Context: an optimization exercise on an open-source flow, tuned for small area. The choices shown serve that exercise and are no tape-out recipe.
Function was checked by simulation only, so behaviour that the tests miss may differ from the original.
Not every run is shown, and edits may drop behaviour that the tests do not exercise.

[design/flow/config.mk]
export PLATFORM = sky130hd
export DESIGN_NAME = ddc_frontend
export DESIGN_NICKNAME = ddc_frontend
export VERILOG_FILES = /design/flow/design.v
export SDC_FILE = /design/flow/constraint.sdc
export NUM_CORES = 4
export LEC_CHECK = 0
export CAP_MARGIN = 20
export CORE_MARGIN = 2
export CORE_UTILIZATION = 40
export SLEW_MARGIN = 20
[design/flow/constraint.sdc]
create_clock -name core_clock -period 16.0 [get_ports {clock}]
set_input_delay 3.2000 -clock core_clock [delete_from_list [all_inputs] [get_ports {clock}]]
set_output_delay 3.2000 -clock core_clock [all_outputs]
set_load 0.01 [all_outputs]
[design/flow/design.v]
module cordic( clock, reset, frequency, in_data, out_data_I, out_data_Q );
parameter IN_WIDTH   = 12;  
parameter EXTRA_BITS = 5;   
localparam WR =  IN_WIDTH + EXTRA_BITS + 1;  
localparam OUT_WIDTH = WR;                   
localparam WZ =  IN_WIDTH + EXTRA_BITS - 1;  
localparam STG = IN_WIDTH + EXTRA_BITS - 2;  
localparam WO = OUT_WIDTH;
localparam WF = 32;  
localparam WP = WF;  
input clock;
input reset;
input signed [WF-1:0] frequency;
input signed [IN_WIDTH-1:0] in_data;
output signed [WO-1:0] out_data_I;
output signed [WO-1:0] out_data_Q;
localparam WT = 32;
wire signed [WT-1:0] atan_table [1:WT-1];
assign atan_table[01] = 32'b00100101110010000000101000111011;  
assign atan_table[02] = 32'b00010011111101100111000010110111;  
assign atan_table[03] = 32'b00001010001000100010001110101000;  
assign atan_table[04] = 32'b00000101000101100001101010000110;  
assign atan_table[05] = 32'b00000010100010111010111111000011;  
assign atan_table[06] = 32'b00000001010001011110110000111101;  
assign atan_table[07] = 32'b00000000101000101111100010101010;  
assign atan_table[08] = 32'b00000000010100010111110010100111;  
assign atan_table[09] = 32'b00000000001010001011111001011101;  
assign atan_table[10] = 32'b00000000000101000101111100110000;  
assign atan_table[11] = 32'b00000000000010100010111110011000;  
assign atan_table[12] = 32'b00000000000001010001011111001100;  
assign atan_table[13] = 32'b00000000000000101000101111100110;  
assign atan_table[14] = 32'b00000000000000010100010111110011;  
assign atan_table[15] = 32'b00000000000000001010001011111010;  
assign atan_table[16] = 32'b00000000000000000101000101111101;  
assign atan_table[17] = 32'b00000000000000000010100010111110;  
assign atan_table[18] = 32'b00000000000000000001010001011111;  
assign atan_table[19] = 32'b00000000000000000000101000110000;  
assign atan_table[20] = 32'b00000000000000000000010100011000;  
assign atan_table[21] = 32'b00000000000000000000001010001100;  
assign atan_table[22] = 32'b00000000000000000000000101000110;  
assign atan_table[23] = 32'b00000000000000000000000010100011;  
assign atan_table[24] = 32'b00000000000000000000000001010001;  
assign atan_table[25] = 32'b00000000000000000000000000101001;  
assign atan_table[26] = 32'b00000000000000000000000000010100;  
assign atan_table[27] = 32'b00000000000000000000000000001010;  
assign atan_table[28] = 32'b00000000000000000000000000000101;  
assign atan_table[29] = 32'b00000000000000000000000000000011;  
assign atan_table[30] = 32'b00000000000000000000000000000001;  
assign atan_table[31] = 32'b00000000000000000000000000000001;  
reg [WP-1:0] phase;
reg signed [WR-1:0] X [0:STG-1];
reg signed [WR-1:0] Y [0:STG-1];
reg signed [WZ-1:0] Z [0:STG-1];
wire signed [WR-1:0] in_data_ext = {in_data[IN_WIDTH-1], in_data, {EXTRA_BITS{1'b0}}};
wire [1:0] quadrant = phase[WP-1:WP-2];
always @(posedge clock)
  begin
  case (quadrant)
    0: begin X[0] <=  in_data_ext;   Y[0] <=  in_data_ext; end
    1: begin X[0] <= -in_data_ext;   Y[0] <=  in_data_ext; end
    2: begin X[0] <= -in_data_ext;   Y[0] <= -in_data_ext; end
    3: begin X[0] <=  in_data_ext;   Y[0] <= -in_data_ext; end
  endcase
  Z[0] <= {~phase[WP-3], ~phase[WP-3], phase[WP-4:WP-WZ-1]};
  if (reset) phase <= 0;
  else phase <= phase + frequency;
  end
genvar n;
generate
  for (n=0; n<=(STG-2); n=n+1)
    begin : stages
    wire signed [WR-1:0] X_shr = {{(n+1){X[n][WR-1]}}, X[n][WR-1:n+1]};
    wire signed [WR-1:0] Y_shr = {{(n+1){Y[n][WR-1]}}, Y[n][WR-1:n+1]};
    wire [WZ-2-n:0] atan = atan_table[n+1][WT-2-n:WT-WZ] + atan_table[n+1][WT-WZ-1];
    wire Z_sign = Z[n][WZ-1-n];
    always @(posedge clock)
      begin
      X[n+1] <= Z_sign ? X[n] + Y_shr + Y[n][n] : X[n] - Y_shr - Y[n][n];
      Y[n+1] <= Z_sign ? Y[n] - X_shr - X[n][n] : Y[n] + X_shr + X[n][n];
      if (n < STG-2)
        begin : angles
        Z[n+1][WZ-2-n:0] <= Z_sign ? Z[n][WZ-2-n:0] + atan : Z[n][WZ-2-n:0] - atan;
        end
      end
    end
endgenerate
generate
  if (OUT_WIDTH == WR)
    begin
    assign out_data_I = X[STG-1];
    assign out_data_Q = Y[STG-1];
    end
  else
    begin
    reg signed [WO-1:0] rounded_I;
    reg signed [WO-1:0] rounded_Q;
    always @(posedge clock)
      begin
      rounded_I <= X[STG-1][WR-1 : WR-WO] + X[STG-1][WR-1-WO];
      rounded_Q <= Y[STG-1][WR-1 : WR-WO] + Y[STG-1][WR-1-WO];
      end
    assign out_data_I = rounded_I;
    assign out_data_Q = rounded_Q;
    end
endgenerate
endmodule
module cic( clock, reset, in_strobe, out_strobe, in_data, out_data );
parameter STAGES = 3;
parameter DECIMATION = 16;  
parameter IN_WIDTH = 18;
parameter ACC_WIDTH = IN_WIDTH  + 12;
parameter OUT_WIDTH = IN_WIDTH  + 2;
input clock;
input reset;
input in_strobe;
output reg out_strobe;
input signed [IN_WIDTH-1:0] in_data;
output signed [OUT_WIDTH-1:0] out_data;
reg [15:0] sample_no;
always @(posedge clock)
  if (reset)
    begin
    sample_no <= 0;
    out_strobe <= 0;
    end
  else if (in_strobe)
    begin
    if (sample_no == (DECIMATION-1))
      begin
      sample_no <= 0;
      out_strobe <= 1;
      end
    else
      begin
      sample_no <= sample_no + 8'd1;
      out_strobe <= 0;
      end
    end
  else
    out_strobe <= 0;
wire signed [ACC_WIDTH-1:0] integrator_data [0:STAGES];
wire signed [ACC_WIDTH-1:0] comb_data [0:STAGES];
assign integrator_data[0] = in_data;
assign comb_data[0] = integrator_data[STAGES];
genvar i;
generate
  for (i=0; i<STAGES; i=i+1)
    begin : cic_stages
    cic_integrator #(ACC_WIDTH) cic_integrator_inst(
      .clock(clock),
      .strobe(in_strobe),
      .in_data(integrator_data[i]),
      .out_data(integrator_data[i+1])
      );
    cic_comb #(ACC_WIDTH) cic_comb_inst(
      .clock(clock),
      .strobe(out_strobe),
      .in_data(comb_data[i]),
      .out_data(comb_data[i+1])
      );
    end
endgenerate
assign out_data = comb_data[STAGES][ACC_WIDTH-1:ACC_WIDTH-OUT_WIDTH] +
  {{(OUT_WIDTH-1){1'b0}}, comb_data[STAGES][ACC_WIDTH-OUT_WIDTH-1]};
endmodule
module cic_comb( clock, strobe,  in_data,  out_data );
parameter WIDTH = 64;
input clock;
input strobe;
input signed [WIDTH-1:0] in_data;
output reg signed [WIDTH-1:0] out_data;
reg signed [WIDTH-1:0] prev_data;
always @(posedge clock)  
  if (strobe) 
    begin
    out_data <= in_data - prev_data;
    prev_data <= in_data;
    end
endmodule
module cic_integrator( clock, strobe, in_data,  out_data );
parameter WIDTH = 64;
input clock;
input strobe;
input signed [WIDTH-1:0] in_data;
output reg signed [WIDTH-1:0] out_data;
always @(posedge clock)
  if (strobe) out_data <= out_data + in_data;
endmodule
module varcic(decimation, clock, reset, in_strobe,  out_strobe, in_data, out_data );
  parameter STAGES = 5;
  parameter IN_WIDTH = 18;
  parameter ACC_WIDTH = 45;
  parameter OUT_WIDTH = 18;
  input [5:0] decimation; 
  input clock;
  input reset;
  input in_strobe;
  output reg out_strobe;
  input signed [IN_WIDTH-1:0] in_data;
  output reg signed [OUT_WIDTH-1:0] out_data;
reg [15:0] sample_no;
always @(posedge clock)
  if (reset)
    begin
    sample_no <= 0;
    out_strobe <= 0;
    end
  else if (in_strobe)
    begin
    if (sample_no == (decimation - 1))
      begin
      sample_no <= 0;
      out_strobe <= 1;
      end
    else
      begin
      sample_no <= sample_no + 8'd1;
      out_strobe <= 0;
      end
    end
  else
    out_strobe <= 0;
wire signed [ACC_WIDTH-1:0] integrator_data [0:STAGES];
wire signed [ACC_WIDTH-1:0] comb_data [0:STAGES];
assign integrator_data[0] = in_data;
assign comb_data[0] = integrator_data[STAGES];
genvar i;
generate
  for (i=0; i<STAGES; i=i+1)
    begin : cic_stages
    cic_integrator #(ACC_WIDTH) cic_integrator_inst(
      .clock(clock),
      .strobe(in_strobe),
      .in_data(integrator_data[i]),
      .out_data(integrator_data[i+1])
      );
    cic_comb #(ACC_WIDTH) cic_comb_inst(
      .clock(clock),
      .strobe(out_strobe),
      .in_data(comb_data[i]),
      .out_data(comb_data[i+1])
      );
    end
endgenerate
localparam GROWTH2  =  5;
localparam GROWTH4  = 10;
localparam GROWTH5  = 12;
localparam GROWTH8  = 15;
localparam GROWTH10 = 17;
localparam GROWTH20 = 22;
localparam GROWTH40 = 27;
localparam MSB2  =  (IN_WIDTH + GROWTH2)  - 1;            
localparam LSB2  =  (IN_WIDTH + GROWTH2)  - OUT_WIDTH;    
localparam MSB4  =  (IN_WIDTH + GROWTH4)  - 1;            
localparam LSB4  =  (IN_WIDTH + GROWTH4)  - OUT_WIDTH;    
localparam MSB5  =  (IN_WIDTH + GROWTH5)  - 1;            
localparam LSB5  =  (IN_WIDTH + GROWTH5)  - OUT_WIDTH;    
localparam MSB8  =  (IN_WIDTH + GROWTH8)  - 1;            
localparam LSB8  =  (IN_WIDTH + GROWTH8)  - OUT_WIDTH;    
localparam MSB10 =  (IN_WIDTH + GROWTH10) - 1;            
localparam LSB10 =  (IN_WIDTH + GROWTH10) - OUT_WIDTH;    
localparam MSB20 =  (IN_WIDTH + GROWTH20) - 1;    			 
localparam LSB20 =  (IN_WIDTH + GROWTH20) - OUT_WIDTH;    
localparam MSB40 =  (IN_WIDTH + GROWTH40) - 1;     		 
localparam LSB40 =  (IN_WIDTH + GROWTH40) - OUT_WIDTH;    
always @(posedge clock)
  case (decimation)
	   2: out_data <= comb_data[STAGES][MSB2:LSB2] 	 + comb_data[STAGES][LSB2-1];
	   4: out_data <= comb_data[STAGES][MSB4:LSB4]   + comb_data[STAGES][LSB4-1];
	   5: out_data <= comb_data[STAGES][MSB5:LSB5]   + comb_data[STAGES][LSB5-1];
	   8: out_data <= comb_data[STAGES][MSB8:LSB8]   + comb_data[STAGES][LSB8-1];
	  10: out_data <= comb_data[STAGES][MSB10:LSB10] + comb_data[STAGES][LSB10-1];
	  20: out_data <= comb_data[STAGES][MSB20:LSB20] + comb_data[STAGES][LSB20-1];
	  40: out_data <= comb_data[STAGES][MSB40:LSB40] + comb_data[STAGES][LSB40-1];
  endcase
endmodule
module ddc_frontend(
  input clock,                   
  input reset,                   
  input [31:0] frequency,        
  input signed [11:0] adc_data,  
  output out_strobe,             
  output signed [17:0] out_i,
  output signed [17:0] out_q
  );
    reg signed [11:0] temp_ADC;
    always @ (posedge clock) temp_ADC <= adc_data;
       localparam M2 = 32'd2345624805;   
       localparam M3 = 32'd16777216;    
       wire [63:0] ratio = frequency * M2 + M3;
       wire [31:0] rx_tune_phase = ratio[56:25];
wire signed [17:0] cordic_outdata_I;
wire signed [17:0] cordic_outdata_Q;
cordic rx_cordic (
    .clock(clock),
    .reset(reset),
    .in_data(temp_ADC),
    .frequency(rx_tune_phase),   
    .out_data_I(cordic_outdata_I),
    .out_data_Q(cordic_outdata_Q)
    );
wire cic_outstrobe_1;
wire signed [17:0] cic_outdata_I1;
wire signed [17:0] cic_outdata_Q1;
cic #(.STAGES(3), .DECIMATION(16), .IN_WIDTH(18), .ACC_WIDTH(27), .OUT_WIDTH(18))
  cic_inst_I1(
    .clock(clock),
    .reset(reset),
    .in_strobe(1'b1),
    .out_strobe(cic_outstrobe_1),
    .in_data(cordic_outdata_I),
    .out_data(cic_outdata_I1)
    );
cic #(.STAGES(3), .DECIMATION(16), .IN_WIDTH(18), .ACC_WIDTH(27), .OUT_WIDTH(18))
  cic_inst_Q1(
    .clock(clock),
    .reset(reset),
    .in_strobe(1'b1),
    .out_strobe(),
    .in_data(cordic_outdata_Q),
    .out_data(cic_outdata_Q1)
    );
varcic #(.STAGES(5), .IN_WIDTH(18), .ACC_WIDTH(45), .OUT_WIDTH(18))
  varcic_inst_I2(
    .clock(clock),
    .reset(reset),
    .in_strobe(cic_outstrobe_1),
    .decimation(6'd10),
    .out_strobe(out_strobe),
    .in_data(cic_outdata_I1),
    .out_data(out_i)
    );
varcic #(.STAGES(5), .IN_WIDTH(18), .ACC_WIDTH(45), .OUT_WIDTH(18))
  varcic_inst_Q2(
    .clock(clock),
    .reset(reset),
    .in_strobe(cic_outstrobe_1),
    .decimation(6'd10),
    .out_strobe(),
    .in_data(cic_outdata_Q1),
    .out_data(out_q)
    );
endmodule
[design/flow/run.sh]
#!/bin/bash
# synth_recipe.tcl (not shown) runs the flow's synth.tcl, then flattens the netlist and writes it again
# the make line also repeats each setting of config.mk as NAME=value (left out here)
make -C /OpenROAD-flow-scripts/flow DESIGN_CONFIG=/design/flow/config.mk WORK_HOME=/design/flow/orfs CLKGATE_MAP_FILE= SYNTH_SCRIPT=/design/flow/synth_recipe.tcl finish
==> run_1/metal_stack.png <==
The bar under the picture is 200 um long. Two of the layers only.
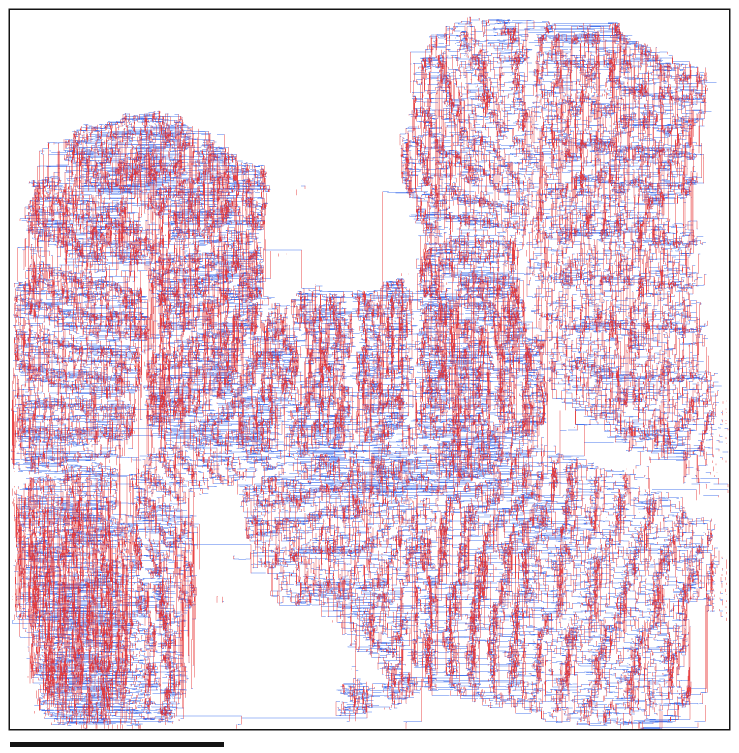
- red: met2 (wire length 179 mm)
- blue: met1 (wire length 169 mm)

==> run_1/port_nets.png <==
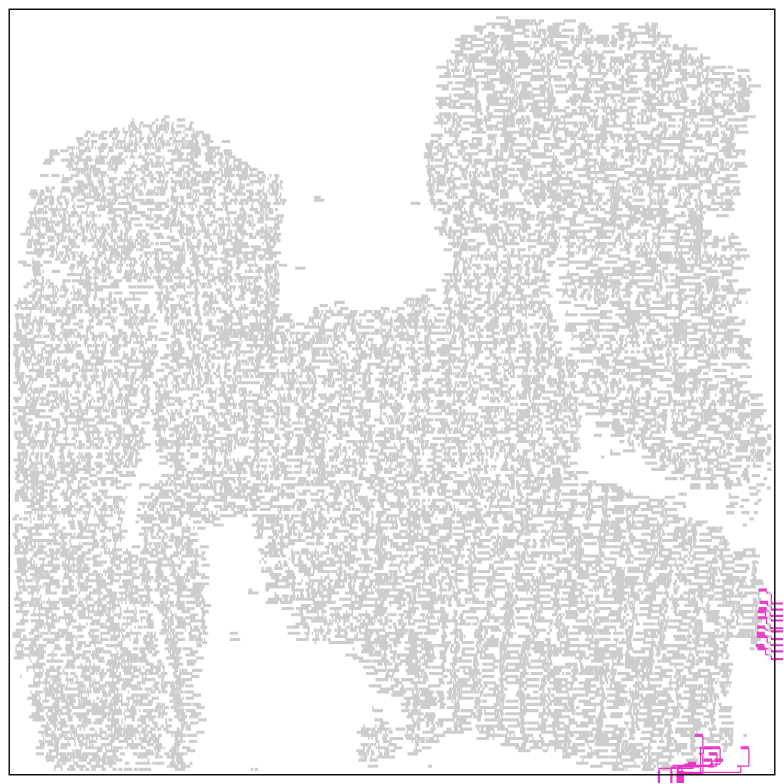
- magenta: out_i (bits 18; direction output; end cells 18; buffers 18; wire 534 um)

==> run_1/registers.png <==
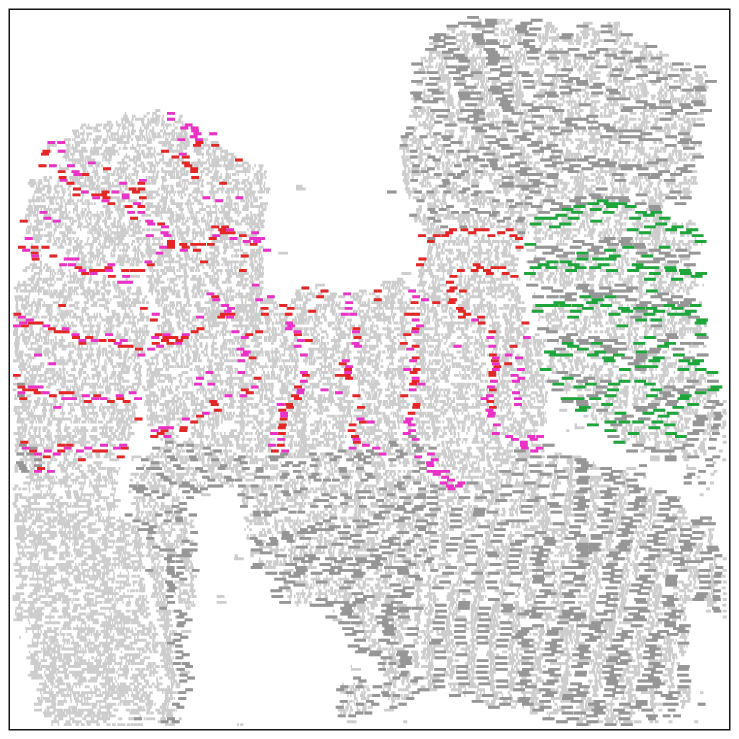
- green: varcic_inst_Q2.cic_stages.cic_comb_inst.prev_data (flops 175; where east)
- red: rx_cordic.Y (flops 259)
- magenta: rx_cordic.X (flops 256)
- not coloured: 1591

==> impl_results.md, run 1 <==
* Util after Layout at 44.0%
* Crit path depth at 41
* Number of multi-input logic gates at 13213
* CLK BUF at 373
* Fmax at 73.9 MHz
* Worst path max stage delay at 0.91 ns
* CP arrival at 14.30 ns
* Adder-cell share of the synthesized area at 25.5%
* Setup_tns at 0 ns
* Antenna violations before repair at 4
* Multi-input combinational area share at 54.9%
* Synth Cell Area at 0.178 mm2
* Synth top area share at 22.3%
* Status: finished clean
* Port-buffer cells at 82
* Top delay family on crit path: adder cells
* Flop-to-flop setup slack at 10.76 ns
* Die area at 0.451 mm2
* Mux contribution to synthesized area at 0.459%
* Number of max-cap violations at 0
* Most common cell in the netlist: inv_1
* Avg Cell Area, Syn at 9.52 um2
* Inverters at 3106
* Clock root cell: clkbuf_16
* Seq area share at 30.1%
* First-pass GRT wire length at 609 mm
* Most frequent cells in the layout: inv_1 (3102), ha_1 (2790), a21oi_1 (1434)
* Crit Path Class: input port to register
* Largest family of logic cells by synthesized area: adder cells
* Met1 Wirelength at 169 mm
* Tapcell count at 5928
* CTS tree: yes
* Vias in the first global route at 123756
* Min-delay worst type: register to register
* CP endpoint: rx_cordic.phase[29]
* Final critical-path share of the clock period at 84.6%
* CTS resizes at 0
* Area Growth Syn to Fin at 9.64%
* Final non-clock buffer share at 0.643%
* Synth Area in Simple Gates at 9.81%
* Later-pin clock latency in the skew report at 0.93 ns
* Final GP Congestion at 0.891
* Routed WL at 367 mm
* Bufs and invs on worst path at 8
* Rows at 245
* Largest registers: rx_cordic.Y (259), rx_cordic.X (256)
* Pre-CTS setup slack at 1.60 ns
==> run_1/final_placement.png <==
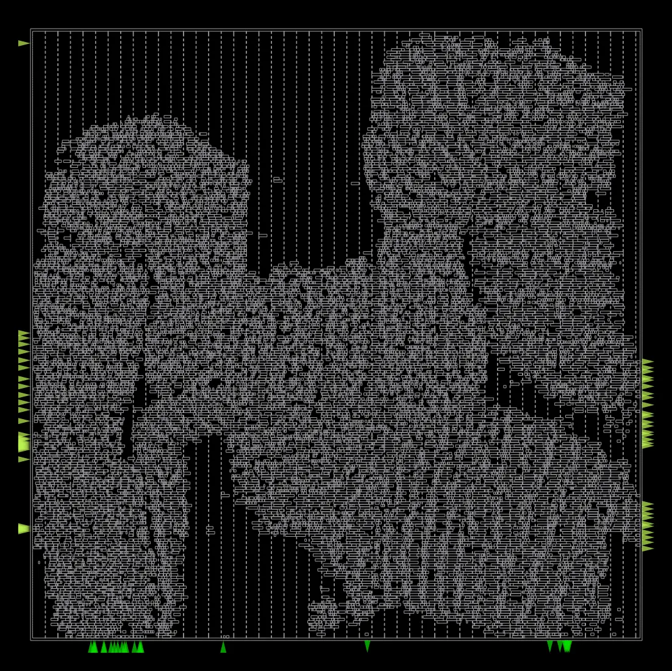

==> run 2: too many edits to list; what changed since run 1 <==
design/flow/design.v: 343 -> 1211 lines; modules unchanged: 0
  rca: new, 17 lines
  cordic_pipe: new, 68 lines
  csa_add: new, 29 lines
  cic1: new, 30 lines
  cic2: new, 45 lines
  nco_step: new, 954 lines
  ddc_frontend: edited, 67 -> 68 lines
  removed: cordic, cic, cic_comb, cic_integrator, varcic
==> module rca as of run 2 <==
module rca #(parameter W = 8) (
  input  [W-1:0] a,
  input  [W-1:0] b,
  input          ci,
  output [W-1:0] s
  );
wire [W:0] c;
assign c[0] = ci;
genvar i;
generate
  for (i = 0; i < W; i = i + 1)
    begin : bits
    assign s[i]   = a[i] ^ b[i] ^ c[i];
    assign c[i+1] = (a[i] & b[i]) | (c[i] & (a[i] ^ b[i]));
    end
endgenerate
endmodule
==> module ddc_frontend as of run 2 <==
module ddc_frontend(
  input clock,                   
  input reset,                   
  input [31:0] frequency,        
  input signed [11:0] adc_data,  
  output out_strobe,             
  output signed [17:0] out_i,
  output signed [17:0] out_q
  );
localparam [13:0] CUT = 14'b11010101001000;   
localparam integer L = 6;                     
localparam [3:0] R16 = (2 - L + 32) % 16;     
localparam integer Q1 = (R16 + 1 + L - 3) / 16;
localparam [3:0] RK = 4'd0;                   
localparam [3:0] KC = (RK + 7 + Q1) % 10;     
localparam [3:0] R16M = (R16 + 15) % 16;      
localparam [3:0] RKM  = (R16 == 0) ? (RK + 9) % 10 : RK;    
reg [3:0] c16;     
reg [3:0] k10;     
reg [3:0] r10;     
reg armed, strobe, iact_r, cact_r;
wire c16_wrap = (c16 == 4'd15);
wire ev1 = (c16 == 4'd3);
wire istart = (r10 == 4'd0) & (c16 <= 4'd9);
wire iact = istart | (iact_r & (r10 != 4'd0));
wire cstart = istart & (k10 == KC);
wire cact = cstart | (cact_r & (r10 != 4'd0));
always @(posedge clock)
  begin
  iact_r <= iact;
  cact_r <= cact;
  if (reset)
    begin
    c16 <= R16;
    k10 <= RK;
    r10 <= 4'd0;
    armed <= 1'b0;
    strobe <= 1'b0;
    end
  else
    begin
    c16 <= c16 + 4'd1;
    if (c16_wrap) k10 <= (k10 == 4'd9) ? 4'd0 : k10 + 4'd1;
    r10 <= (r10 == 4'd9) ? 4'd0 : r10 + 4'd1;
    if ((c16 == R16M) & (k10 == RKM)) armed <= 1'b1;
    strobe <= armed & (c16 == R16) & (k10 == RK);
    end
  end
assign out_strobe = strobe;
reg [11:0] adc_r;
reg [31:0] phase;
wire [31:0] phase_n;
nco_step nco (.f(frequency), .p(phase), .pn(phase_n));
always @(posedge clock)
  begin
  adc_r <= adc_data;
  phase <= reset ? 32'd0 : phase_n;
  end
wire [17:0] cordic_i, cordic_q;
cordic_pipe #(.CUT(CUT)) rx_cordic (
  .clock(clock), .adc(adc_r), .ph(phase), .xo(cordic_i), .yo(cordic_q));
wire [18:0] r1_i, r1_q;
cic1 cic1_i (.clock(clock), .ev(ev1), .x(cordic_i), .r1(r1_i));
cic1 cic1_q (.clock(clock), .ev(ev1), .x(cordic_q), .r1(r1_q));
cic2 cic2_iq (
  .clock(clock), .r10(r10), .iact(iact), .cact(cact),
  .xi(r1_i), .xq(r1_q), .out_i(out_i), .out_q(out_q));
endmodule
==> module csa_add as of run 2 <==
module csa_add #(parameter W = 16, parameter LOW = 8) (
  input  [W-1:0] a,
  input  [W-1:0] b,
  input          ci,
  output [W-1:0] s
  );
wire [LOW:0] cl;
wire [W-LOW:0] c0, c1;
wire [W-LOW-1:0] s0, s1;
assign cl[0] = ci;
assign c0[0] = 1'b0;
assign c1[0] = 1'b1;
genvar i;
generate
  for (i = 0; i < LOW; i = i + 1)
    begin : lo
    assign s[i]    = a[i] ^ b[i] ^ cl[i];
    assign cl[i+1] = (a[i] & b[i]) | (cl[i] & (a[i] ^ b[i]));
    end
  for (i = 0; i < W-LOW; i = i + 1)
    begin : hi
    assign s0[i]   = a[LOW+i] ^ b[LOW+i] ^ c0[i];
    assign c0[i+1] = (a[LOW+i] & b[LOW+i]) | (c0[i] & (a[LOW+i] ^ b[LOW+i]));
    assign s1[i]   = a[LOW+i] ^ b[LOW+i] ^ c1[i];
    assign c1[i+1] = (a[LOW+i] & b[LOW+i]) | (c1[i] & (a[LOW+i] ^ b[LOW+i]));
    assign s[LOW+i] = (cl[LOW] & s1[i]) | (~cl[LOW] & s0[i]);
    end
endgenerate
endmodule
==> module cordic_pipe as of run 2 <==
module cordic_pipe #(parameter [13:0] CUT = 14'b00100100100100) (
  input         clock,
  input  [11:0] adc,
  input  [31:0] ph,
  output [17:0] xo,
  output [17:0] yo
  );
localparam [14*15-1:0] ATAN = {
  15'd1, 15'd3, 15'd5, 15'd10, 15'd20, 15'd41, 15'd81,
  15'd163, 15'd326, 15'd652, 15'd1302, 15'd2594, 15'd5110, 15'd9672};
wire [17:0] X [0:14];
wire [17:0] Y [0:14];
wire [15:0] Z [0:14];
wire [17:0] a  = {adc[11], adc, 5'b0};
wire [12:0] na13;
rca #(13) neg (.a(~{adc[11], adc}), .b(13'd0), .ci(1'b1), .s(na13));
wire [17:0] na = {na13, 5'b0};
assign X[0] = (ph[31] ^ ph[30]) ? na : a;
assign Y[0] = ph[31] ? na : a;
assign Z[0] = {~ph[29], ~ph[29], ph[28:15]};
genvar n;
generate
  for (n = 0; n < 14; n = n + 1)
    begin : stages
    wire d = Z[n][15-n];
    wire [17:0] ysh = {{(n+1){Y[n][17]}}, Y[n][17:n+1]};
    wire [17:0] xsh = {{(n+1){X[n][17]}}, X[n][17:n+1]};
    wire ry = Y[n][n];
    wire rx = X[n][n];
    wire [17:0] xn, yn;
    rca #(18) ax (.a(X[n]), .b(d ? ysh : ~ysh), .ci(d ? ry : ~ry), .s(xn));
    rca #(18) ay (.a(Y[n]), .b(d ? ~xsh : xsh), .ci(d ? ~rx : rx), .s(yn));
    wire [15:0] zn;
    if (n < 13)
      begin : zs
      wire [14-n:0] at = ATAN[n*15 +: 15-n];
      wire [14-n:0] zs = Z[n][14-n:0] + (d ? at : ~at + 1'b1);
      assign zn = zs;
      end
    else
      begin : zz
      assign zn = 16'd0;
      end
    if (CUT[n])
      begin : r
      reg [17:0] xr, yr;
      reg [14-n:0] zr;
      always @(posedge clock)
        begin
        xr <= xn;
        yr <= yn;
        zr <= zn[14-n:0];
        end
      assign X[n+1] = xr;
      assign Y[n+1] = yr;
      assign Z[n+1] = zr;
      end
    else
      begin : w
      assign X[n+1] = xn;
      assign Y[n+1] = yn;
      assign Z[n+1] = zn;
      end
    end
endgenerate
assign xo = X[14];
assign yo = Y[14];
endmodule
==> module cic2 as of run 2 <==
module cic2 (
  input         clock,
  input  [3:0]  r10,        
  input         iact,       
  input         cact,       
  input  [18:0] xi,         
  input  [18:0] xq,
  output reg [17:0] out_i,
  output reg [17:0] out_q
  );
reg [349:0] ir;
reg [539:0] cr;
reg [34:0]  t;
wire [34:0] iw0 = ir[34:0];
wire [34:0] iw1 = ir[69:35];
wire sel_i = (r10 == 4'd4);
wire sel_q = (r10 == 4'd9);
wire [18:0] xs = sel_i ? xi : xq;
wire xu = xs[18] | (&xs[17:0]);
wire [34:0] xin = {{17{xu}}, xs[18:1]};
wire [34:0] op = (sel_i | sel_q) ? xin : iw1;
wire [34:0] iw;
csa_add #(35, 17) ai (.a(iw0), .b(iact ? op : 35'd0), .ci(iact & (sel_i | sel_q) & xs[0]), .s(iw));
always @(posedge clock)
  ir <= {iw, ir[349:35]};
wire [34:0] cw0 = cr[34:0];
wire [18:0] ow0 = cr[53:35];
wire [18:0] ow1 = cr[107:89];
wire first = (r10 == 4'd0) | (r10 == 4'd5);
wire last  = (r10 == 4'd4) | (r10 == 4'd9);
wire [34:0] src = first ? iw0 : t;
wire [34:0] dif;
csa_add #(35, 17) ac (.a(src), .b(~cw0), .ci(1'b1), .s(dif));
wire [34:0] cn = cact ? src : cw0;
wire [18:0] on = cact ? (last ? dif[34:16] : ow1) : ow0;
wire [17:0] rnd;
rca #(18) ar (.a(ow0[18:1]), .b(18'd0), .ci(ow0[0]), .s(rnd));
always @(posedge clock)
  begin
  cr <= {on, cn, cr[539:54]};
  t <= dif;
  if (cact & (r10 == 4'd0)) out_i <= rnd;
  if (cact & (r10 == 4'd5)) out_q <= rnd;
  end
endmodule
==> module cic1 as of run 2 <==
module cic1 (
  input         clock,
  input         ev,
  input  [17:0] x,
  output reg [18:0] r1
  );
reg [26:0] i1, i2, i3;
reg [26:0] c0, c1, c2;
wire [26:0] s1, s2, s3;
rca #(27) ai1 (.a(i1), .b({{9{x[17]}}, x}), .ci(1'b0), .s(s1));
rca #(27) ai2 (.a(i2), .b(i1), .ci(1'b0), .s(s2));
rca #(27) ai3 (.a(i3), .b(i2), .ci(1'b0), .s(s3));
wire [26:0] a1, a2, a3;
rca #(27) ac1 (.a(i3), .b(~c0), .ci(1'b1), .s(a1));
rca #(27) ac2 (.a(a1), .b(~c1), .ci(1'b1), .s(a2));
rca #(27) ac3 (.a(a2), .b(~c2), .ci(1'b1), .s(a3));
always @(posedge clock)
  begin
  i1 <= s1;
  i2 <= s2;
  i3 <= s3;
  if (ev)
    begin
    c0 <= i3;
    c1 <= a1;
    c2 <= a2;
    r1 <= a3[26:8];
    end
  end
endmodule
==> run_2/final_placement.png <==
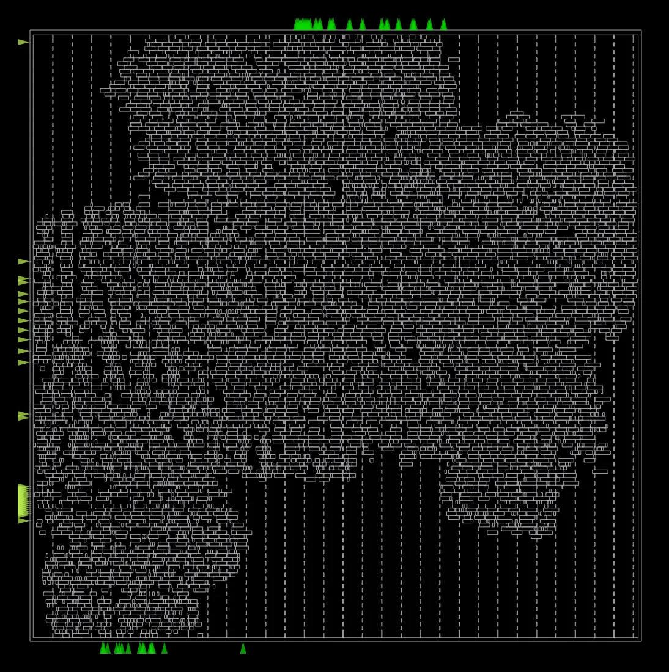
Fillers: 16687
Core ar.: 0.185 mm2

==> impl_results.md, run 2 <==
* Pre-CTS setup slack at 0.988 ns
* Bufs and invs on worst path at 4
* Die area at 0.190 mm2
* Multi-input combinational area share at 42.5%
* Inverters at 957
* Final GP Congestion at 0.871
* Largest family of logic cells by synthesized area: adder cells
* Most common cell in the netlist: dfxtp_1
* First-pass GRT wire length at 206 mm
* Mux contribution to synthesized area at 1.53%
* CTS resizes at 0
* Most frequent cells in the layout: dfxtp_1 (1396), fa_1 (1198), inv_1 (955)
* Vias in the first global route at 39744
* Met1 Wirelength at 55.9 mm
* CP endpoint: rx_cordic.stages[6].r.xr[17]
* Fmax at 68.3 MHz
* Min-delay worst type: register to register
* Final non-clock buffer share at 1.48%
* Avg Cell Area, Syn at 14.0 um2
* CLK BUF at 238
* Later-pin clock latency in the skew report at 0.78 ns
* Status: finished clean
* Number of multi-input logic gates at 2663
* Synth Area in Simple Gates at 1.96%
* Antenna violations before repair at 3
* Worst path max stage delay at 0.79 ns
* Rows at 158
==> run_2/registers.png <==
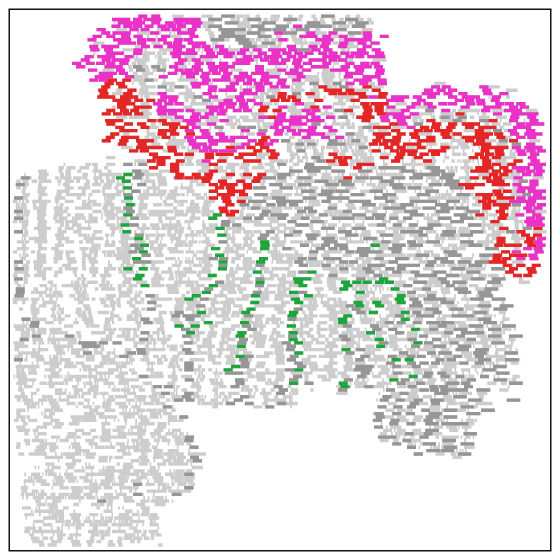
Register Area: 0.0351 mm2
Util after Layout: 45.5%

==> run_2/port_nets.png <==
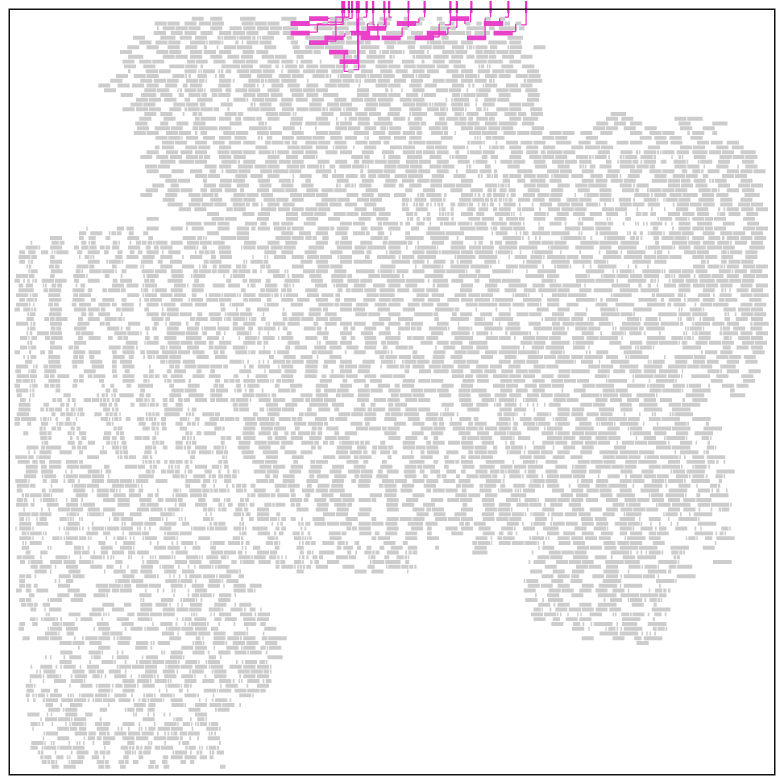

==> inputs of run 3 (changes only) <==
--- a/design/flow/design.v
+++ b/design/flow/design.v
@@ -120,11 +120,10 @@
   );
-reg [26:0] i1, i2, i3;
-reg [26:0] c0, c1, c2;
-wire [26:0] s1, s2, s3;
+reg [26:0] i1, i2, acc;
+reg [26:0] c1, c2;
+wire [26:0] s1, s2, sa;
 rca #(27) ai1 (.a(i1), .b({{9{x[17]}}, x}), .ci(1'b0), .s(s1));
 rca #(27) ai2 (.a(i2), .b(i1), .ci(1'b0), .s(s2));
-rca #(27) ai3 (.a(i3), .b(i2), .ci(1'b0), .s(s3));
-wire [26:0] a1, a2, a3;
-rca #(27) ac1 (.a(i3), .b(~c0), .ci(1'b1), .s(a1));
-rca #(27) ac2 (.a(a1), .b(~c1), .ci(1'b1), .s(a2));
+rca #(27) ai3 (.a(ev ? 27'd0 : acc), .b(i2), .ci(1'b0), .s(sa));
+wire [26:0] a2, a3;
+rca #(27) ac2 (.a(acc), .b(~c1), .ci(1'b1), .s(a2));
 rca #(27) ac3 (.a(a2), .b(~c2), .ci(1'b1), .s(a3));
@@ -134,7 +133,6 @@
   i2 <= s2;
-  i3 <= s3;
+  acc <= sa;
   if (ev)
     begin
-    c0 <= i3;
-    c1 <= a1;
+    c1 <= acc;
     c2 <= a2;
@@ -155,3 +153,4 @@
 reg [349:0] ir;
-reg [539:0] cr;
+reg [279:0] cr;
+reg [179:0] orr;
 reg [34:0]  t;
@@ -161,2 +160,3 @@
 wire sel_q = (r10 == 4'd9);
+wire dump = cact & ((r10 == 4'd0) | (r10 == 4'd5));
 wire [18:0] xs = sel_i ? xi : xq;
@@ -166,23 +166,25 @@
 wire [34:0] iw;
-csa_add #(35, 17) ai (.a(iw0), .b(iact ? op : 35'd0), .ci(iact & (sel_i | sel_q) & xs[0]), .s(iw));
+csa_add #(35, 17) ai (.a(dump ? 35'd0 : iw0), .b(iact ? op : 35'd0),
+  .ci(iact & (sel_i | sel_q) & xs[0]), .s(iw));
 always @(posedge clock)
   ir <= {iw, ir[349:35]};
+wire cstep = cact & ~r10[3];                  
 wire [34:0] cw0 = cr[34:0];
-wire [18:0] ow0 = cr[53:35];
-wire [18:0] ow1 = cr[107:89];
-wire first = (r10 == 4'd0) | (r10 == 4'd5);
-wire last  = (r10 == 4'd4) | (r10 == 4'd9);
-wire [34:0] src = first ? iw0 : t;
+wire [34:0] src = (r10 == 4'd0) ? iw0 : (r10 == 4'd4) ? iw1 : t;
 wire [34:0] dif;
-csa_add #(35, 17) ac (.a(src), .b(~cw0), .ci(1'b1), .s(dif));
-wire [34:0] cn = cact ? src : cw0;
-wire [18:0] on = cact ? (last ? dif[34:16] : ow1) : ow0;
+csa_add #(35, 17) ac (.a(src), .b(cstep ? ~cw0 : 35'd0), .ci(cstep), .s(dif));
+wire [34:0] cn = cstep ? src : cw0;
 wire [17:0] rnd;
-rca #(18) ar (.a(ow0[18:1]), .b(18'd0), .ci(ow0[0]), .s(rnd));
+rca #(18) ar (.a(t[34:17]), .b(18'd0), .ci(t[16]), .s(rnd));
+wire [17:0] ow0 = orr[17:0];
+wire [17:0] ow1 = orr[35:18];
+wire olast = (r10 == 4'd4) | (r10 == 4'd9);
+wire [17:0] on = cact ? (olast ? rnd : ow1) : ow0;
 always @(posedge clock)
   begin
-  cr <= {on, cn, cr[539:54]};
+  cr <= {cn, cr[279:35]};
+  orr <= {on, orr[179:18]};
   t <= dif;
-  if (cact & (r10 == 4'd0)) out_i <= rnd;
-  if (cact & (r10 == 4'd5)) out_q <= rnd;
+  if (cact & (r10 == 4'd0)) out_i <= ow0;
+  if (cact & (r10 == 4'd5)) out_q <= ow0;
   end
--- a/design/flow/config.mk
+++ b/design/flow/config.mk
@@ -7,2 +7,3 @@
 export LEC_CHECK = 0
+export ABC_AREA = 1
 export CAP_MARGIN = 20
==> run_3/port_nets.png <==
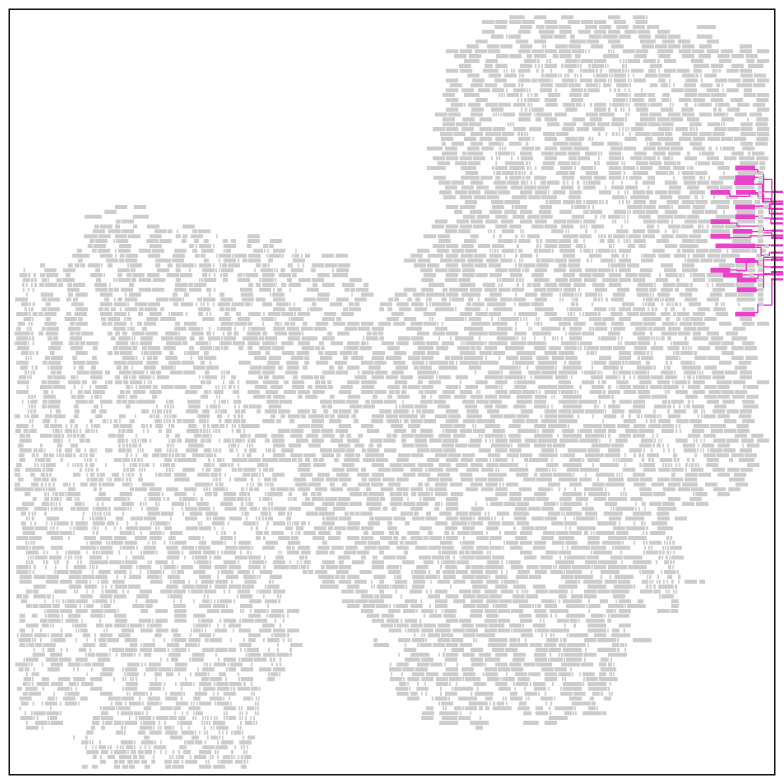
- magenta: out_i (bits 18; direction output; end cells 18; buffers 18; wire 331 um)

==> impl_results.md, run 3 <==
* Status: finished clean
* Final GP Congestion at 0.893
* Fmax at 66.5 MHz
* CP endpoint: rx_cordic.stages[6].r.xr[17]
* Mux contribution to synthesized area at 0.210%
* Min-delay worst type: register to register
* First-pass GRT wire length at 210 mm
* Multi-input combinational area share at 44.1%
* CTS resizes at 0
* Rows at 155
* Area Growth Syn to Fin at 13.0%
* Final non-clock buffer share at 1.41%
* Largest registers: cic2_iq.ir (350), cic2_iq.cr (280), cic2_iq.orr (180)
* Port-buffer cells at 82
* Later-pin clock latency in the skew report at 0.80 ns
* Antenna violations before repair at 0
* Util after Layout at 45.4%
* Bufs and invs on worst path at 4
* Setup_tns at 0 ns
* CTS tree: yes
* Final critical-path share of the clock period at 93.9%
* Pre-CTS setup slack at 0.570 ns
* Met1 Wirelength at 54.6 mm
* Crit path depth at 40
* Number of multi-input logic gates at 3030
* Most frequent cells in the layout: dfxtp_1 (1316), fa_1 (1149), inv_1 (991)
* Synth top area share at 36.8%
* Routed WL at 125 mm
* Die area at 0.182 mm2
* Seq area share at 39.4%
* Synth Area in Simple Gates at 4.65%
* CLK BUF at 208
==> run_3/metal_stack.png <==
The bar under the picture is 100 um long. Two of the layers only.
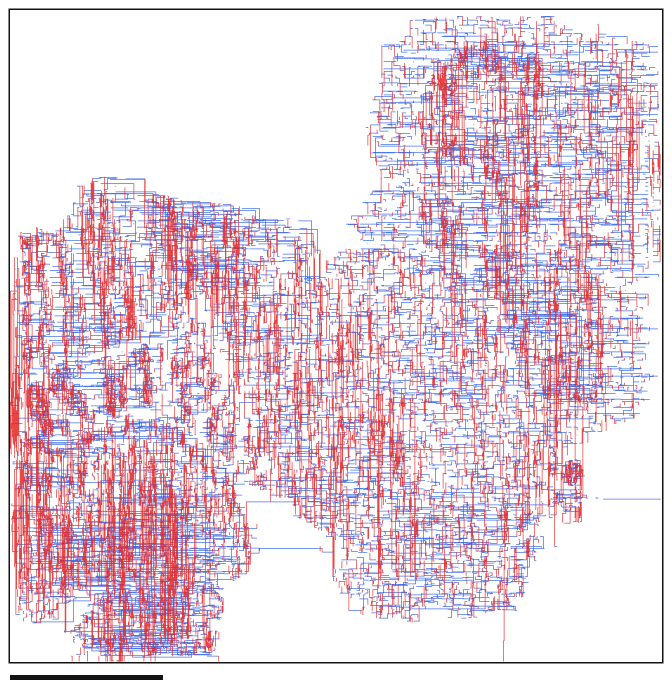
- blue: met1 (wire length 54.6 mm)
- red: met2 (wire length 63.2 mm)

==> run_3/final_placement.png <==
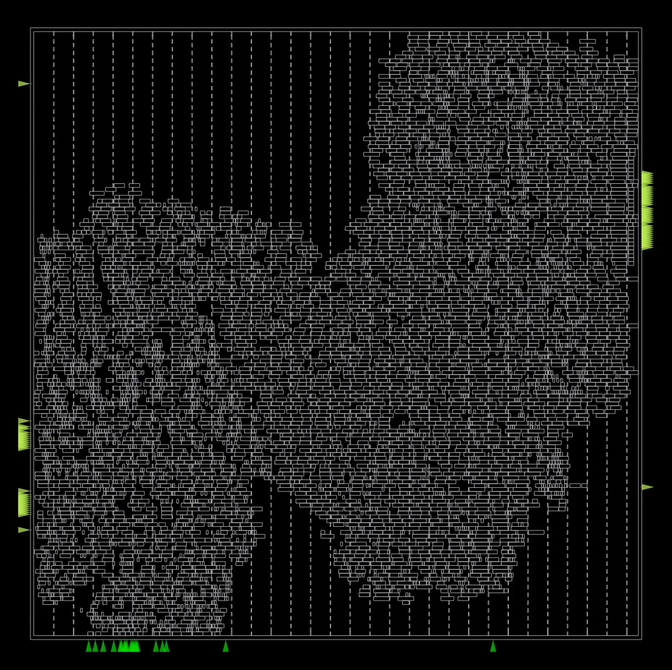

==> inputs of run 4 (changes only) <==
--- a/design/flow/config.mk
+++ b/design/flow/config.mk
@@ -11,2 +11,5 @@
 export CORE_UTILIZATION = 40
+export CTS_BUF_LIST = sky130_fd_sc_hd__clkbuf_8
+export CTS_CLUSTER_DIAMETER = 60
+export CTS_CLUSTER_SIZE = 16
 export SLEW_MARGIN = 20
==> run_4/final_placement.png <==
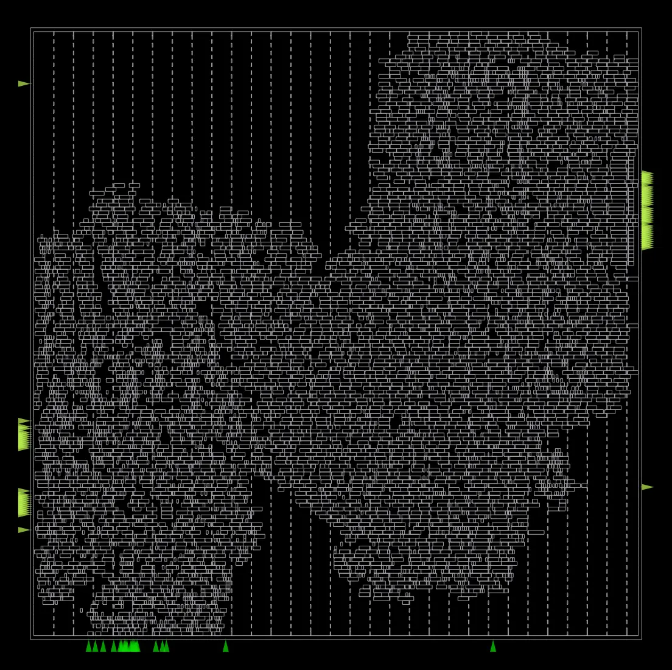
Core ar.: 0.178 mm2
Fillers: 16442
Seq area share: 40.9%

==> impl_results.md, run 4 <==
* Pre-CTS setup slack at 0.570 ns
* Bufs and invs on worst path at 2
* Later-pin clock latency in the skew report at 0.91 ns
* Final GP Congestion at 0.893
* Area Growth Syn to Fin at 8.74%
* Die area at 0.182 mm2
* CLK BUF at 127
* Inverters at 1004
* Flop-to-flop setup slack at 0.97 ns
* CTS resizes at 0
* Largest registers: cic2_iq.ir (350), cic2_iq.cr (280), cic2_iq.orr (180)
* Vias in the first global route at 39079
* Status: finished clean
* Antenna violations before repair at 2
* Routed WL at 123 mm
* Final non-clock buffer share at 1.47%
* Util after Layout at 43.7%
* Rows at 155
* Adder-cell share of the synthesized area at 36.4%
* Met1 Wirelength at 53.7 mm
* Avg Cell Area, Syn at 12.7 um2
* Tapcell count at 2355
* Clock root cell: clkbuf_8
* CTS tree: yes
* Most common cell in the netlist: dfxtp_1
* Min-delay worst type: register to register
* Port-buffer cells at 82
* Most frequent cells in the layout: dfxtp_1 (1316), fa_1 (1149), inv_1 (1016)
* Number of max-cap violations at 0
* Crit Path Class: register to register
* Synth Cell Area at 0.0716 mm2
* Number of multi-input logic gates at 3030
* First-pass GRT wire length at 207 mm
* Synth top area share at 36.8%
==> run_4/metal_stack.png <==
The bar under the picture is 100 um long. Two of the layers only.
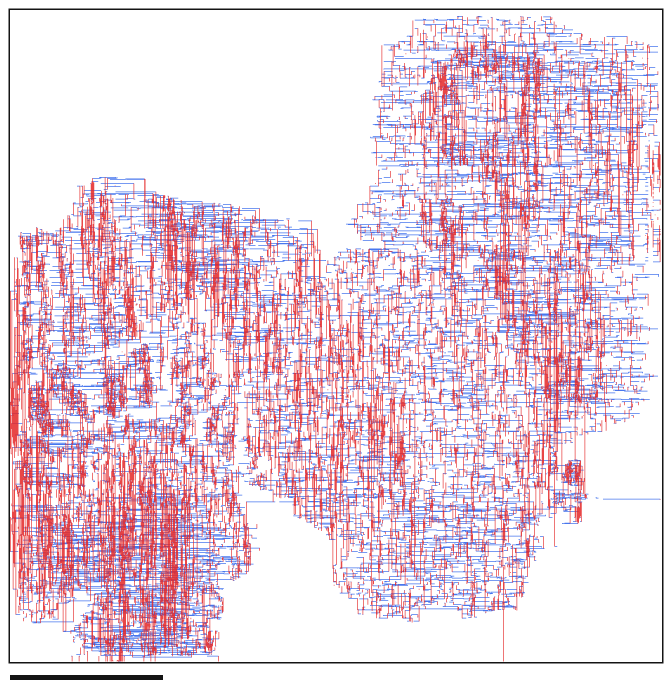
- blue: met1 (wire length 53.7 mm)
- red: met2 (wire length 62.4 mm)

==> run_4/registers.png <==
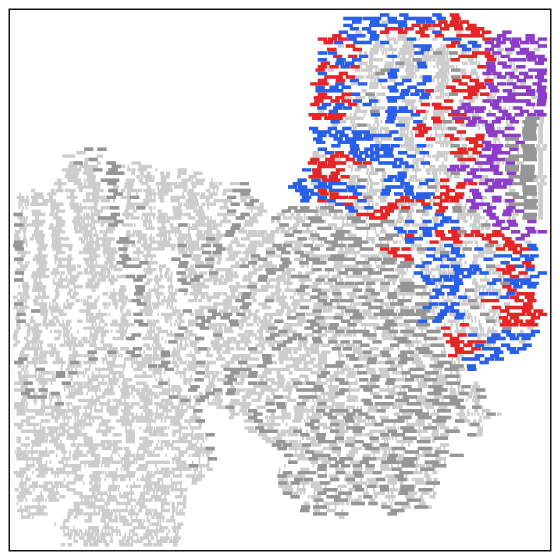

==> inputs of run 5 (changes only) <==
--- a/design/flow/design.v
+++ b/design/flow/design.v
@@ -1154,4 +1154,4 @@
   );
-localparam [13:0] CUT = 14'b11010101001000;   
-localparam integer L = 6;                     
+localparam [13:0] CUT = 14'b01010101001000;   
+localparam integer L = 5;                     
 localparam [3:0] R16 = (2 - L + 32) % 16;     
--- a/design/flow/config.mk
+++ b/design/flow/config.mk
@@ -7,3 +7,2 @@
 export LEC_CHECK = 0
-export ABC_AREA = 1
 export CAP_MARGIN = 20
==> run_5/registers.png <==
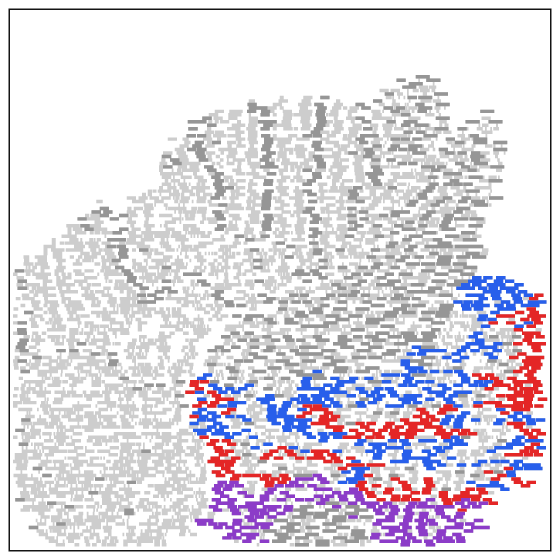
Register Area: 0.0311 mm2
Util after Layout: 43.7%
Seq area share: 40.6%

==> run_5/final_placement.png <==
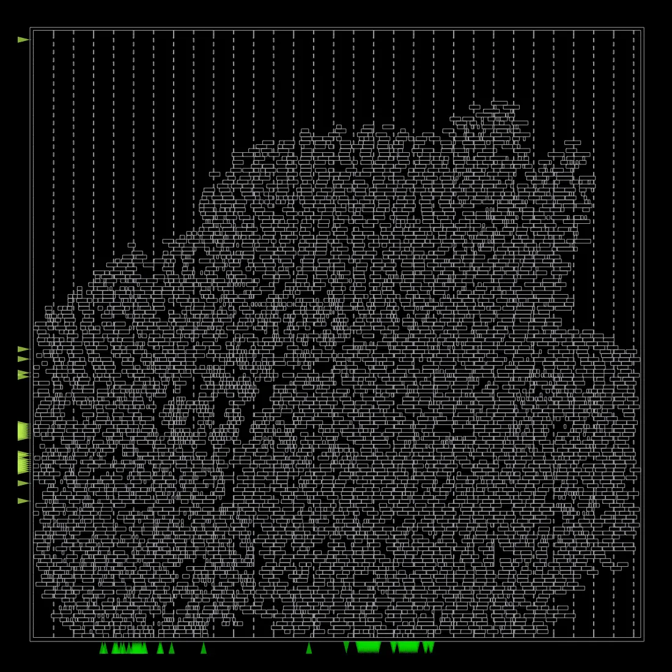
Fillers: 15946
tapcell count: 2340
Core ar.: 0.176 mm2
Rows: 154
sequential cell count: 1463

==> impl_results.md, run 5 <==
* Worst path max stage delay at 0.81 ns
* Fmax at 67.3 MHz
* Area Growth Syn to Fin at 8.85%
* Antenna violations before repair at 3
* Final setup margin at 1.13 ns
* Met3 WL post-DR at 3.67 mm
* Later-pin clock latency in the skew report at 0.88 ns
* Critical Path RT at 16.74 ns
* Min-delay worst type: register to register
* Avg Cell Area, Syn at 13.6 um2
* CTS resizes at 0
* Port-buffer cells at 82
* Most flops, register: cic2_iq.ir
* Die area at 0.179 mm2
* Die width at 424 um
* Synth Cell Area at 0.0704 mm2
* Hpwl dp at 91.9 mm
* Crit Path Class: register to register
* Largest registers: cic2_iq.ir (350), cic2_iq.cr (280), cic2_iq.orr (180)
* Number of multi-input logic gates at 2743
* Setup_tns at 0 ns
* Mux contribution to synthesized area at 2.47%
* Most common cell in the netlist: dfxtp_1
* CP arrival at 15.61 ns
* Multi-input combinational area share at 46.8%
* Status: finished clean
* Flop-to-flop setup slack at 1.13 ns
* Synth Area in Simple Gates at 2.77%
* Vias in the first global route at 37730
* DR top layer: met4
* Met1 Wirelength at 54.6 mm
* Inverters at 866
* CLK BUF at 123
* Max Slew Vio Count at 0
* Adder-cell share of the synthesized area at 37.0%
* Most frequent cells in the layout: dfxtp_1 (1280), fa_1 (1148), inv_1 (890)
* Routed WL at 116 mm
* Final non-clock buffer share at 1.58%
* Number of max-cap violations at 0
* Clock root cell: clkbuf_8
* CP endpoint: rx_cordic.stages[6].r.xr[17]
* Most frequent cell on the critical path: fa_1
* Largest family of logic cells by synthesized area: adder cells
==> run_5/zoom.png <==
The bar under the picture is 20 um long. Window x 81 to 131, y 81 to 131 um. Cells in grey, sequential cells in the stronger grey; small squares are vias.
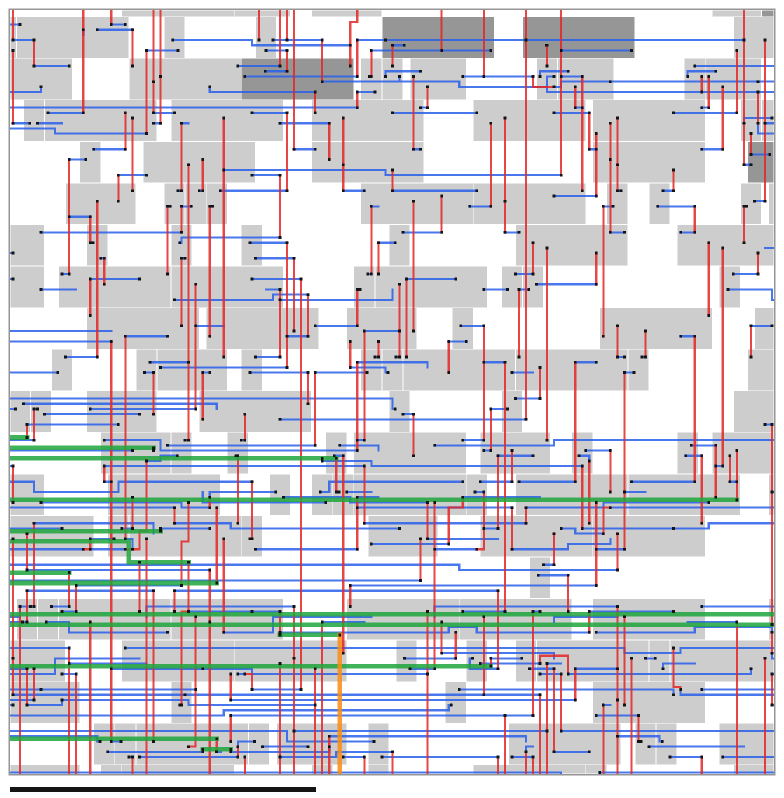

==> inputs of run 6 (changes only) <==
--- a/design/flow/config.mk
+++ b/design/flow/config.mk
@@ -11,4 +11,4 @@
 export CTS_BUF_LIST = sky130_fd_sc_hd__clkbuf_8
-export CTS_CLUSTER_DIAMETER = 60
-export CTS_CLUSTER_SIZE = 16
+export CTS_CLUSTER_DIAMETER = 35
+export CTS_CLUSTER_SIZE = 20
 export SLEW_MARGIN = 20
==> run_6/zoom.png <==
The bar under the picture is 20 um long. Window x 81 to 131, y 81 to 131 um. Cells in grey, sequential cells in the stronger grey; small squares are vias.
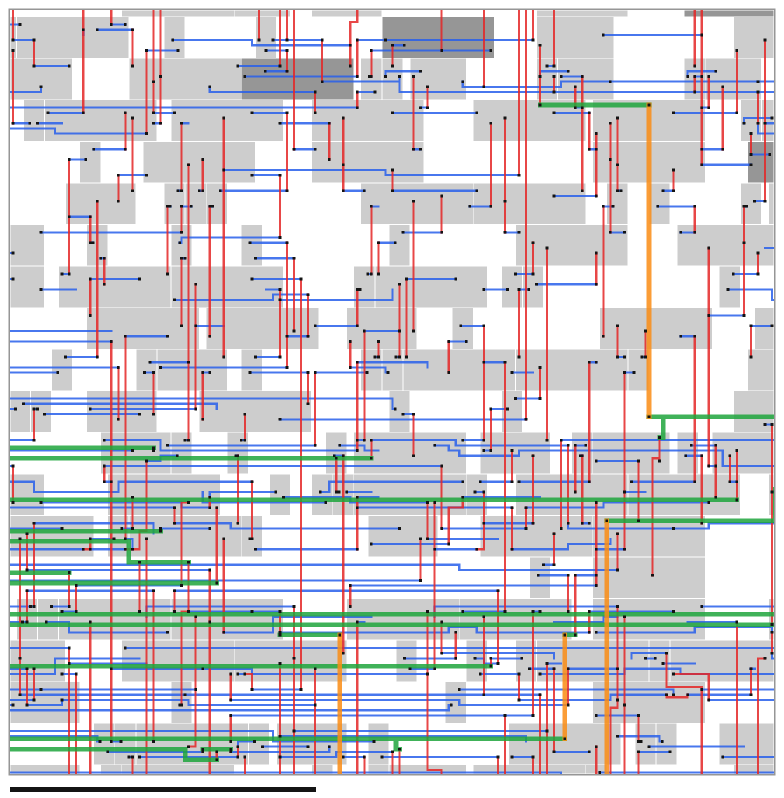
- blue: met1
- red: met2
- green: met3
- orange: met4
- sequential cells in the window: 2
- most frequent: inv_1 (55), fa_1 (46), ha_1 (10)
- netlist names of flops here include: phase (2)
- cells with their middle in the window: 124

==> impl_results.md, run 6 <==
* Status: finished clean
* Most frequent cell on the critical path: fa_1
* Bufs and invs on worst path at 4
* Port-buffer cells at 82
* Number of max-cap violations at 0
* Adder-cell share of the synthesized area at 37.0%
* Setup_tns at 0 ns
* DR top layer: met4
* Top delay family on crit path: adder cells
* Fmax at 67.3 MHz
* Most flops, register: cic2_iq.ir
* Crit path depth at 38
* Final critical-path share of the clock period at 92.8%
* Clock root cell: clkbuf_8
* CTS tree: yes
* CP arrival at 15.62 ns
* Final setup margin at 1.15 ns
* Synth top area share at 36.4%
* Pre-CTS setup slack at 0.997 ns
* Hpwl dp at 91.9 mm
* Largest registers: cic2_iq.ir (350), cic2_iq.cr (280), cic2_iq.orr (180)
* Rows at 154
* First-pass GRT wire length at 200 mm
* Avg Cell Area, Syn at 13.6 um2
* Flop-to-flop setup slack at 1.15 ns
* CTS resizes at 0
* Util after Layout at 45.2%
* Sequential cell count at 1463
* Die area at 0.179 mm2
* Final non-clock buffer share at 1.53%
* Core ar. at 0.176 mm2
* Met1 Wirelength at 54.5 mm
* Area Growth Syn to Fin at 12.6%
==> run_6/final_placement.png <==
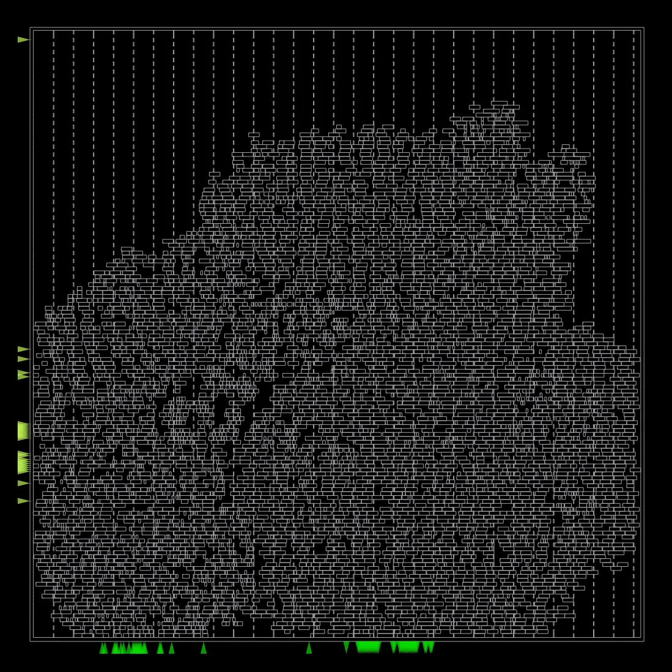
non-filler cells, final: 7934
Seq area share: 39.2%

==> run_6/registers.png <==
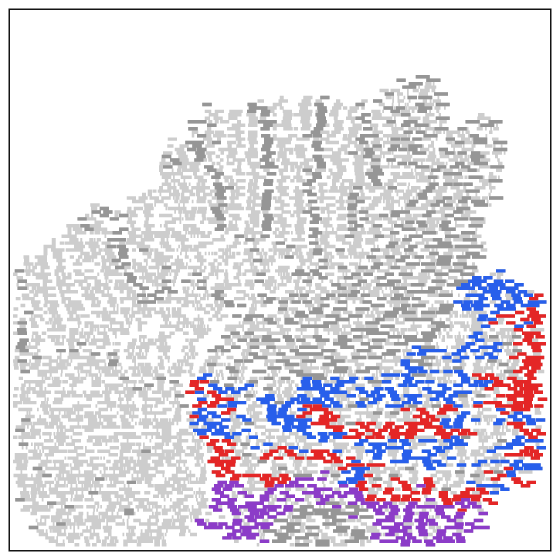

==> inputs of run 7 (changes only) <==
--- a/design/flow/config.mk
+++ b/design/flow/config.mk
@@ -10,5 +10,5 @@
 export CORE_UTILIZATION = 40
-export CTS_BUF_LIST = sky130_fd_sc_hd__clkbuf_8
-export CTS_CLUSTER_DIAMETER = 35
-export CTS_CLUSTER_SIZE = 20
+export CTS_BUF_LIST = sky130_fd_sc_hd__clkbuf_4
+export CTS_CLUSTER_DIAMETER = 40
+export CTS_CLUSTER_SIZE = 10
 export SLEW_MARGIN = 20
==> run_7/registers.png <==
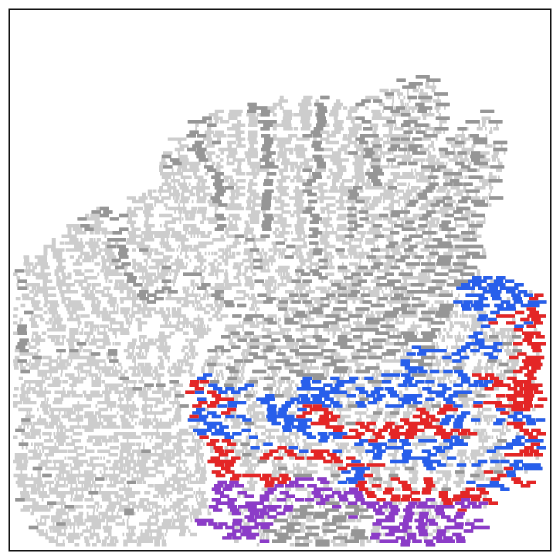
- purple: cic2_iq.orr (flops 180)
- blue: cic2_iq.ir (flops 350)
- red: cic2_iq.cr (flops 280)
- not coloured: 653

==> impl_results.md, run 7 <==
* Hpwl dp at 91.9 mm
* Later-pin clock latency in the skew report at 1.21 ns
* Crit path depth at 38
* Met3 WL post-DR at 4.47 mm
* Final non-clock buffer share at 1.58%
* Die width at 424 um
* Pre-CTS setup slack at 0.997 ns
* Number of max-cap violations at 0
* Final setup margin at 1.15 ns
* Synth Area in Simple Gates at 2.77%
* Setup_tns at 0 ns
* Most flops, register: cic2_iq.ir
* Synth Cell Area at 0.0704 mm2
* Min-delay worst type: register to register
* DR top layer: met5
* Crit Path Class: register to register
* Fillers at 16009
* Multi-input combinational area share at 46.7%
* Number of multi-input logic gates at 2743
* First-pass GRT wire length at 199 mm
* CP arrival at 15.90 ns
* Adder-cell share of the synthesized area at 37.0%
* CTS tree: yes
* Largest registers: cic2_iq.ir (350), cic2_iq.cr (280), cic2_iq.orr (180)
* Avg Cell Area, Syn at 13.6 um2
* Final GP Congestion at 0.839
* Most frequent cells in the layout: dfxtp_1 (1280), fa_1 (1148), inv_1 (864)
* Inverters at 866
* Status: finished clean
* Vias in the first global route at 38529
* Clock root cell: clkbuf_4
* CTS resizes at 0
* Antenna violations before repair at 5
* Top delay family on crit path: adder cells
* Flop-to-flop setup slack at 1.15 ns
* CLK BUF at 240
* Util after Layout at 43.8%
* Synth top area share at 36.4%
* Routed WL at 117 mm
* Port-buffer cells at 82
* Tapcell count at 2340
==> run_7/port_nets.png <==
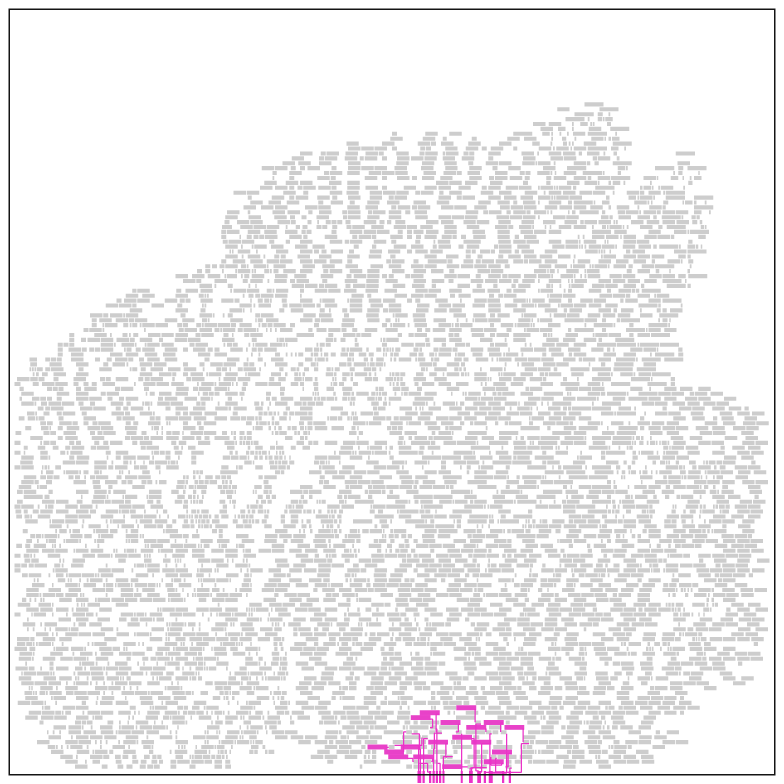
- magenta: out_i (bits 18; direction output; end cells 18; buffers 18; wire 492 um)

==> run_7/metal_stack.png <==
The bar under the picture is 100 um long. Two of the layers only.
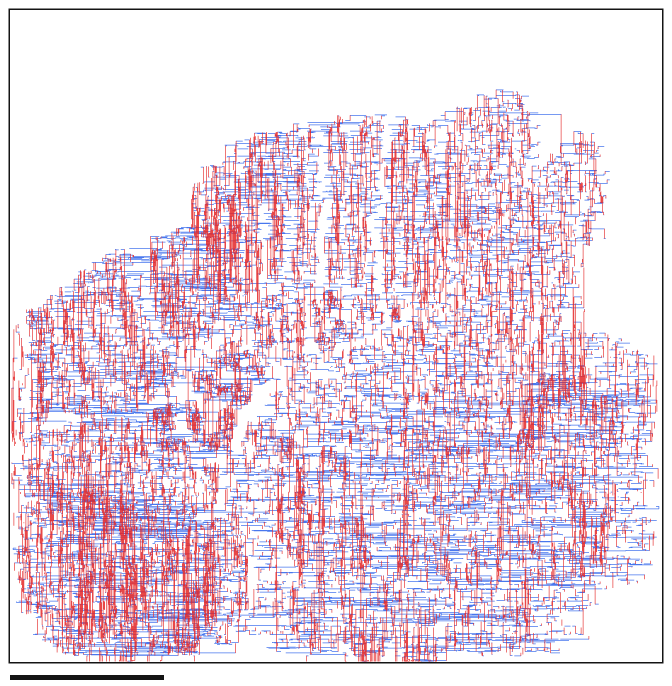

==> inputs of run 8 (changes only) <==
==> design/flow/flow/run.sh (new file) <==
#!/bin/bash
# Standard layout, with one netlist step between synthesis and floorplan: inverters
# around full adders are removed by flipping adders (a full adder commutes with
# complementing all its pins) and xor/xnor gates; registers are untouched.
set -euo pipefail
R=orfs/results/${FLOW_PLATFORM:-sky130hd}/ddc_frontend/base
bash standard.sh synth > synth.log 2>&1
cp "$R/1_2_yosys.v" "$R/1_2_yosys.std.v"
if python3 flow/invopt.py "$R/1_2_yosys.std.v" invopt.v > invopt.log 2>&1 &&
   python3 flow/simeq.py "$R/1_2_yosys.std.v" invopt.v > simeq.log 2>&1 &&
   grep -q ", 0 differ" simeq.log; then
  cp invopt.v "$R/1_2_yosys.v"
  echo "netlist step applied" >> invopt.log
else
  echo "netlist step skipped" >> invopt.log
fi
rm -f "$R/1_synth.odb" "$R/1_synth.sdc"
BUFFER_PORTS_ARGS="-buffer_cell sky130_fd_sc_hd__buf_1" bash standard.sh > layout.log 2>&1
==> design/flow/flow/invopt.py (new file) <==
#!/usr/bin/env python3
"""Removes inverters around sky130 full adders in a Yosys netlist.

A full adder commutes with complementing all its pins: FA(~a,~b,~c) = (~cout, ~sum).
Each inverter chain is collapsed to a base signal and a polarity; each full adder may be
flipped (fed the complements of its inputs, giving the complements of its outputs); a local
search picks the flips that need the fewest inverters; the netlist is written back with one
inverter per base signal and polarity that some pin needs and its driver does not give.
Usage: invopt.py IN.v OUT.v"""
import re, sys, collections

src = re.sub(r"\(\*.*?\*\)", "", open(sys.argv[1]).read())
INV = "sky130_fd_sc_hd__inv_1"
FA = "sky130_fd_sc_hd__fa_1"
OUTPINS = {"X", "Y", "Q", "Q_N", "SUM", "COUT", "HI", "LO"}

# split the module body into statements
m = re.search(r"module\s+(\S+)\s*\((.*?)\);(.*)endmodule", src, re.S)
top, ports, body = m.group(1), m.group(2), m.group(3)
stmts = [s.strip() for s in re.split(r";\s*\n", body) if s.strip()]
decls, cells, assigns = [], [], []
cell_re = re.compile(r"^(sky130_fd_sc_hd__\w+)\s+(\S+)\s*\((.*)\)$", re.S)
pin_re = re.compile(r"\.(\w+)\((.*?)\)\s*(?:,|$)", re.S)
for s in stmts:
    if s.startswith(("wire", "input", "output", "reg")):
        decls.append(s)
    elif s.startswith("assign"):
        assigns.append(s)
    else:
        mm = cell_re.match(s)
        if not mm:
            raise SystemExit("cannot parse: " + s[:200])
        pins = [(p, n.strip()) for p, n in pin_re.findall(mm.group(3))]
        cells.append([mm.group(1), mm.group(2), pins])

def norm(n):
    return re.sub(r"\s+", "", n)

# inverter collapse: net -> (base, pol)
inv_of = {}
for typ, name, pins in cells:
    if typ == INV:
        d = dict(pins)
        inv_of[norm(d["Y"])] = norm(d["A"])
def base(n):
    p = 0
    n = norm(n)
    while n in inv_of:
        n = inv_of[n]; p ^= 1
    return n, p

XORS = {"sky130_fd_sc_hd__xor2_1": "sky130_fd_sc_hd__xnor2_1", "sky130_fd_sc_hd__xnor2_1": "sky130_fd_sc_hd__xor2_1",
        "sky130_fd_sc_hd__xor2_2": "sky130_fd_sc_hd__xnor2_2", "sky130_fd_sc_hd__xnor2_2": "sky130_fd_sc_hd__xor2_2"}
fas = [c for c in cells if c[0] == FA or c[0] in XORS]
others = [c for c in cells if c[0] not in (FA, INV) and c[0] not in XORS]
OUTP = {"SUM", "COUT", "X", "Y"}
INP = {"A", "B", "CIN"}
# producers: base net -> fa index (if driven by a FA output)
prod = {}
for i, (typ, name, pins) in enumerate(fas):
    for p, n in pins:
        if p in OUTP:
            prod[norm(n)] = i
# consumers: list of (base, pol, fa index or None)
cons = collections.defaultdict(list)   # base -> list of (pol, fa or None)
isx = [c[0] in XORS for c in fas]
for i, (typ, name, pins) in enumerate(fas):
    for p, n in pins:
        if p in INP:
            b, pol = base(n)
            cons[b].append((pol, -1 if isx[i] else i))
for typ, name, pins in others:
    for p, n in pins:
        if p not in OUTPINS:
            if n.startswith("1'") or n == "":
                continue
            b, pol = base(n)
            cons[b].append((pol, None))
# nets used by assigns / ports: need their own polarity as they are
outs_needed = set()
for a in assigns:
    mm = re.match(r"assign\s+(.*?)\s*=\s*(.*)$", a, re.S)
    for side in (mm.group(2),):
        b, pol = base(side)
        cons[b].append((pol, None))
portnames = set()
for d in decls:
    if d.startswith("output"):
        nm = d.split()[-1]
        portnames.add(nm)
for pn in portnames:
    b, pol = base(pn)
    if b != norm(pn) or pol:
        cons[b].append((pol, None))

flip = [0] * len(fas)
fa_inputs = collections.defaultdict(list)
for b, lst in cons.items():
    for pol, i in lst:
        if i is not None and i >= 0:
            fa_inputs[i].append(b)
fa_outputs = collections.defaultdict(list)
for b, i in prod.items():
    fa_outputs[i].append(b)

def cost_of(b):
    q = flip[prod[b]] if b in prod else 0
    need = set()
    for pol, i in cons.get(b, []):
        if i == -1:
            continue
        need.add(pol ^ (flip[i] if i is not None else 0))
    return 1 if (1 - q) in need else 0

def local(i):
    bs = set(fa_inputs[i]) | set(fa_outputs[i])
    return sum(cost_of(b) for b in bs)

total0 = sum(cost_of(b) for b in set(cons) | set(prod))
improved = True
passes = 0
while improved and passes < 50:
    improved = False; passes += 1
    for i in range(len(fas)):
        before = local(i)
        flip[i] ^= 1
        after = local(i)
        if after < before:
            improved = True
        else:
            flip[i] ^= 1
import random, math
random.seed(1)
allb = list(set(cons) | set(prod))
cur = sum(cost_of(b) for b in allb)
best = cur; bestflip = flip[:]
T = 2.0
N = len(fas)
for it in range(400000):
    i = random.randrange(N)
    before = local(i)
    flip[i] ^= 1
    d = local(i) - before
    if d <= 0 or random.random() < math.exp(-d / T):
        cur += d
        if cur < best:
            best = cur; bestflip = flip[:]
    else:
        flip[i] ^= 1
    T = max(0.05, 2.0 * (1 - it / 350000.0))
flip[:] = bestflip
improved = True
while improved:
    improved = False
    for i in range(len(fas)):
        before = local(i)
        flip[i] ^= 1
        if local(i) < before:
            improved = True
        else:
            flip[i] ^= 1
total1 = sum(cost_of(b) for b in set(cons) | set(prod))
ninv = sum(1 for c in cells if c[0] == INV)
sys.stderr.write("inverters: %d in netlist, %d needed before, %d after, %d full adders flipped\n"
                 % (ninv, total0, total1, sum(flip)))

# rebuild: for each base b, net for polarity q (native) is b itself when not flipped;
# a flipped FA drives a fresh net carrying ~b, and b (the original name) becomes an
# inverter output if positive polarity is needed.
fresh = [0]
def newnet(hint):
    fresh[0] += 1
    return "_invopt_%d_" % fresh[0]
native = {}          # base -> (net, pol)
for b in set(cons) | set(prod):
    if b in prod and flip[prod[b]]:
        native[b] = (newnet(b), 1)
    else:
        native[b] = (b, 0)
other_net = {}       # base -> net of the other polarity
new_invs = []
def net_for(b, pol):
    n, q = native[b]
    if pol == q:
        return n
    if b not in other_net:
        if q == 1:
            o = b                      # original name carries the positive value
        else:
            o = newnet(b)
        other_net[b] = o
        new_invs.append((n, o))
    return other_net[b]
# rewrite pins
out_cells = []
for typ, name, pins in cells:
    if typ == INV:
        continue
    np_ = []
    if typ == FA:
        i = fas.index([typ, name, pins]) if False else None
    for p, n in pins:
        np_.append([p, n])
    out_cells.append([typ, name, np_])
fa_index = {id(c): k for k, c in enumerate(fas)}
fa_by_name = {c[1]: k for k, c in enumerate(fas)}
for c in out_cells:
    typ, name, pins = c
    if typ == FA:
        k = fa_by_name[name]
        for pp in pins:
            p, n = pp
            if p in ("A", "B", "CIN"):
                b, pol = base(n)
                pp[1] = net_for(b, pol ^ flip[k])
            else:
                b = norm(n)
                pp[1] = native[b][0]
    elif typ in XORS:
        k = fa_by_name[name]
        t = flip[k]
        for pp in pins:
            p, n = pp
            if p in INP:
                b, pol = base(n)
                nn, q = native[b]
                if q != pol:
                    t ^= 1
                pp[1] = nn
            else:
                pp[1] = native[norm(n)][0]
        if t:
            c[0] = XORS[typ]
            for pp in pins:
                if pp[0] in ("X", "Y"):
                    pp[0] = "Y" if "xnor" in c[0] else "X"
    else:
        for pp in pins:
            p, n = pp
            if p not in OUTPINS and not n.startswith("1'") and n != "":
                b, pol = base(n)
                pp[1] = net_for(b, pol)
new_assigns = []
for a in assigns:
    mm = re.match(r"assign\s+(.*?)\s*=\s*(.*)$", a, re.S)
    b, pol = base(mm.group(2))
    new_assigns.append("assign %s = %s" % (mm.group(1), net_for(b, pol)))
# ports driven through inverters in the original: make sure the port net exists with its value
for pn in portnames:
    b, pol = base(pn)
    if b != norm(pn) or pol:
        n = net_for(b, pol)
        if n != norm(pn):
            new_assigns.append("assign %s = %s" % (pn, n))
# drop declarations of nets that no longer exist? keep all; add new ones
newdecls = ["wire %s" % n for n in sorted(set([native[b][0] for b in native if native[b][1]] + list(other_net.values()))) if n.startswith("_invopt_")]
o = ["module %s(%s);" % (top, ports)]
for d in decls + newdecls:
    o.append("  " + d + ";")
k = 0
for a, y in new_invs:
    k += 1
    o.append("  %s _invopt_inv_%d_ (.A(%s), .Y(%s));" % (INV, k, a, y))
for typ, name, pins in out_cells:
    o.append("  %s %s (%s);" % (typ, name, ", ".join(".%s(%s)" % (p, n) for p, n in pins)))
for a in new_assigns:
    o.append("  " + a + ";")
o.append("endmodule")
text = "\n".join(o) + "\n"
text = re.sub(r"(\\[^\s,;()]+)", r"\1 ", text)
open(sys.argv[2], "w").write(text)
sys.stderr.write("wrote %d inverters\n" % len(new_invs))
if len(sys.argv) > 3:  # category report
    cat = collections.Counter()
    for b in set(cons) | set(prod):
        if cost_of(b):
            drv = ("FA" if not isx[prod[b]] else "X") if b in prod else "other"
            kinds = collections.Counter()
            for pol, i in cons.get(b, []):
                if i is None: kinds["other"] += 1
                elif i >= 0: kinds["FA"] += 1
            cat[(drv, tuple(sorted(kinds)))] += 1
    for k, v in cat.most_common(): sys.stderr.write("%d %s\n" % (v, k))
==> design/flow/flow/simeq.py (new file) <==
#!/usr/bin/env python3
"""Random-vector combinational equivalence of two sky130 netlists with the same flops/ports:
flop outputs and inputs are free variables, flop D/DE pins and outputs are compared."""
import re, sys, random, collections
LIB = "/OpenROAD-flow-scripts/flow/platforms/sky130hd/lib/sky130_fd_sc_hd__tt_025C_1v80.lib"
lib = open(LIB).read()
funcs = {}
for blk in re.split(r"\n\s*cell\s*\(", lib)[1:]:
    name = re.match(r'\s*"?(\w+)"?', blk).group(1)
    f = {}
    for pm in re.finditer(r'pin\s*\(\s*"?(\w+)"?\s*\)\s*\{(.*?)\n\s{8}\}', blk, re.S):
        fm = re.search(r'function\s*:\s*"([^"]*)"', pm.group(2))
        dm = re.search(r'direction\s*:\s*"?(\w+)', pm.group(2))
        if fm and dm and dm.group(1) == "output":
            f[pm.group(1)] = fm.group(1)
    funcs[name] = f
def pyexpr(e):
    e = e.replace("!", "~").replace("*", "&").replace("+", "|").replace("^", "^")
    e = re.sub(r"\b([A-Z][A-Z0-9_]*)\b", r"v['\1']", e)
    return e
def load(fn):
    src = re.sub(r"\(\*.*?\*\)", "", open(fn).read())
    body = re.search(r"module\s+\S+\s*\(.*?\);(.*)endmodule", src, re.S).group(1)
    cells, assigns = [], []
    for s in re.split(r";\s*\n", body):
        s = s.strip()
        if not s or s.startswith(("wire", "input", "output", "reg")):
            continue
        if s.startswith("assign"):
            m = re.match(r"assign\s+(.*?)\s*=\s*(.*)$", s, re.S)
            assigns.append((re.sub(r"\s+", "", m.group(1)), re.sub(r"\s+", "", m.group(2))))
            continue
        m = re.match(r"^(sky130_fd_sc_hd__\w+)\s+(\S+)\s*\((.*)\)$", s, re.S)
        pins = {p: re.sub(r"\s+", "", n) for p, n in re.findall(r"\.(\w+)\((.*?)\)\s*(?:,|$)", m.group(3), re.S)}
        cells.append((m.group(1), m.group(2), pins))
    return cells, assigns
SEQ = ("df", "edf", "sdf", "dlx", "dlclkp", "sdlclkp")
def is_seq(t):
    t = t.replace("sky130_fd_sc_hd__", "")
    return t.startswith(SEQ)
def evaluate(cells, assigns, free, W):
    val = dict(free)
    val["1'b0"] = 0; val["1'b1"] = (1 << W) - 1
    drv = {}
    for c in cells:
        if is_seq(c[0]):
            continue
        for p, n in c[2].items():
            if p in funcs[c[0]]:
                drv[n] = (c, p)
    for a, b in assigns:
        drv[a] = ("assign", b)
    mask = (1 << W) - 1
    sys.setrecursionlimit(100000)
    def get(n):
        if n in val:
            return val[n]
        if n not in drv:
            raise KeyError(n)
        c, p = drv[n]
        if c == "assign":
            r = get(p)
        else:
            v = {q: get(m) for q, m in c[2].items() if q not in funcs[c[0]]}
            r = eval(pyexpr(funcs[c[0]][p])) & mask
        val[n] = r
        return r
    return get
def main():
    A = load(sys.argv[1]); B = load(sys.argv[2])
    W = 256
    random.seed(5)
    # free: all flop Q outputs and primary inputs (any net not driven in A)
    drivenA = set()
    for c in A[0]:
        if not is_seq(c[0]):
            for p, n in c[2].items():
                if p in funcs[c[0]]:
                    drivenA.add(n)
    for a, b in A[1]:
        drivenA.add(a)
    free = {}
    checks = []
    for c in A[0]:
        if is_seq(c[0]):
            for p, n in c[2].items():
                if p in ("Q", "Q_N"):
                    free[n] = random.getrandbits(W)
                elif p != "CLK":
                    checks.append(n)
    allnets = set()
    for c in A[0]:
        for p, n in c[2].items():
            allnets.add(n)
    for n in allnets:
        if n not in drivenA and n not in free and not n.startswith("1'"):
            free[n] = random.getrandbits(W)
    outs = [a for a, b in A[1]]
    for c in A[0]:
        pass
    ga = evaluate(A[0], A[1], free, W); gb = evaluate(B[0], B[1], free, W)
    # outputs: port nets = nets named like out_* plus flop inputs
    ports = re.findall(r"output\s+(?:\[\d+:\d+\]\s*)?(\w+)", open(sys.argv[1]).read())
    for n in list(allnets):
        if any(n == p or n.startswith(p + "[") for p in ports):
            checks.append(n)
    bad = 0
    seqB = {c[1]: c for c in B[0] if is_seq(c[0])}
    pairs = []
    for c in A[0]:
        if is_seq(c[0]):
            cb = seqB[c[1]]
            assert cb[0] == c[0]
            for p, n in c[2].items():
                if p not in ("Q", "Q_N", "CLK"):
                    pairs.append((n, cb[2][p]))
    for n in allnets:
        if any(n == p or n.startswith(p + "[") for p in ports):
            pairs.append((n, n))
    for a, b in A[1]:
        pairs.append((a, a))
    for na, nb in pairs:
        if na.startswith("1'") and nb == na:
            continue
        if ga(na) != gb(nb):
            bad += 1
            if bad < 5: print("DIFF", na, nb)
    print("checked", len(pairs), "pins,", bad, "differ")
main()
==> design/flow/standard.sh (new file) <==
#!/bin/bash
# synth_recipe.tcl (not shown) runs the flow's synth.tcl, then flattens the netlist and writes it again
# the make line also repeats each setting of config.mk as NAME=value (left out here)
make -C /OpenROAD-flow-scripts/flow DESIGN_CONFIG=/design/flow/config.mk WORK_HOME=/design/flow/orfs CLKGATE_MAP_FILE= SYNTH_SCRIPT=/design/flow/synth_recipe.tcl "${@:-finish}"
--- a/design/flow/config.mk
+++ b/design/flow/config.mk
@@ -10,5 +10,5 @@
 export CORE_UTILIZATION = 40
-export CTS_BUF_LIST = sky130_fd_sc_hd__clkbuf_4
-export CTS_CLUSTER_DIAMETER = 40
-export CTS_CLUSTER_SIZE = 10
+export CTS_BUF_LIST = sky130_fd_sc_hd__clkbuf_8
+export CTS_CLUSTER_DIAMETER = 60
+export CTS_CLUSTER_SIZE = 16
 export SLEW_MARGIN = 20
removed: design/flow/run.sh
==> run_8/metal_stack.png <==
The bar under the picture is 100 um long. Two of the layers only.
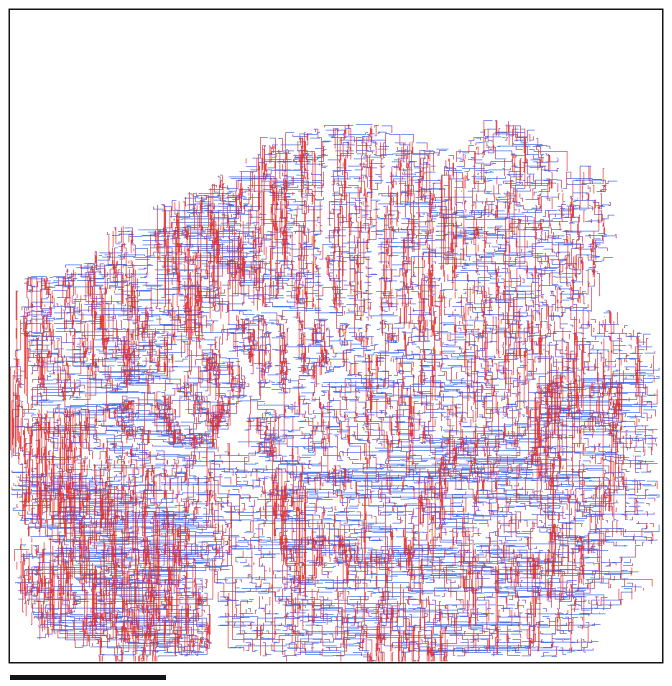
- blue: met1 (wire length 53.7 mm)
- red: met2 (wire length 54.4 mm)

==> run_8/final_placement.png <==
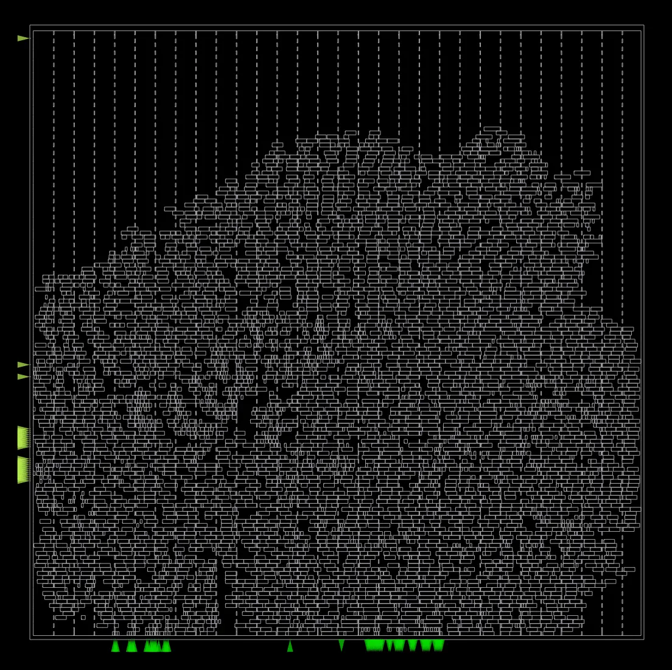
Seq area share: 42.0%
Core ar.: 0.170 mm2
tapcell count: 2218
non-filler cells, final: 7072
Fillers: 15307

==> impl_results.md, run 8 <==
* Status: finished clean
* Met1 Wirelength at 53.7 mm
* Most flops, register: cic2_iq.ir
* Register Area at 0.0311 mm2
* Antenna violations before repair at 2
* Most frequent cell on the critical path: fa_1
* Inverters at 314
* Met3 WL post-DR at 3.94 mm
* Die width at 417 um
* Final setup margin at 0.782 ns
* Rows at 151
* Worst path max stage delay at 0.74 ns
* Synth Cell Area at 0.0684 mm2
* Fmax at 65.7 MHz
* Min-delay worst type: register to register
* Pre-CTS setup slack at 0.670 ns
* Final GP Congestion at 0.859
* Sequential cell count at 1463
* Final non-clock buffer share at 1.15%
* Top delay family on crit path: adder cells
* Vias in the first global route at 35840
* Clock root cell: clkbuf_8
* Port-buffer cells at 82
* DR top layer: met4
* Util after Layout at 43.6%
* Later-pin clock latency in the skew report at 0.85 ns
* CP endpoint: rx_cordic.stages[6].r.xr[17]
* Setup_tns at 0 ns
==> run_8/port_nets.png <==
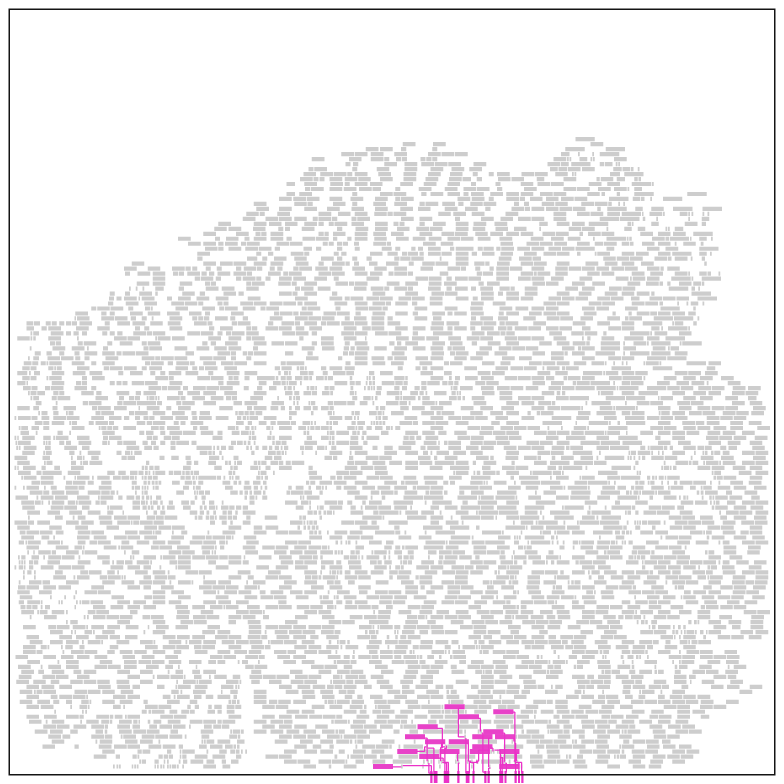

==> inputs of run 9 (changes only) <==
--- a/design/flow/flow/run.sh
+++ b/design/flow/flow/run.sh
@@ -17,2 +17,2 @@
 rm -f "$R/1_synth.odb" "$R/1_synth.sdc"
-BUFFER_PORTS_ARGS="-buffer_cell sky130_fd_sc_hd__buf_1" bash standard.sh > layout.log 2>&1
+bash standard.sh > layout.log 2>&1
==> run_9/port_nets.png <==
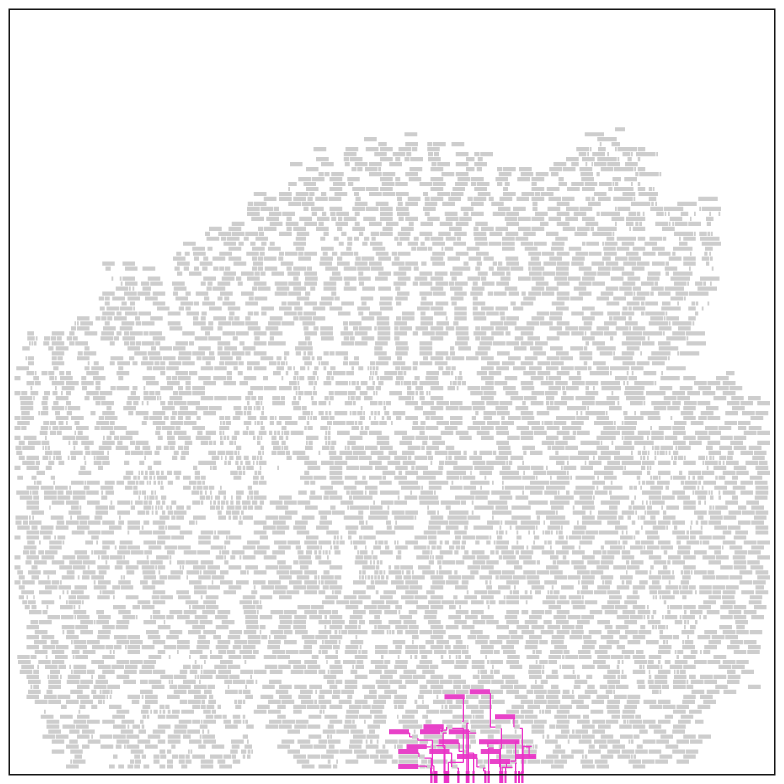
I/O pin cnt: 83
Port-buffer cells: 82

==> run_9/metal_stack.png <==
The bar under the picture is 100 um long. Two of the layers only.
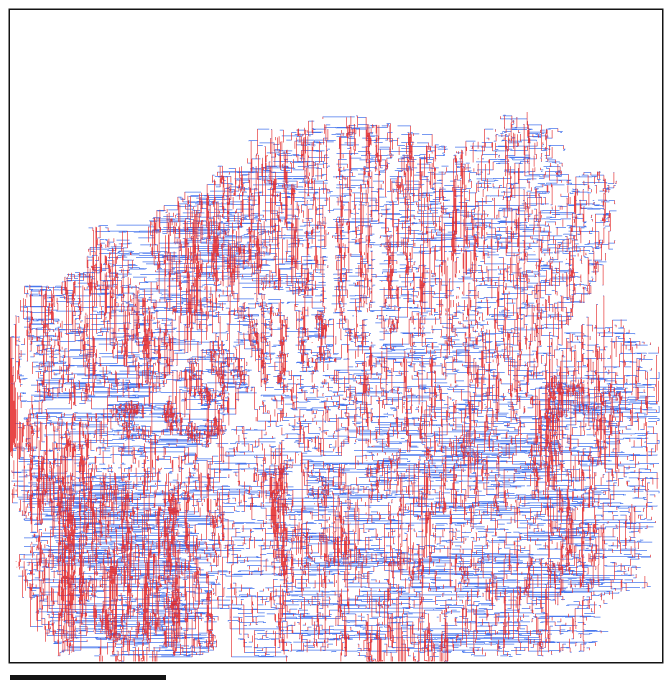
- blue: met1 (wire length 53.8 mm)
- red: met2 (wire length 53.7 mm)

==> impl_results.md, run 9 <==
* Flop-to-flop setup slack at 0.76 ns
* Clock root cell: clkbuf_8
* Util after Layout at 43.9%
* Tapcell count at 2218
* Avg Cell Area, Syn at 14.8 um2
* Die width at 417 um
* CTS resizes at 0
* Antenna violations before repair at 2
* Seq area share at 41.8%
* Crit path depth at 35
* Fillers at 15177
* Final critical-path share of the clock period at 95.3%
* Multi-input combinational area share at 48.2%
* Status: finished clean
* Area Growth Syn to Fin at 8.86%
* Setup_tns at 0 ns
* Pre-CTS setup slack at 0.648 ns
* Hpwl dp at 89.8 mm
* Non-filler cells, final at 7056
* Sequential cell count at 1463
* Number of max-cap violations at 0
* Min-delay worst type: register to register
* First-pass GRT wire length at 191 mm
* Vias in the first global route at 35618
* Max Slew Vio Count at 0
* Synth Cell Area at 0.0684 mm2
* Crit Path Class: register to register
* CP endpoint: rx_cordic.stages[6].r.xr[17]
* Inverters at 314
==> run_9/zoom.png <==
The bar under the picture is 20 um long. Window x 79 to 129, y 79 to 129 um. Cells in grey, sequential cells in the stronger grey; small squares are vias.
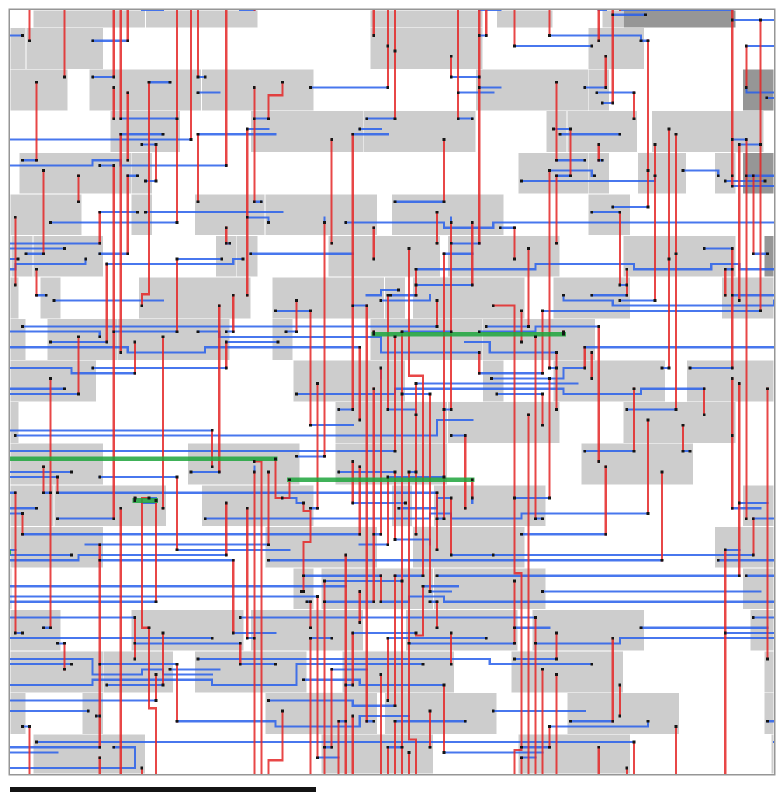

==> inputs of run 10 (changes only) <==
--- a/design/flow/flow/run.sh
+++ b/design/flow/flow/run.sh
@@ -17,2 +17,2 @@
 rm -f "$R/1_synth.odb" "$R/1_synth.sdc"
-bash standard.sh > layout.log 2>&1
+BUFFER_PORTS_ARGS="-buffer_cell sky130_fd_sc_hd__buf_1" bash standard.sh > layout.log 2>&1
--- a/design/flow/flow/invopt.py
+++ b/design/flow/flow/invopt.py
@@ -66,2 +66,10 @@
 isx = [c[0] in XORS for c in fas]
+HA = "sky130_fd_sc_hd__ha_1"
+has = [c for c in cells if c[0] == HA]
+ha_sum, ha_cout = {}, {}
+for j, (typ, name, pins) in enumerate(has):
+    d = dict(pins)
+    ha_sum[norm(d["SUM"])] = j
+    ha_cout[norm(d["COUT"])] = j
+hsplit = [0] * len(has)
 for i, (typ, name, pins) in enumerate(fas):
@@ -107,2 +115,4 @@
     q = flip[prod[b]] if b in prod else 0
+    if b in ha_cout:
+        q = hsplit[ha_cout[b]]
     need = set()
@@ -112,2 +122,4 @@
         need.add(pol ^ (flip[i] if i is not None else 0))
+    if b in ha_sum and hsplit[ha_sum[b]]:
+        return 1 if len(need) == 2 else 0
     return 1 if (1 - q) in need else 0
@@ -161,6 +173,25 @@
             flip[i] ^= 1
+for rnd in range(3):
+    for j, (typ, name, pins) in enumerate(has):
+        d = dict(pins)
+        bs = [norm(d["SUM"]), norm(d["COUT"])]
+        before = sum(cost_of(b) for b in bs)
+        hsplit[j] ^= 1
+        if sum(cost_of(b) for b in bs) < before:
+            continue
+        hsplit[j] ^= 1
+    improved = True
+    while improved:
+        improved = False
+        for i in range(len(fas)):
+            before = local(i)
+            flip[i] ^= 1
+            if local(i) < before:
+                improved = True
+            else:
+                flip[i] ^= 1
 total1 = sum(cost_of(b) for b in set(cons) | set(prod))
 ninv = sum(1 for c in cells if c[0] == INV)
-sys.stderr.write("inverters: %d in netlist, %d needed before, %d after, %d full adders flipped\n"
-                 % (ninv, total0, total1, sum(flip)))
+sys.stderr.write("inverters: %d in netlist, %d needed before, %d after, %d full adders flipped, %d half adders split\n"
+                 % (ninv, total0, total1, sum(flip), sum(hsplit)))
 
@@ -173,6 +204,17 @@
     return "_invopt_%d_" % fresh[0]
+def need_of(b):
+    need = set()
+    for pol, i in cons.get(b, []):
+        if i == -1:
+            continue
+        need.add(pol ^ (flip[i] if i is not None else 0))
+    return need
 native = {}          # base -> (net, pol)
-for b in set(cons) | set(prod):
+for b in set(cons) | set(prod) | set(ha_sum) | set(ha_cout):
     if b in prod and flip[prod[b]]:
         native[b] = (newnet(b), 1)
+    elif b in ha_cout and hsplit[ha_cout[b]]:
+        native[b] = (newnet(b), 1)
+    elif b in ha_sum and hsplit[ha_sum[b]] and need_of(b) == {1}:
+        native[b] = (newnet(b), 1)
     else:
@@ -242,2 +284,4 @@
                 pp[1] = net_for(b, pol)
+            elif typ == HA and p in ("SUM", "COUT"):
+                pp[1] = native[norm(n)][0]
 new_assigns = []
@@ -263,2 +307,16 @@
     o.append("  %s _invopt_inv_%d_ (.A(%s), .Y(%s));" % (INV, k, a, y))
+split_cells = []
+for c in out_cells:
+    typ, name, pins = c
+    if typ == HA:
+        d = dict((p, n) for p, n in pins)
+        j = ha_cout.get(norm(dict(has[[h[1] for h in has].index(name)][2])["COUT"]))
+        if hsplit[j]:
+            sb = norm(dict(has[j][2])["SUM"])
+            xt = "sky130_fd_sc_hd__xnor2_1" if native[sb][1] else "sky130_fd_sc_hd__xor2_1"
+            xp = "Y" if "xnor" in xt else "X"
+            split_cells.append((xt, "_invopt_hx_%d_" % j, [("A", d["A"]), ("B", d["B"]), (xp, d["SUM"])]))
+            split_cells.append(("sky130_fd_sc_hd__nand2_1", "_invopt_hn_%d_" % j, [("A", d["A"]), ("B", d["B"]), ("Y", d["COUT"])]))
+            c[0] = None
+out_cells = [c for c in out_cells if c[0] is not None] + split_cells
 for typ, name, pins in out_cells:
@@ -272,3 +330,3 @@
 sys.stderr.write("wrote %d inverters\n" % len(new_invs))
-if len(sys.argv) > 3:  # category report
+if len(sys.argv) > 3:
     cat = collections.Counter()
--- a/design/flow/config.mk
+++ b/design/flow/config.mk
@@ -13,2 +13,3 @@
 export CTS_CLUSTER_SIZE = 16
+export GPL_TIMING_DRIVEN = 0
 export SLEW_MARGIN = 20
==> run_10/zoom.png <==
The bar under the picture is 20 um long. Window x 79 to 129, y 79 to 129 um. Cells in grey, sequential cells in the stronger grey; small squares are vias.
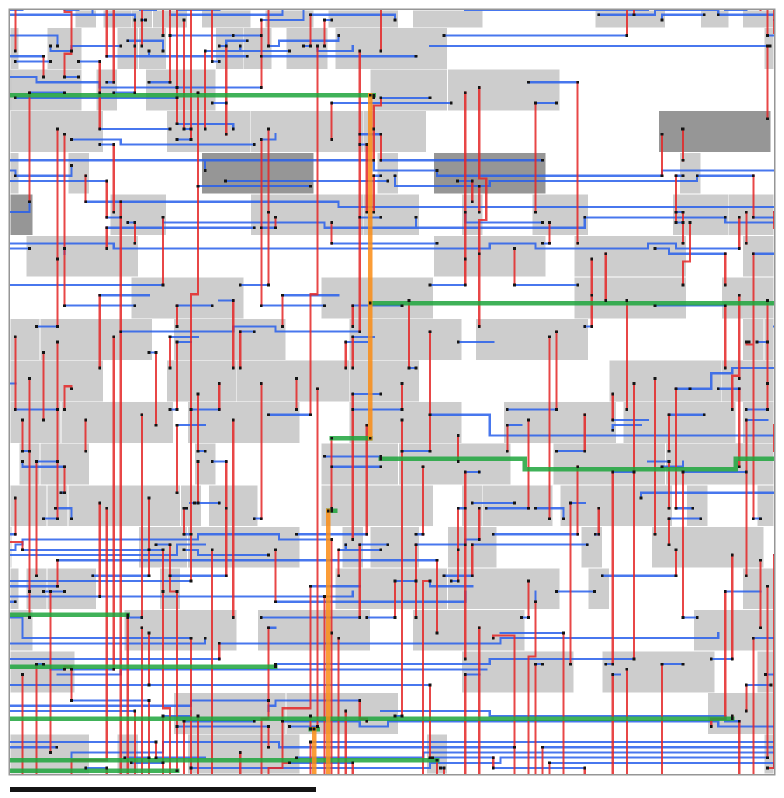
- green: met3
- orange: met4
- blue: met1
- red: met2
- sequential cells in the window: 3
- most frequent: fa_1 (44), inv_1 (9), nand2_1 (7)
- cells with their middle in the window: 95
- netlist names of flops here include: phase (3)

==> impl_results.md, run 10 <==
* Status: finished clean
* Inverters at 276
* Most frequent cell on the critical path: fa_1
* Clock root cell: clkbuf_8
* Hpwl dp at 96.1 mm
* Routed WL at 119 mm
* Die width at 417 um
* Die area at 0.174 mm2
* Crit Path Class: register to register
* Crit path depth at 37
* Number of multi-input logic gates at 2762
* Sequential cell count at 1463
* Final non-clock buffer share at 1.34%
* Antenna violations before repair at 3
* Avg Cell Area, Syn at 14.8 um2
* Largest registers: cic2_iq.ir (350), cic2_iq.cr (280), cic2_iq.orr (180)
* Number of max-cap violations at 0
* CTS tree: yes
* Top delay family on crit path: adder cells
* CP endpoint: rx_cordic.stages[6].r.xr[17]
* Core ar. at 0.169 mm2
* Seq area share at 42.0%
* Final GP Congestion at 0.865
* Min-delay worst type: register to register
* Flop-to-flop setup slack at 0.59 ns
* Later-pin clock latency in the skew report at 0.87 ns
* Most frequent cells in the layout: dfxtp_1 (1279), fa_1 (1149), inv_1 (297)
* Met3 WL post-DR at 5.17 mm
* CLK BUF at 122
==> run_10/registers.png <==
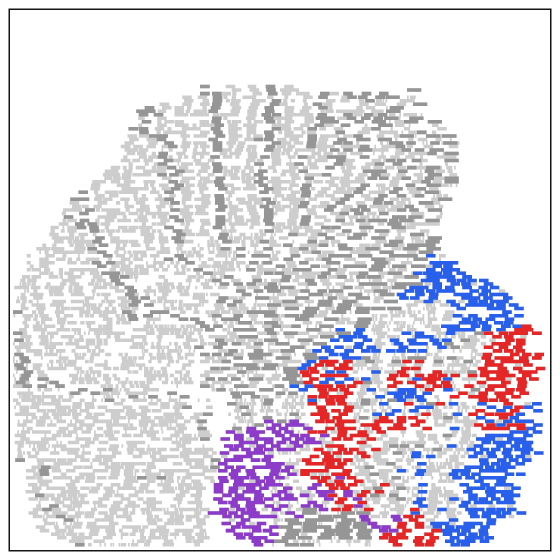
- blue: cic2_iq.ir (flops 350)
- red: cic2_iq.cr (flops 280)
- purple: cic2_iq.orr (flops 180; where south)
- not coloured: 653

==> run_10/metal_stack.png <==
The bar under the picture is 100 um long. Two of the layers only.
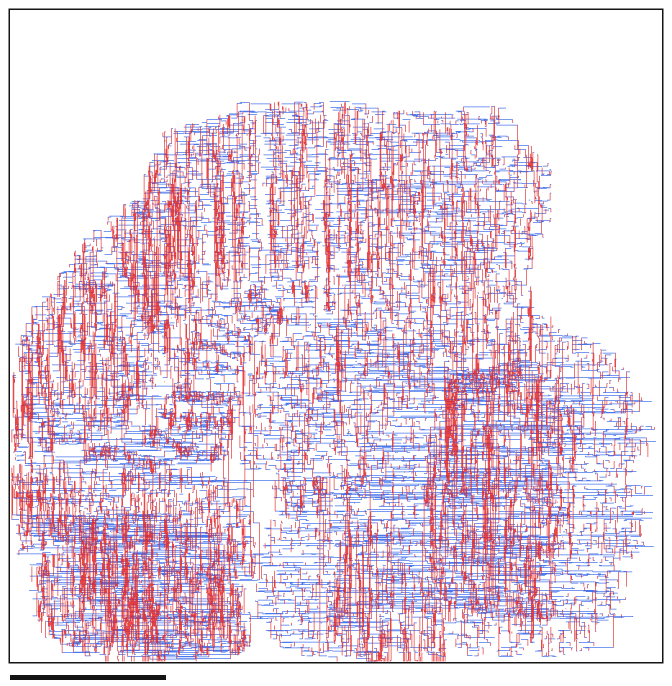

==> inputs of run 11 (changes only) <==
--- a/design/flow/config.mk
+++ b/design/flow/config.mk
@@ -13,3 +13,2 @@
 export CTS_CLUSTER_SIZE = 16
-export GPL_TIMING_DRIVEN = 0
 export SLEW_MARGIN = 20
==> run_11/metal_stack.png <==
The bar under the picture is 100 um long. Two of the layers only.
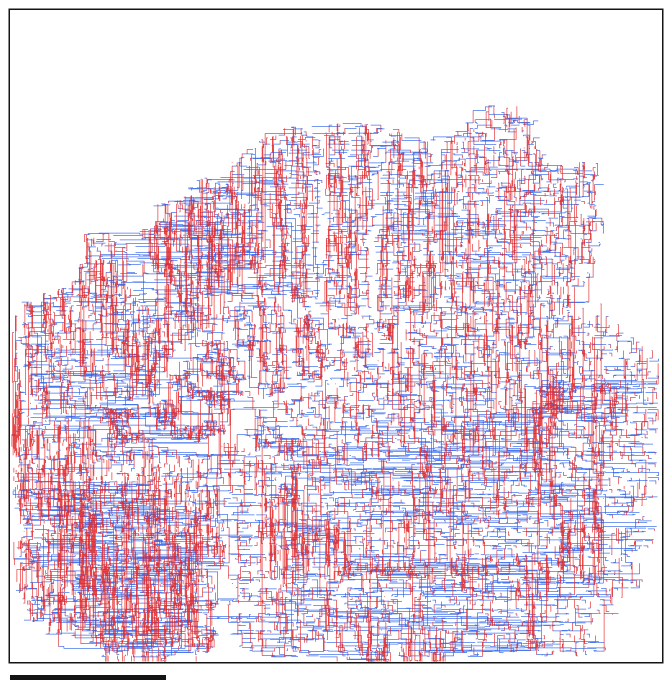
- blue: met1 (wire length 53.0 mm)
- red: met2 (wire length 54.0 mm)

==> run_11/port_nets.png <==
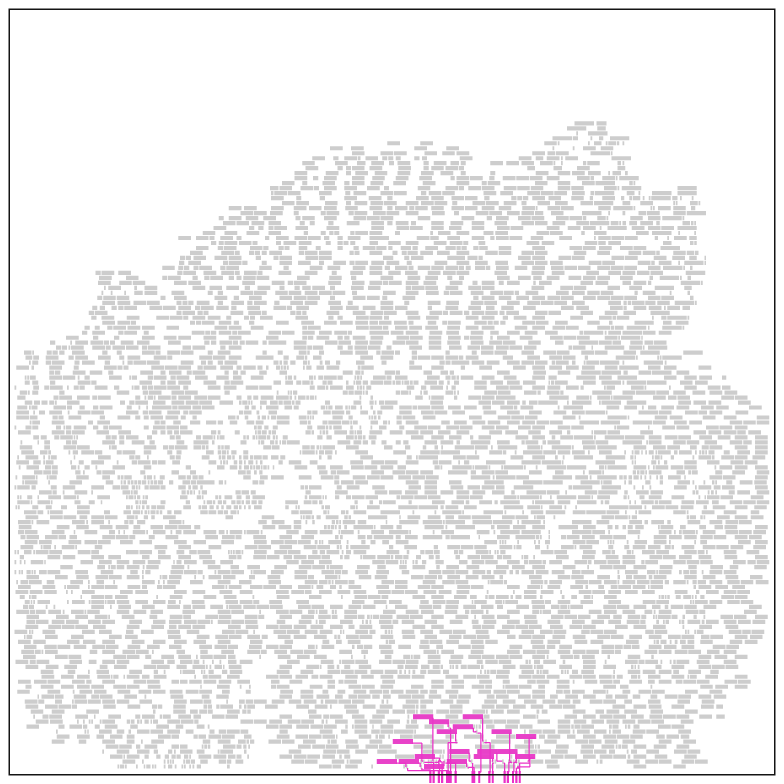
- magenta: out_i (bits 18; direction output; end cells 18; buffers 18; wire 374 um)

==> impl_results.md, run 11 <==
* Fmax at 65.7 MHz
* Min-delay worst type: register to register
* Number of multi-input logic gates at 2762
* Synth Cell Area at 0.0682 mm2
* Clock root cell: clkbuf_8
* Crit path depth at 35
* Met1 Wirelength at 53.0 mm
* Number of max-cap violations at 0
* Critical Path RT at 16.72 ns
* Max Slew Vio Count at 0
* DR top layer: met4
* CP endpoint: rx_cordic.stages[6].r.xr[17]
* Tapcell count at 2218
* Antenna violations before repair at 2
* Rows at 151
* Register Area at 0.0311 mm2
* Sequential cell count at 1463
* Multi-input combinational area share at 48.5%
* Fillers at 15303
* Inverters at 276
* Pre-CTS setup slack at 0.710 ns
* Port-buffer cells at 82
* Status: finished clean
* Crit Path Class: register to register
* Worst path max stage delay at 0.82 ns
* Die width at 417 um
* Most frequent cell on the critical path: fa_1
* Later-pin clock latency in the skew report at 0.88 ns
* CTS resizes at 0
* First-pass GRT wire length at 191 mm
==> run_11/registers.png <==
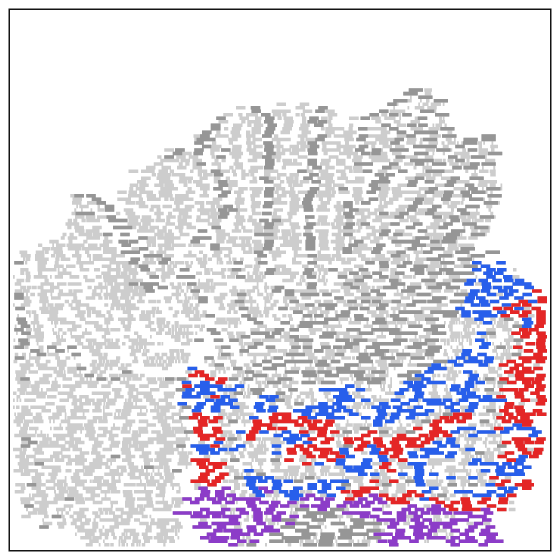

==> inputs of run 12 (changes only) <==
--- a/design/flow/config.mk
+++ b/design/flow/config.mk
@@ -9,3 +9,3 @@
 export CORE_MARGIN = 2
-export CORE_UTILIZATION = 40
+export CORE_UTILIZATION = 60
 export CTS_BUF_LIST = sky130_fd_sc_hd__clkbuf_8
==> run_12/registers.png <==
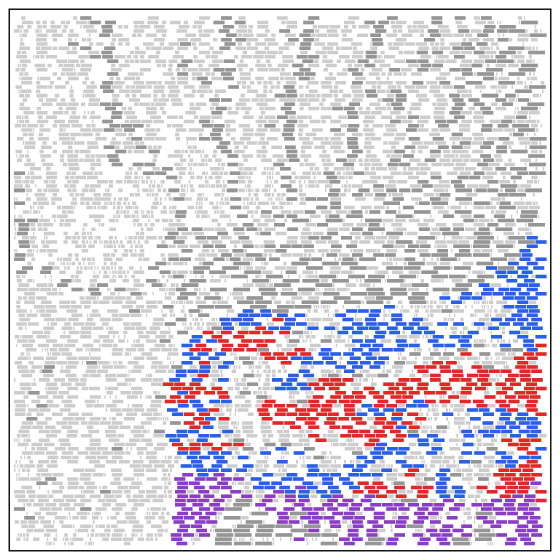
- purple: cic2_iq.orr (flops 180; where a band across the bottom)
- blue: cic2_iq.ir (flops 350)
- red: cic2_iq.cr (flops 280)
- not coloured: 653

==> impl_results.md, run 12 <==
* Status: finished clean
* Top delay family on crit path: adder cells
* Max Slew Vio Count at 0
* CLK BUF at 125
* Tapcell count at 1500
* Rows at 123
* Core ar. at 0.113 mm2
* DR top layer: met4
* Most flops, register: cic2_iq.ir
* Die area at 0.116 mm2
* Crit Path Class: register to register
* Synth Cell Area at 0.0682 mm2
* CP endpoint: rx_cordic.stages[6].r.xr[17]
* Multi-input combinational area share at 49.1%
* Largest registers: cic2_iq.ir (350), cic2_iq.cr (280), cic2_iq.orr (180)
* Area Growth Syn to Fin at 7.23%
* Vias in the first global route at 35723
* Register Area at 0.0311 mm2
* Met1 Wirelength at 51.5 mm
* Crit path depth at 35
* Number of multi-input logic gates at 2762
* Worst path max stage delay at 0.79 ns
* Non-filler cells, final at 6344
* Final non-clock buffer share at 1.13%
==> run_12/port_nets.png <==
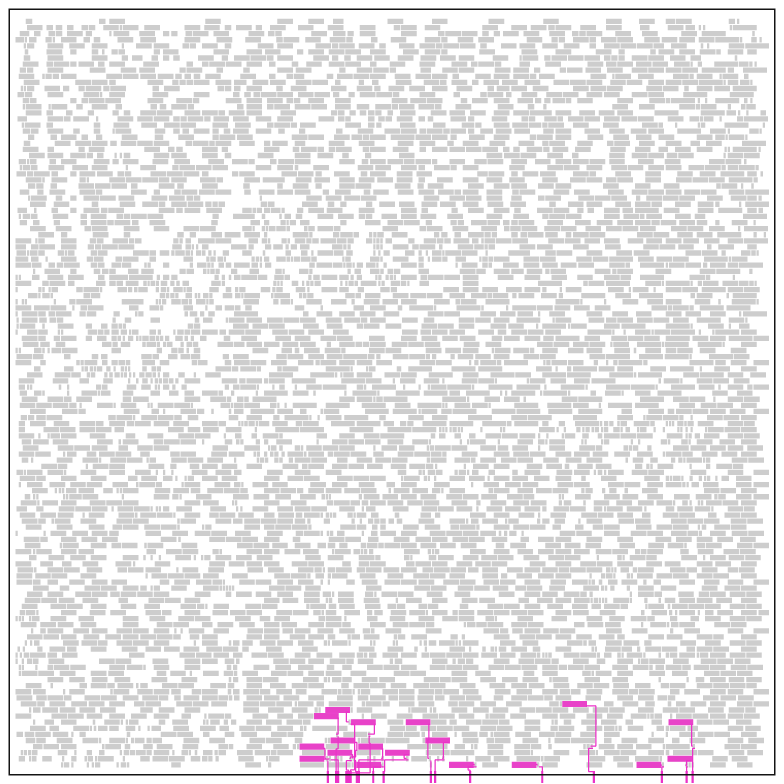
- magenta: out_i (bits 18; direction output; end cells 18; buffers 18; wire 329 um)

==> run_12/zoom.png <==
The bar under the picture is 20 um long. Window x 60 to 110, y 60 to 110 um. Cells in grey, sequential cells in the stronger grey; small squares are vias.
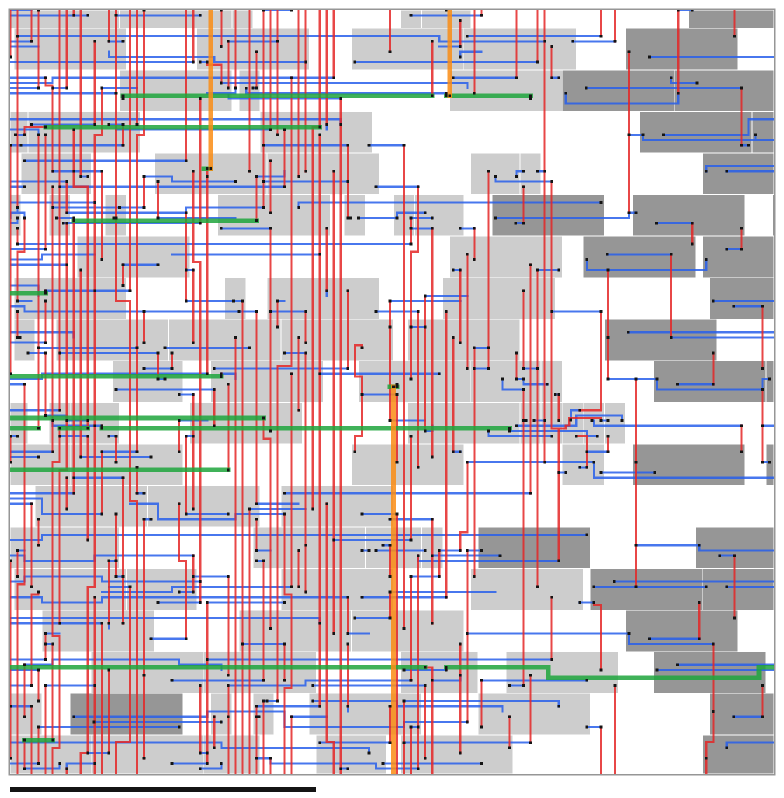

==> inputs of run 13 (changes only) <==
--- a/design/flow/config.mk
+++ b/design/flow/config.mk
@@ -9,6 +9,6 @@
 export CORE_MARGIN = 2
-export CORE_UTILIZATION = 60
+export CORE_UTILIZATION = 40
 export CTS_BUF_LIST = sky130_fd_sc_hd__clkbuf_8
 export CTS_CLUSTER_DIAMETER = 60
-export CTS_CLUSTER_SIZE = 16
+export CTS_CLUSTER_SIZE = 18
 export SLEW_MARGIN = 20
==> run_13/zoom.png <==
The bar under the picture is 20 um long. Window x 79 to 129, y 79 to 129 um. Cells in grey, sequential cells in the stronger grey; small squares are vias.
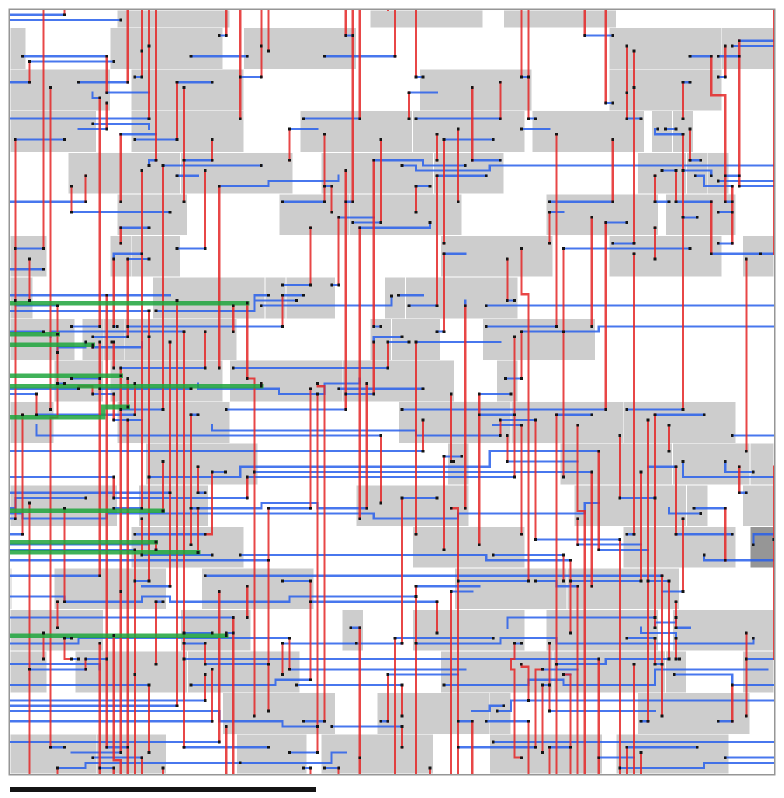
- red: met2
- blue: met1
- green: met3
- most frequent: fa_1 (58), inv_1 (10), ha_1 (9)
- sequential cells in the window: 0
- cells with their middle in the window: 91

==> impl_results.md, run 13 <==
* Status: finished clean
* Later-pin clock latency in the skew report at 0.85 ns
* Seq area share at 42.1%
* Hpwl dp at 88.4 mm
* Most frequent cells in the layout: dfxtp_1 (1280), fa_1 (1149), inv_1 (295)
* Crit Path Class: register to register
* Inverters at 276
* Pre-CTS setup slack at 0.756 ns
* Fmax at 66.0 MHz
* CLK BUF at 117
* Sequential cell count at 1463
* Routed WL at 112 mm
* Min-delay worst type: register to register
* Clock root cell: clkbuf_8
* CP endpoint: rx_cordic.stages[6].r.yr[17]
* Bufs and invs on worst path at 1
* Setup_tns at 0 ns
* Fillers at 15299
* Die area at 0.174 mm2
* CTS tree: yes
* Flop-to-flop setup slack at 0.84 ns
* Number of max-cap violations at 0
* Register Area at 0.0311 mm2
* Avg Cell Area, Syn at 14.8 um2
* Met3 WL post-DR at 4.09 mm
* CTS resizes at 0
* Max Slew Vio Count at 0
* Most flops, register: cic2_iq.ir
* Most frequent cell on the critical path: fa_1
* Largest registers: cic2_iq.ir (350), cic2_iq.cr (280), cic2_iq.orr (180)
* Non-filler cells, final at 7053
* Tapcell count at 2218
* Util after Layout at 43.6%
* Port-buffer cells at 82
* Critical Path RT at 16.71 ns
* Final non-clock buffer share at 1.10%
* Met1 Wirelength at 52.6 mm
* Area Growth Syn to Fin at 8.40%
* Antenna violations before repair at 2
* Die width at 417 um
* Final setup margin at 0.838 ns
* CP arrival at 15.88 ns
* I/O pin cnt at 83
* Synth Cell Area at 0.0682 mm2
==> run_13/registers.png <==
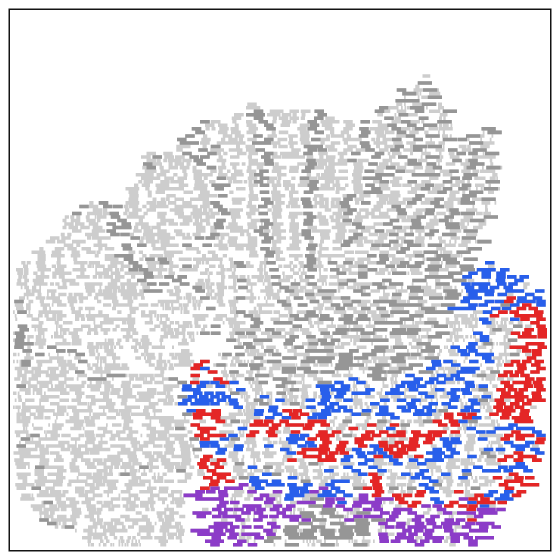
- blue: cic2_iq.ir (flops 350)
- red: cic2_iq.cr (flops 280)
- purple: cic2_iq.orr (flops 180)
- not coloured: 653


==> screenshots <==
Placed standard cells.
panel A
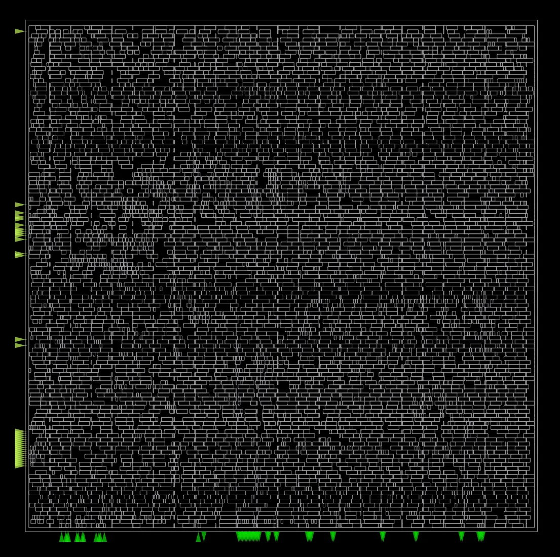
panel B
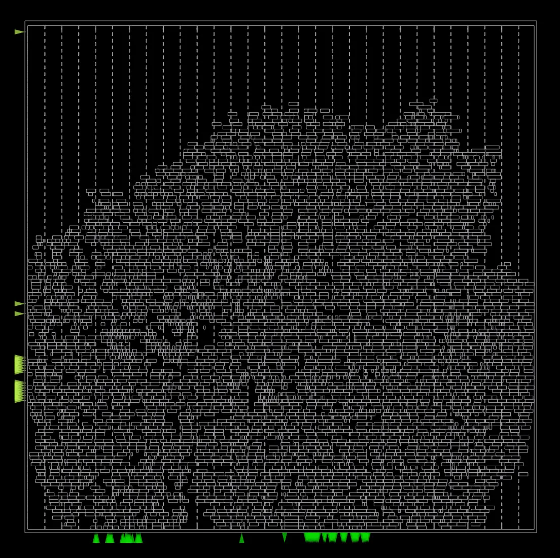
Of these, highest utilization: panel A
- panel B = run 9
- panel A = run 12


==> gallery <==
Finished layout with every layer on.
picture 1
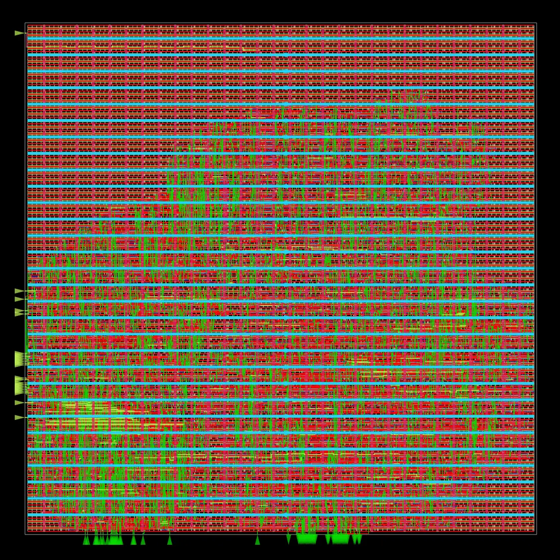
picture 2
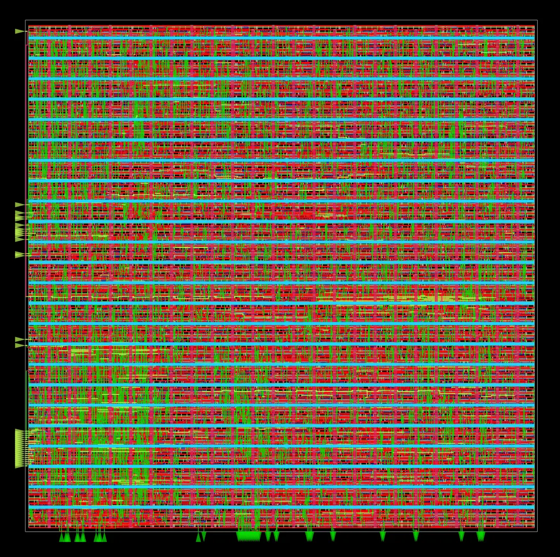
picture 3
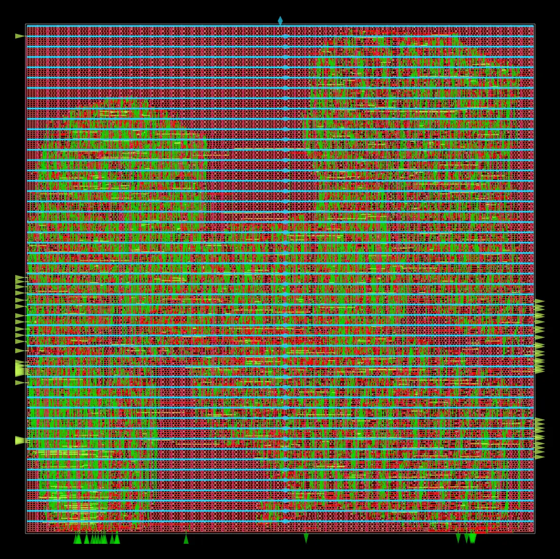
picture 4
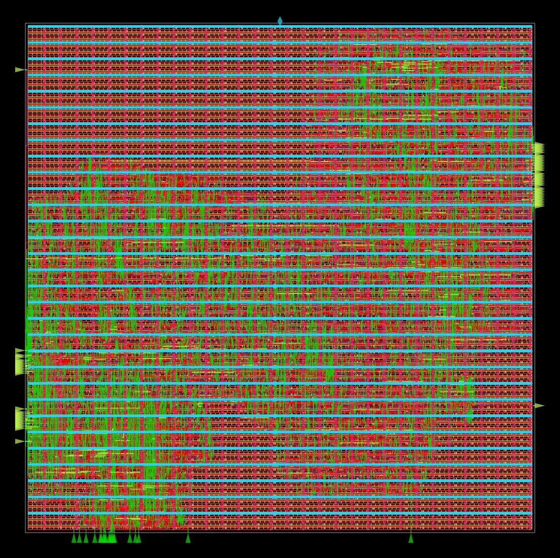
picture 5
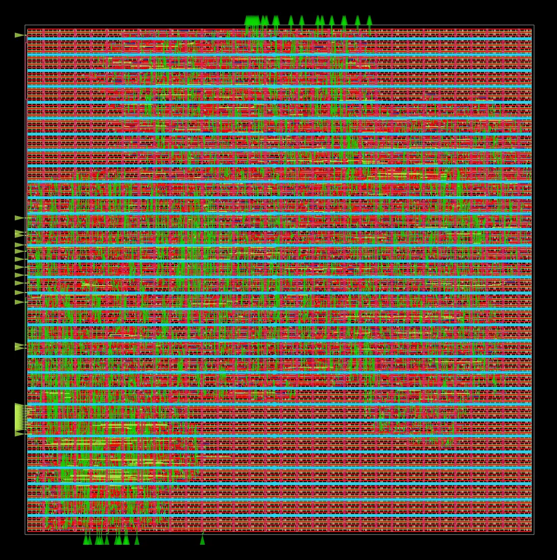
Picture 4 comes from run 4.
Picture 1 comes from run 5.
Picture 5 comes from run 2.
Picture 2 comes from run 12.
Picture 3 comes from run 1.
- largest die: picture 3
- most wire: picture 3

-- port drivers added, routing unchanged --
No port has a modelled driver above. Below, the same layouts with a new extraction and two added sets of constraints.
Step 1 assumes that a clkbuf_16 drives the clock port and a buf_2 every other input.
Step 2 also shifts input and output timing later by t, the mid clock arrival at the registers, as if the neighbouring blocks saw the same clock.
a / b / c = ideal / step 1 / step 2; a / b = the first two.
| run | t (ns) | setup slack, ns | clock arrival spread, ns | slew at the worst register clock pin (ns) | worst slew at a driven data input, ns |
|---|---|---|---|---|---|
| run 1 | 0.991 | 2.459 / 2.550 / 1.559 | 0.106 / 0.106 | 0.06 / 0.06 | 0.07 |
| run 2 | 0.835 | 1.355 / 1.355 / 1.085 | 0.047 / 0.048 | 0.07 / 0.07 | 0.04 |
| run 3 | 0.826 | 0.969 / 0.969 / 0.969 | 0.093 / 0.093 | 0.07 / 0.07 | 0.10 |
| run 4 | 0.938 | 0.967 / 0.967 / 0.967 | 0.087 / 0.087 | 0.10 / 0.10 | 0.10 |
| run 5 | 0.933 | 1.131 / 1.131 / 1.131 | 0.058 / 0.058 | 0.10 / 0.10 | 0.08 |
| run 6 | 0.985 | 1.150 / 1.150 / 1.150 | 0.106 / 0.107 | 0.11 / 0.11 | 0.08 |
| run 7 | 1.230 | 1.150 / 1.150 / 1.150 | 0.119 / 0.120 | 0.12 / 0.12 | 0.08 |
| run 8 | 0.910 | 0.782 / 0.782 / 0.782 | 0.086 / 0.086 | 0.11 / 0.11 | 0.06 |
| run 9 | 0.940 | 0.758 / 0.758 / 0.758 | 0.050 / 0.050 | 0.10 / 0.10 | 0.08 |
| run 10 | 0.904 | 0.593 / 0.593 / 0.593 | 0.088 / 0.087 | 0.11 / 0.11 | 0.04 |
| run 11 | 0.922 | 0.783 / 0.783 / 0.783 | 0.067 / 0.067 | 0.11 / 0.11 | 0.06 |
| run 12 | 0.883 | 0.767 / 0.767 / 0.767 | 0.080 / 0.080 | 0.11 / 0.11 | 0.04 |
| run 13 | 0.906 | 0.838 / 0.838 / 0.838 | 0.083 / 0.082 | 0.12 / 0.12 | 0.05 |
After both steps every run listed still meets setup and hold. The setup slack of run 1, which loses most, moves by +0.091 ns with the drivers and by -0.900 ns with both steps.
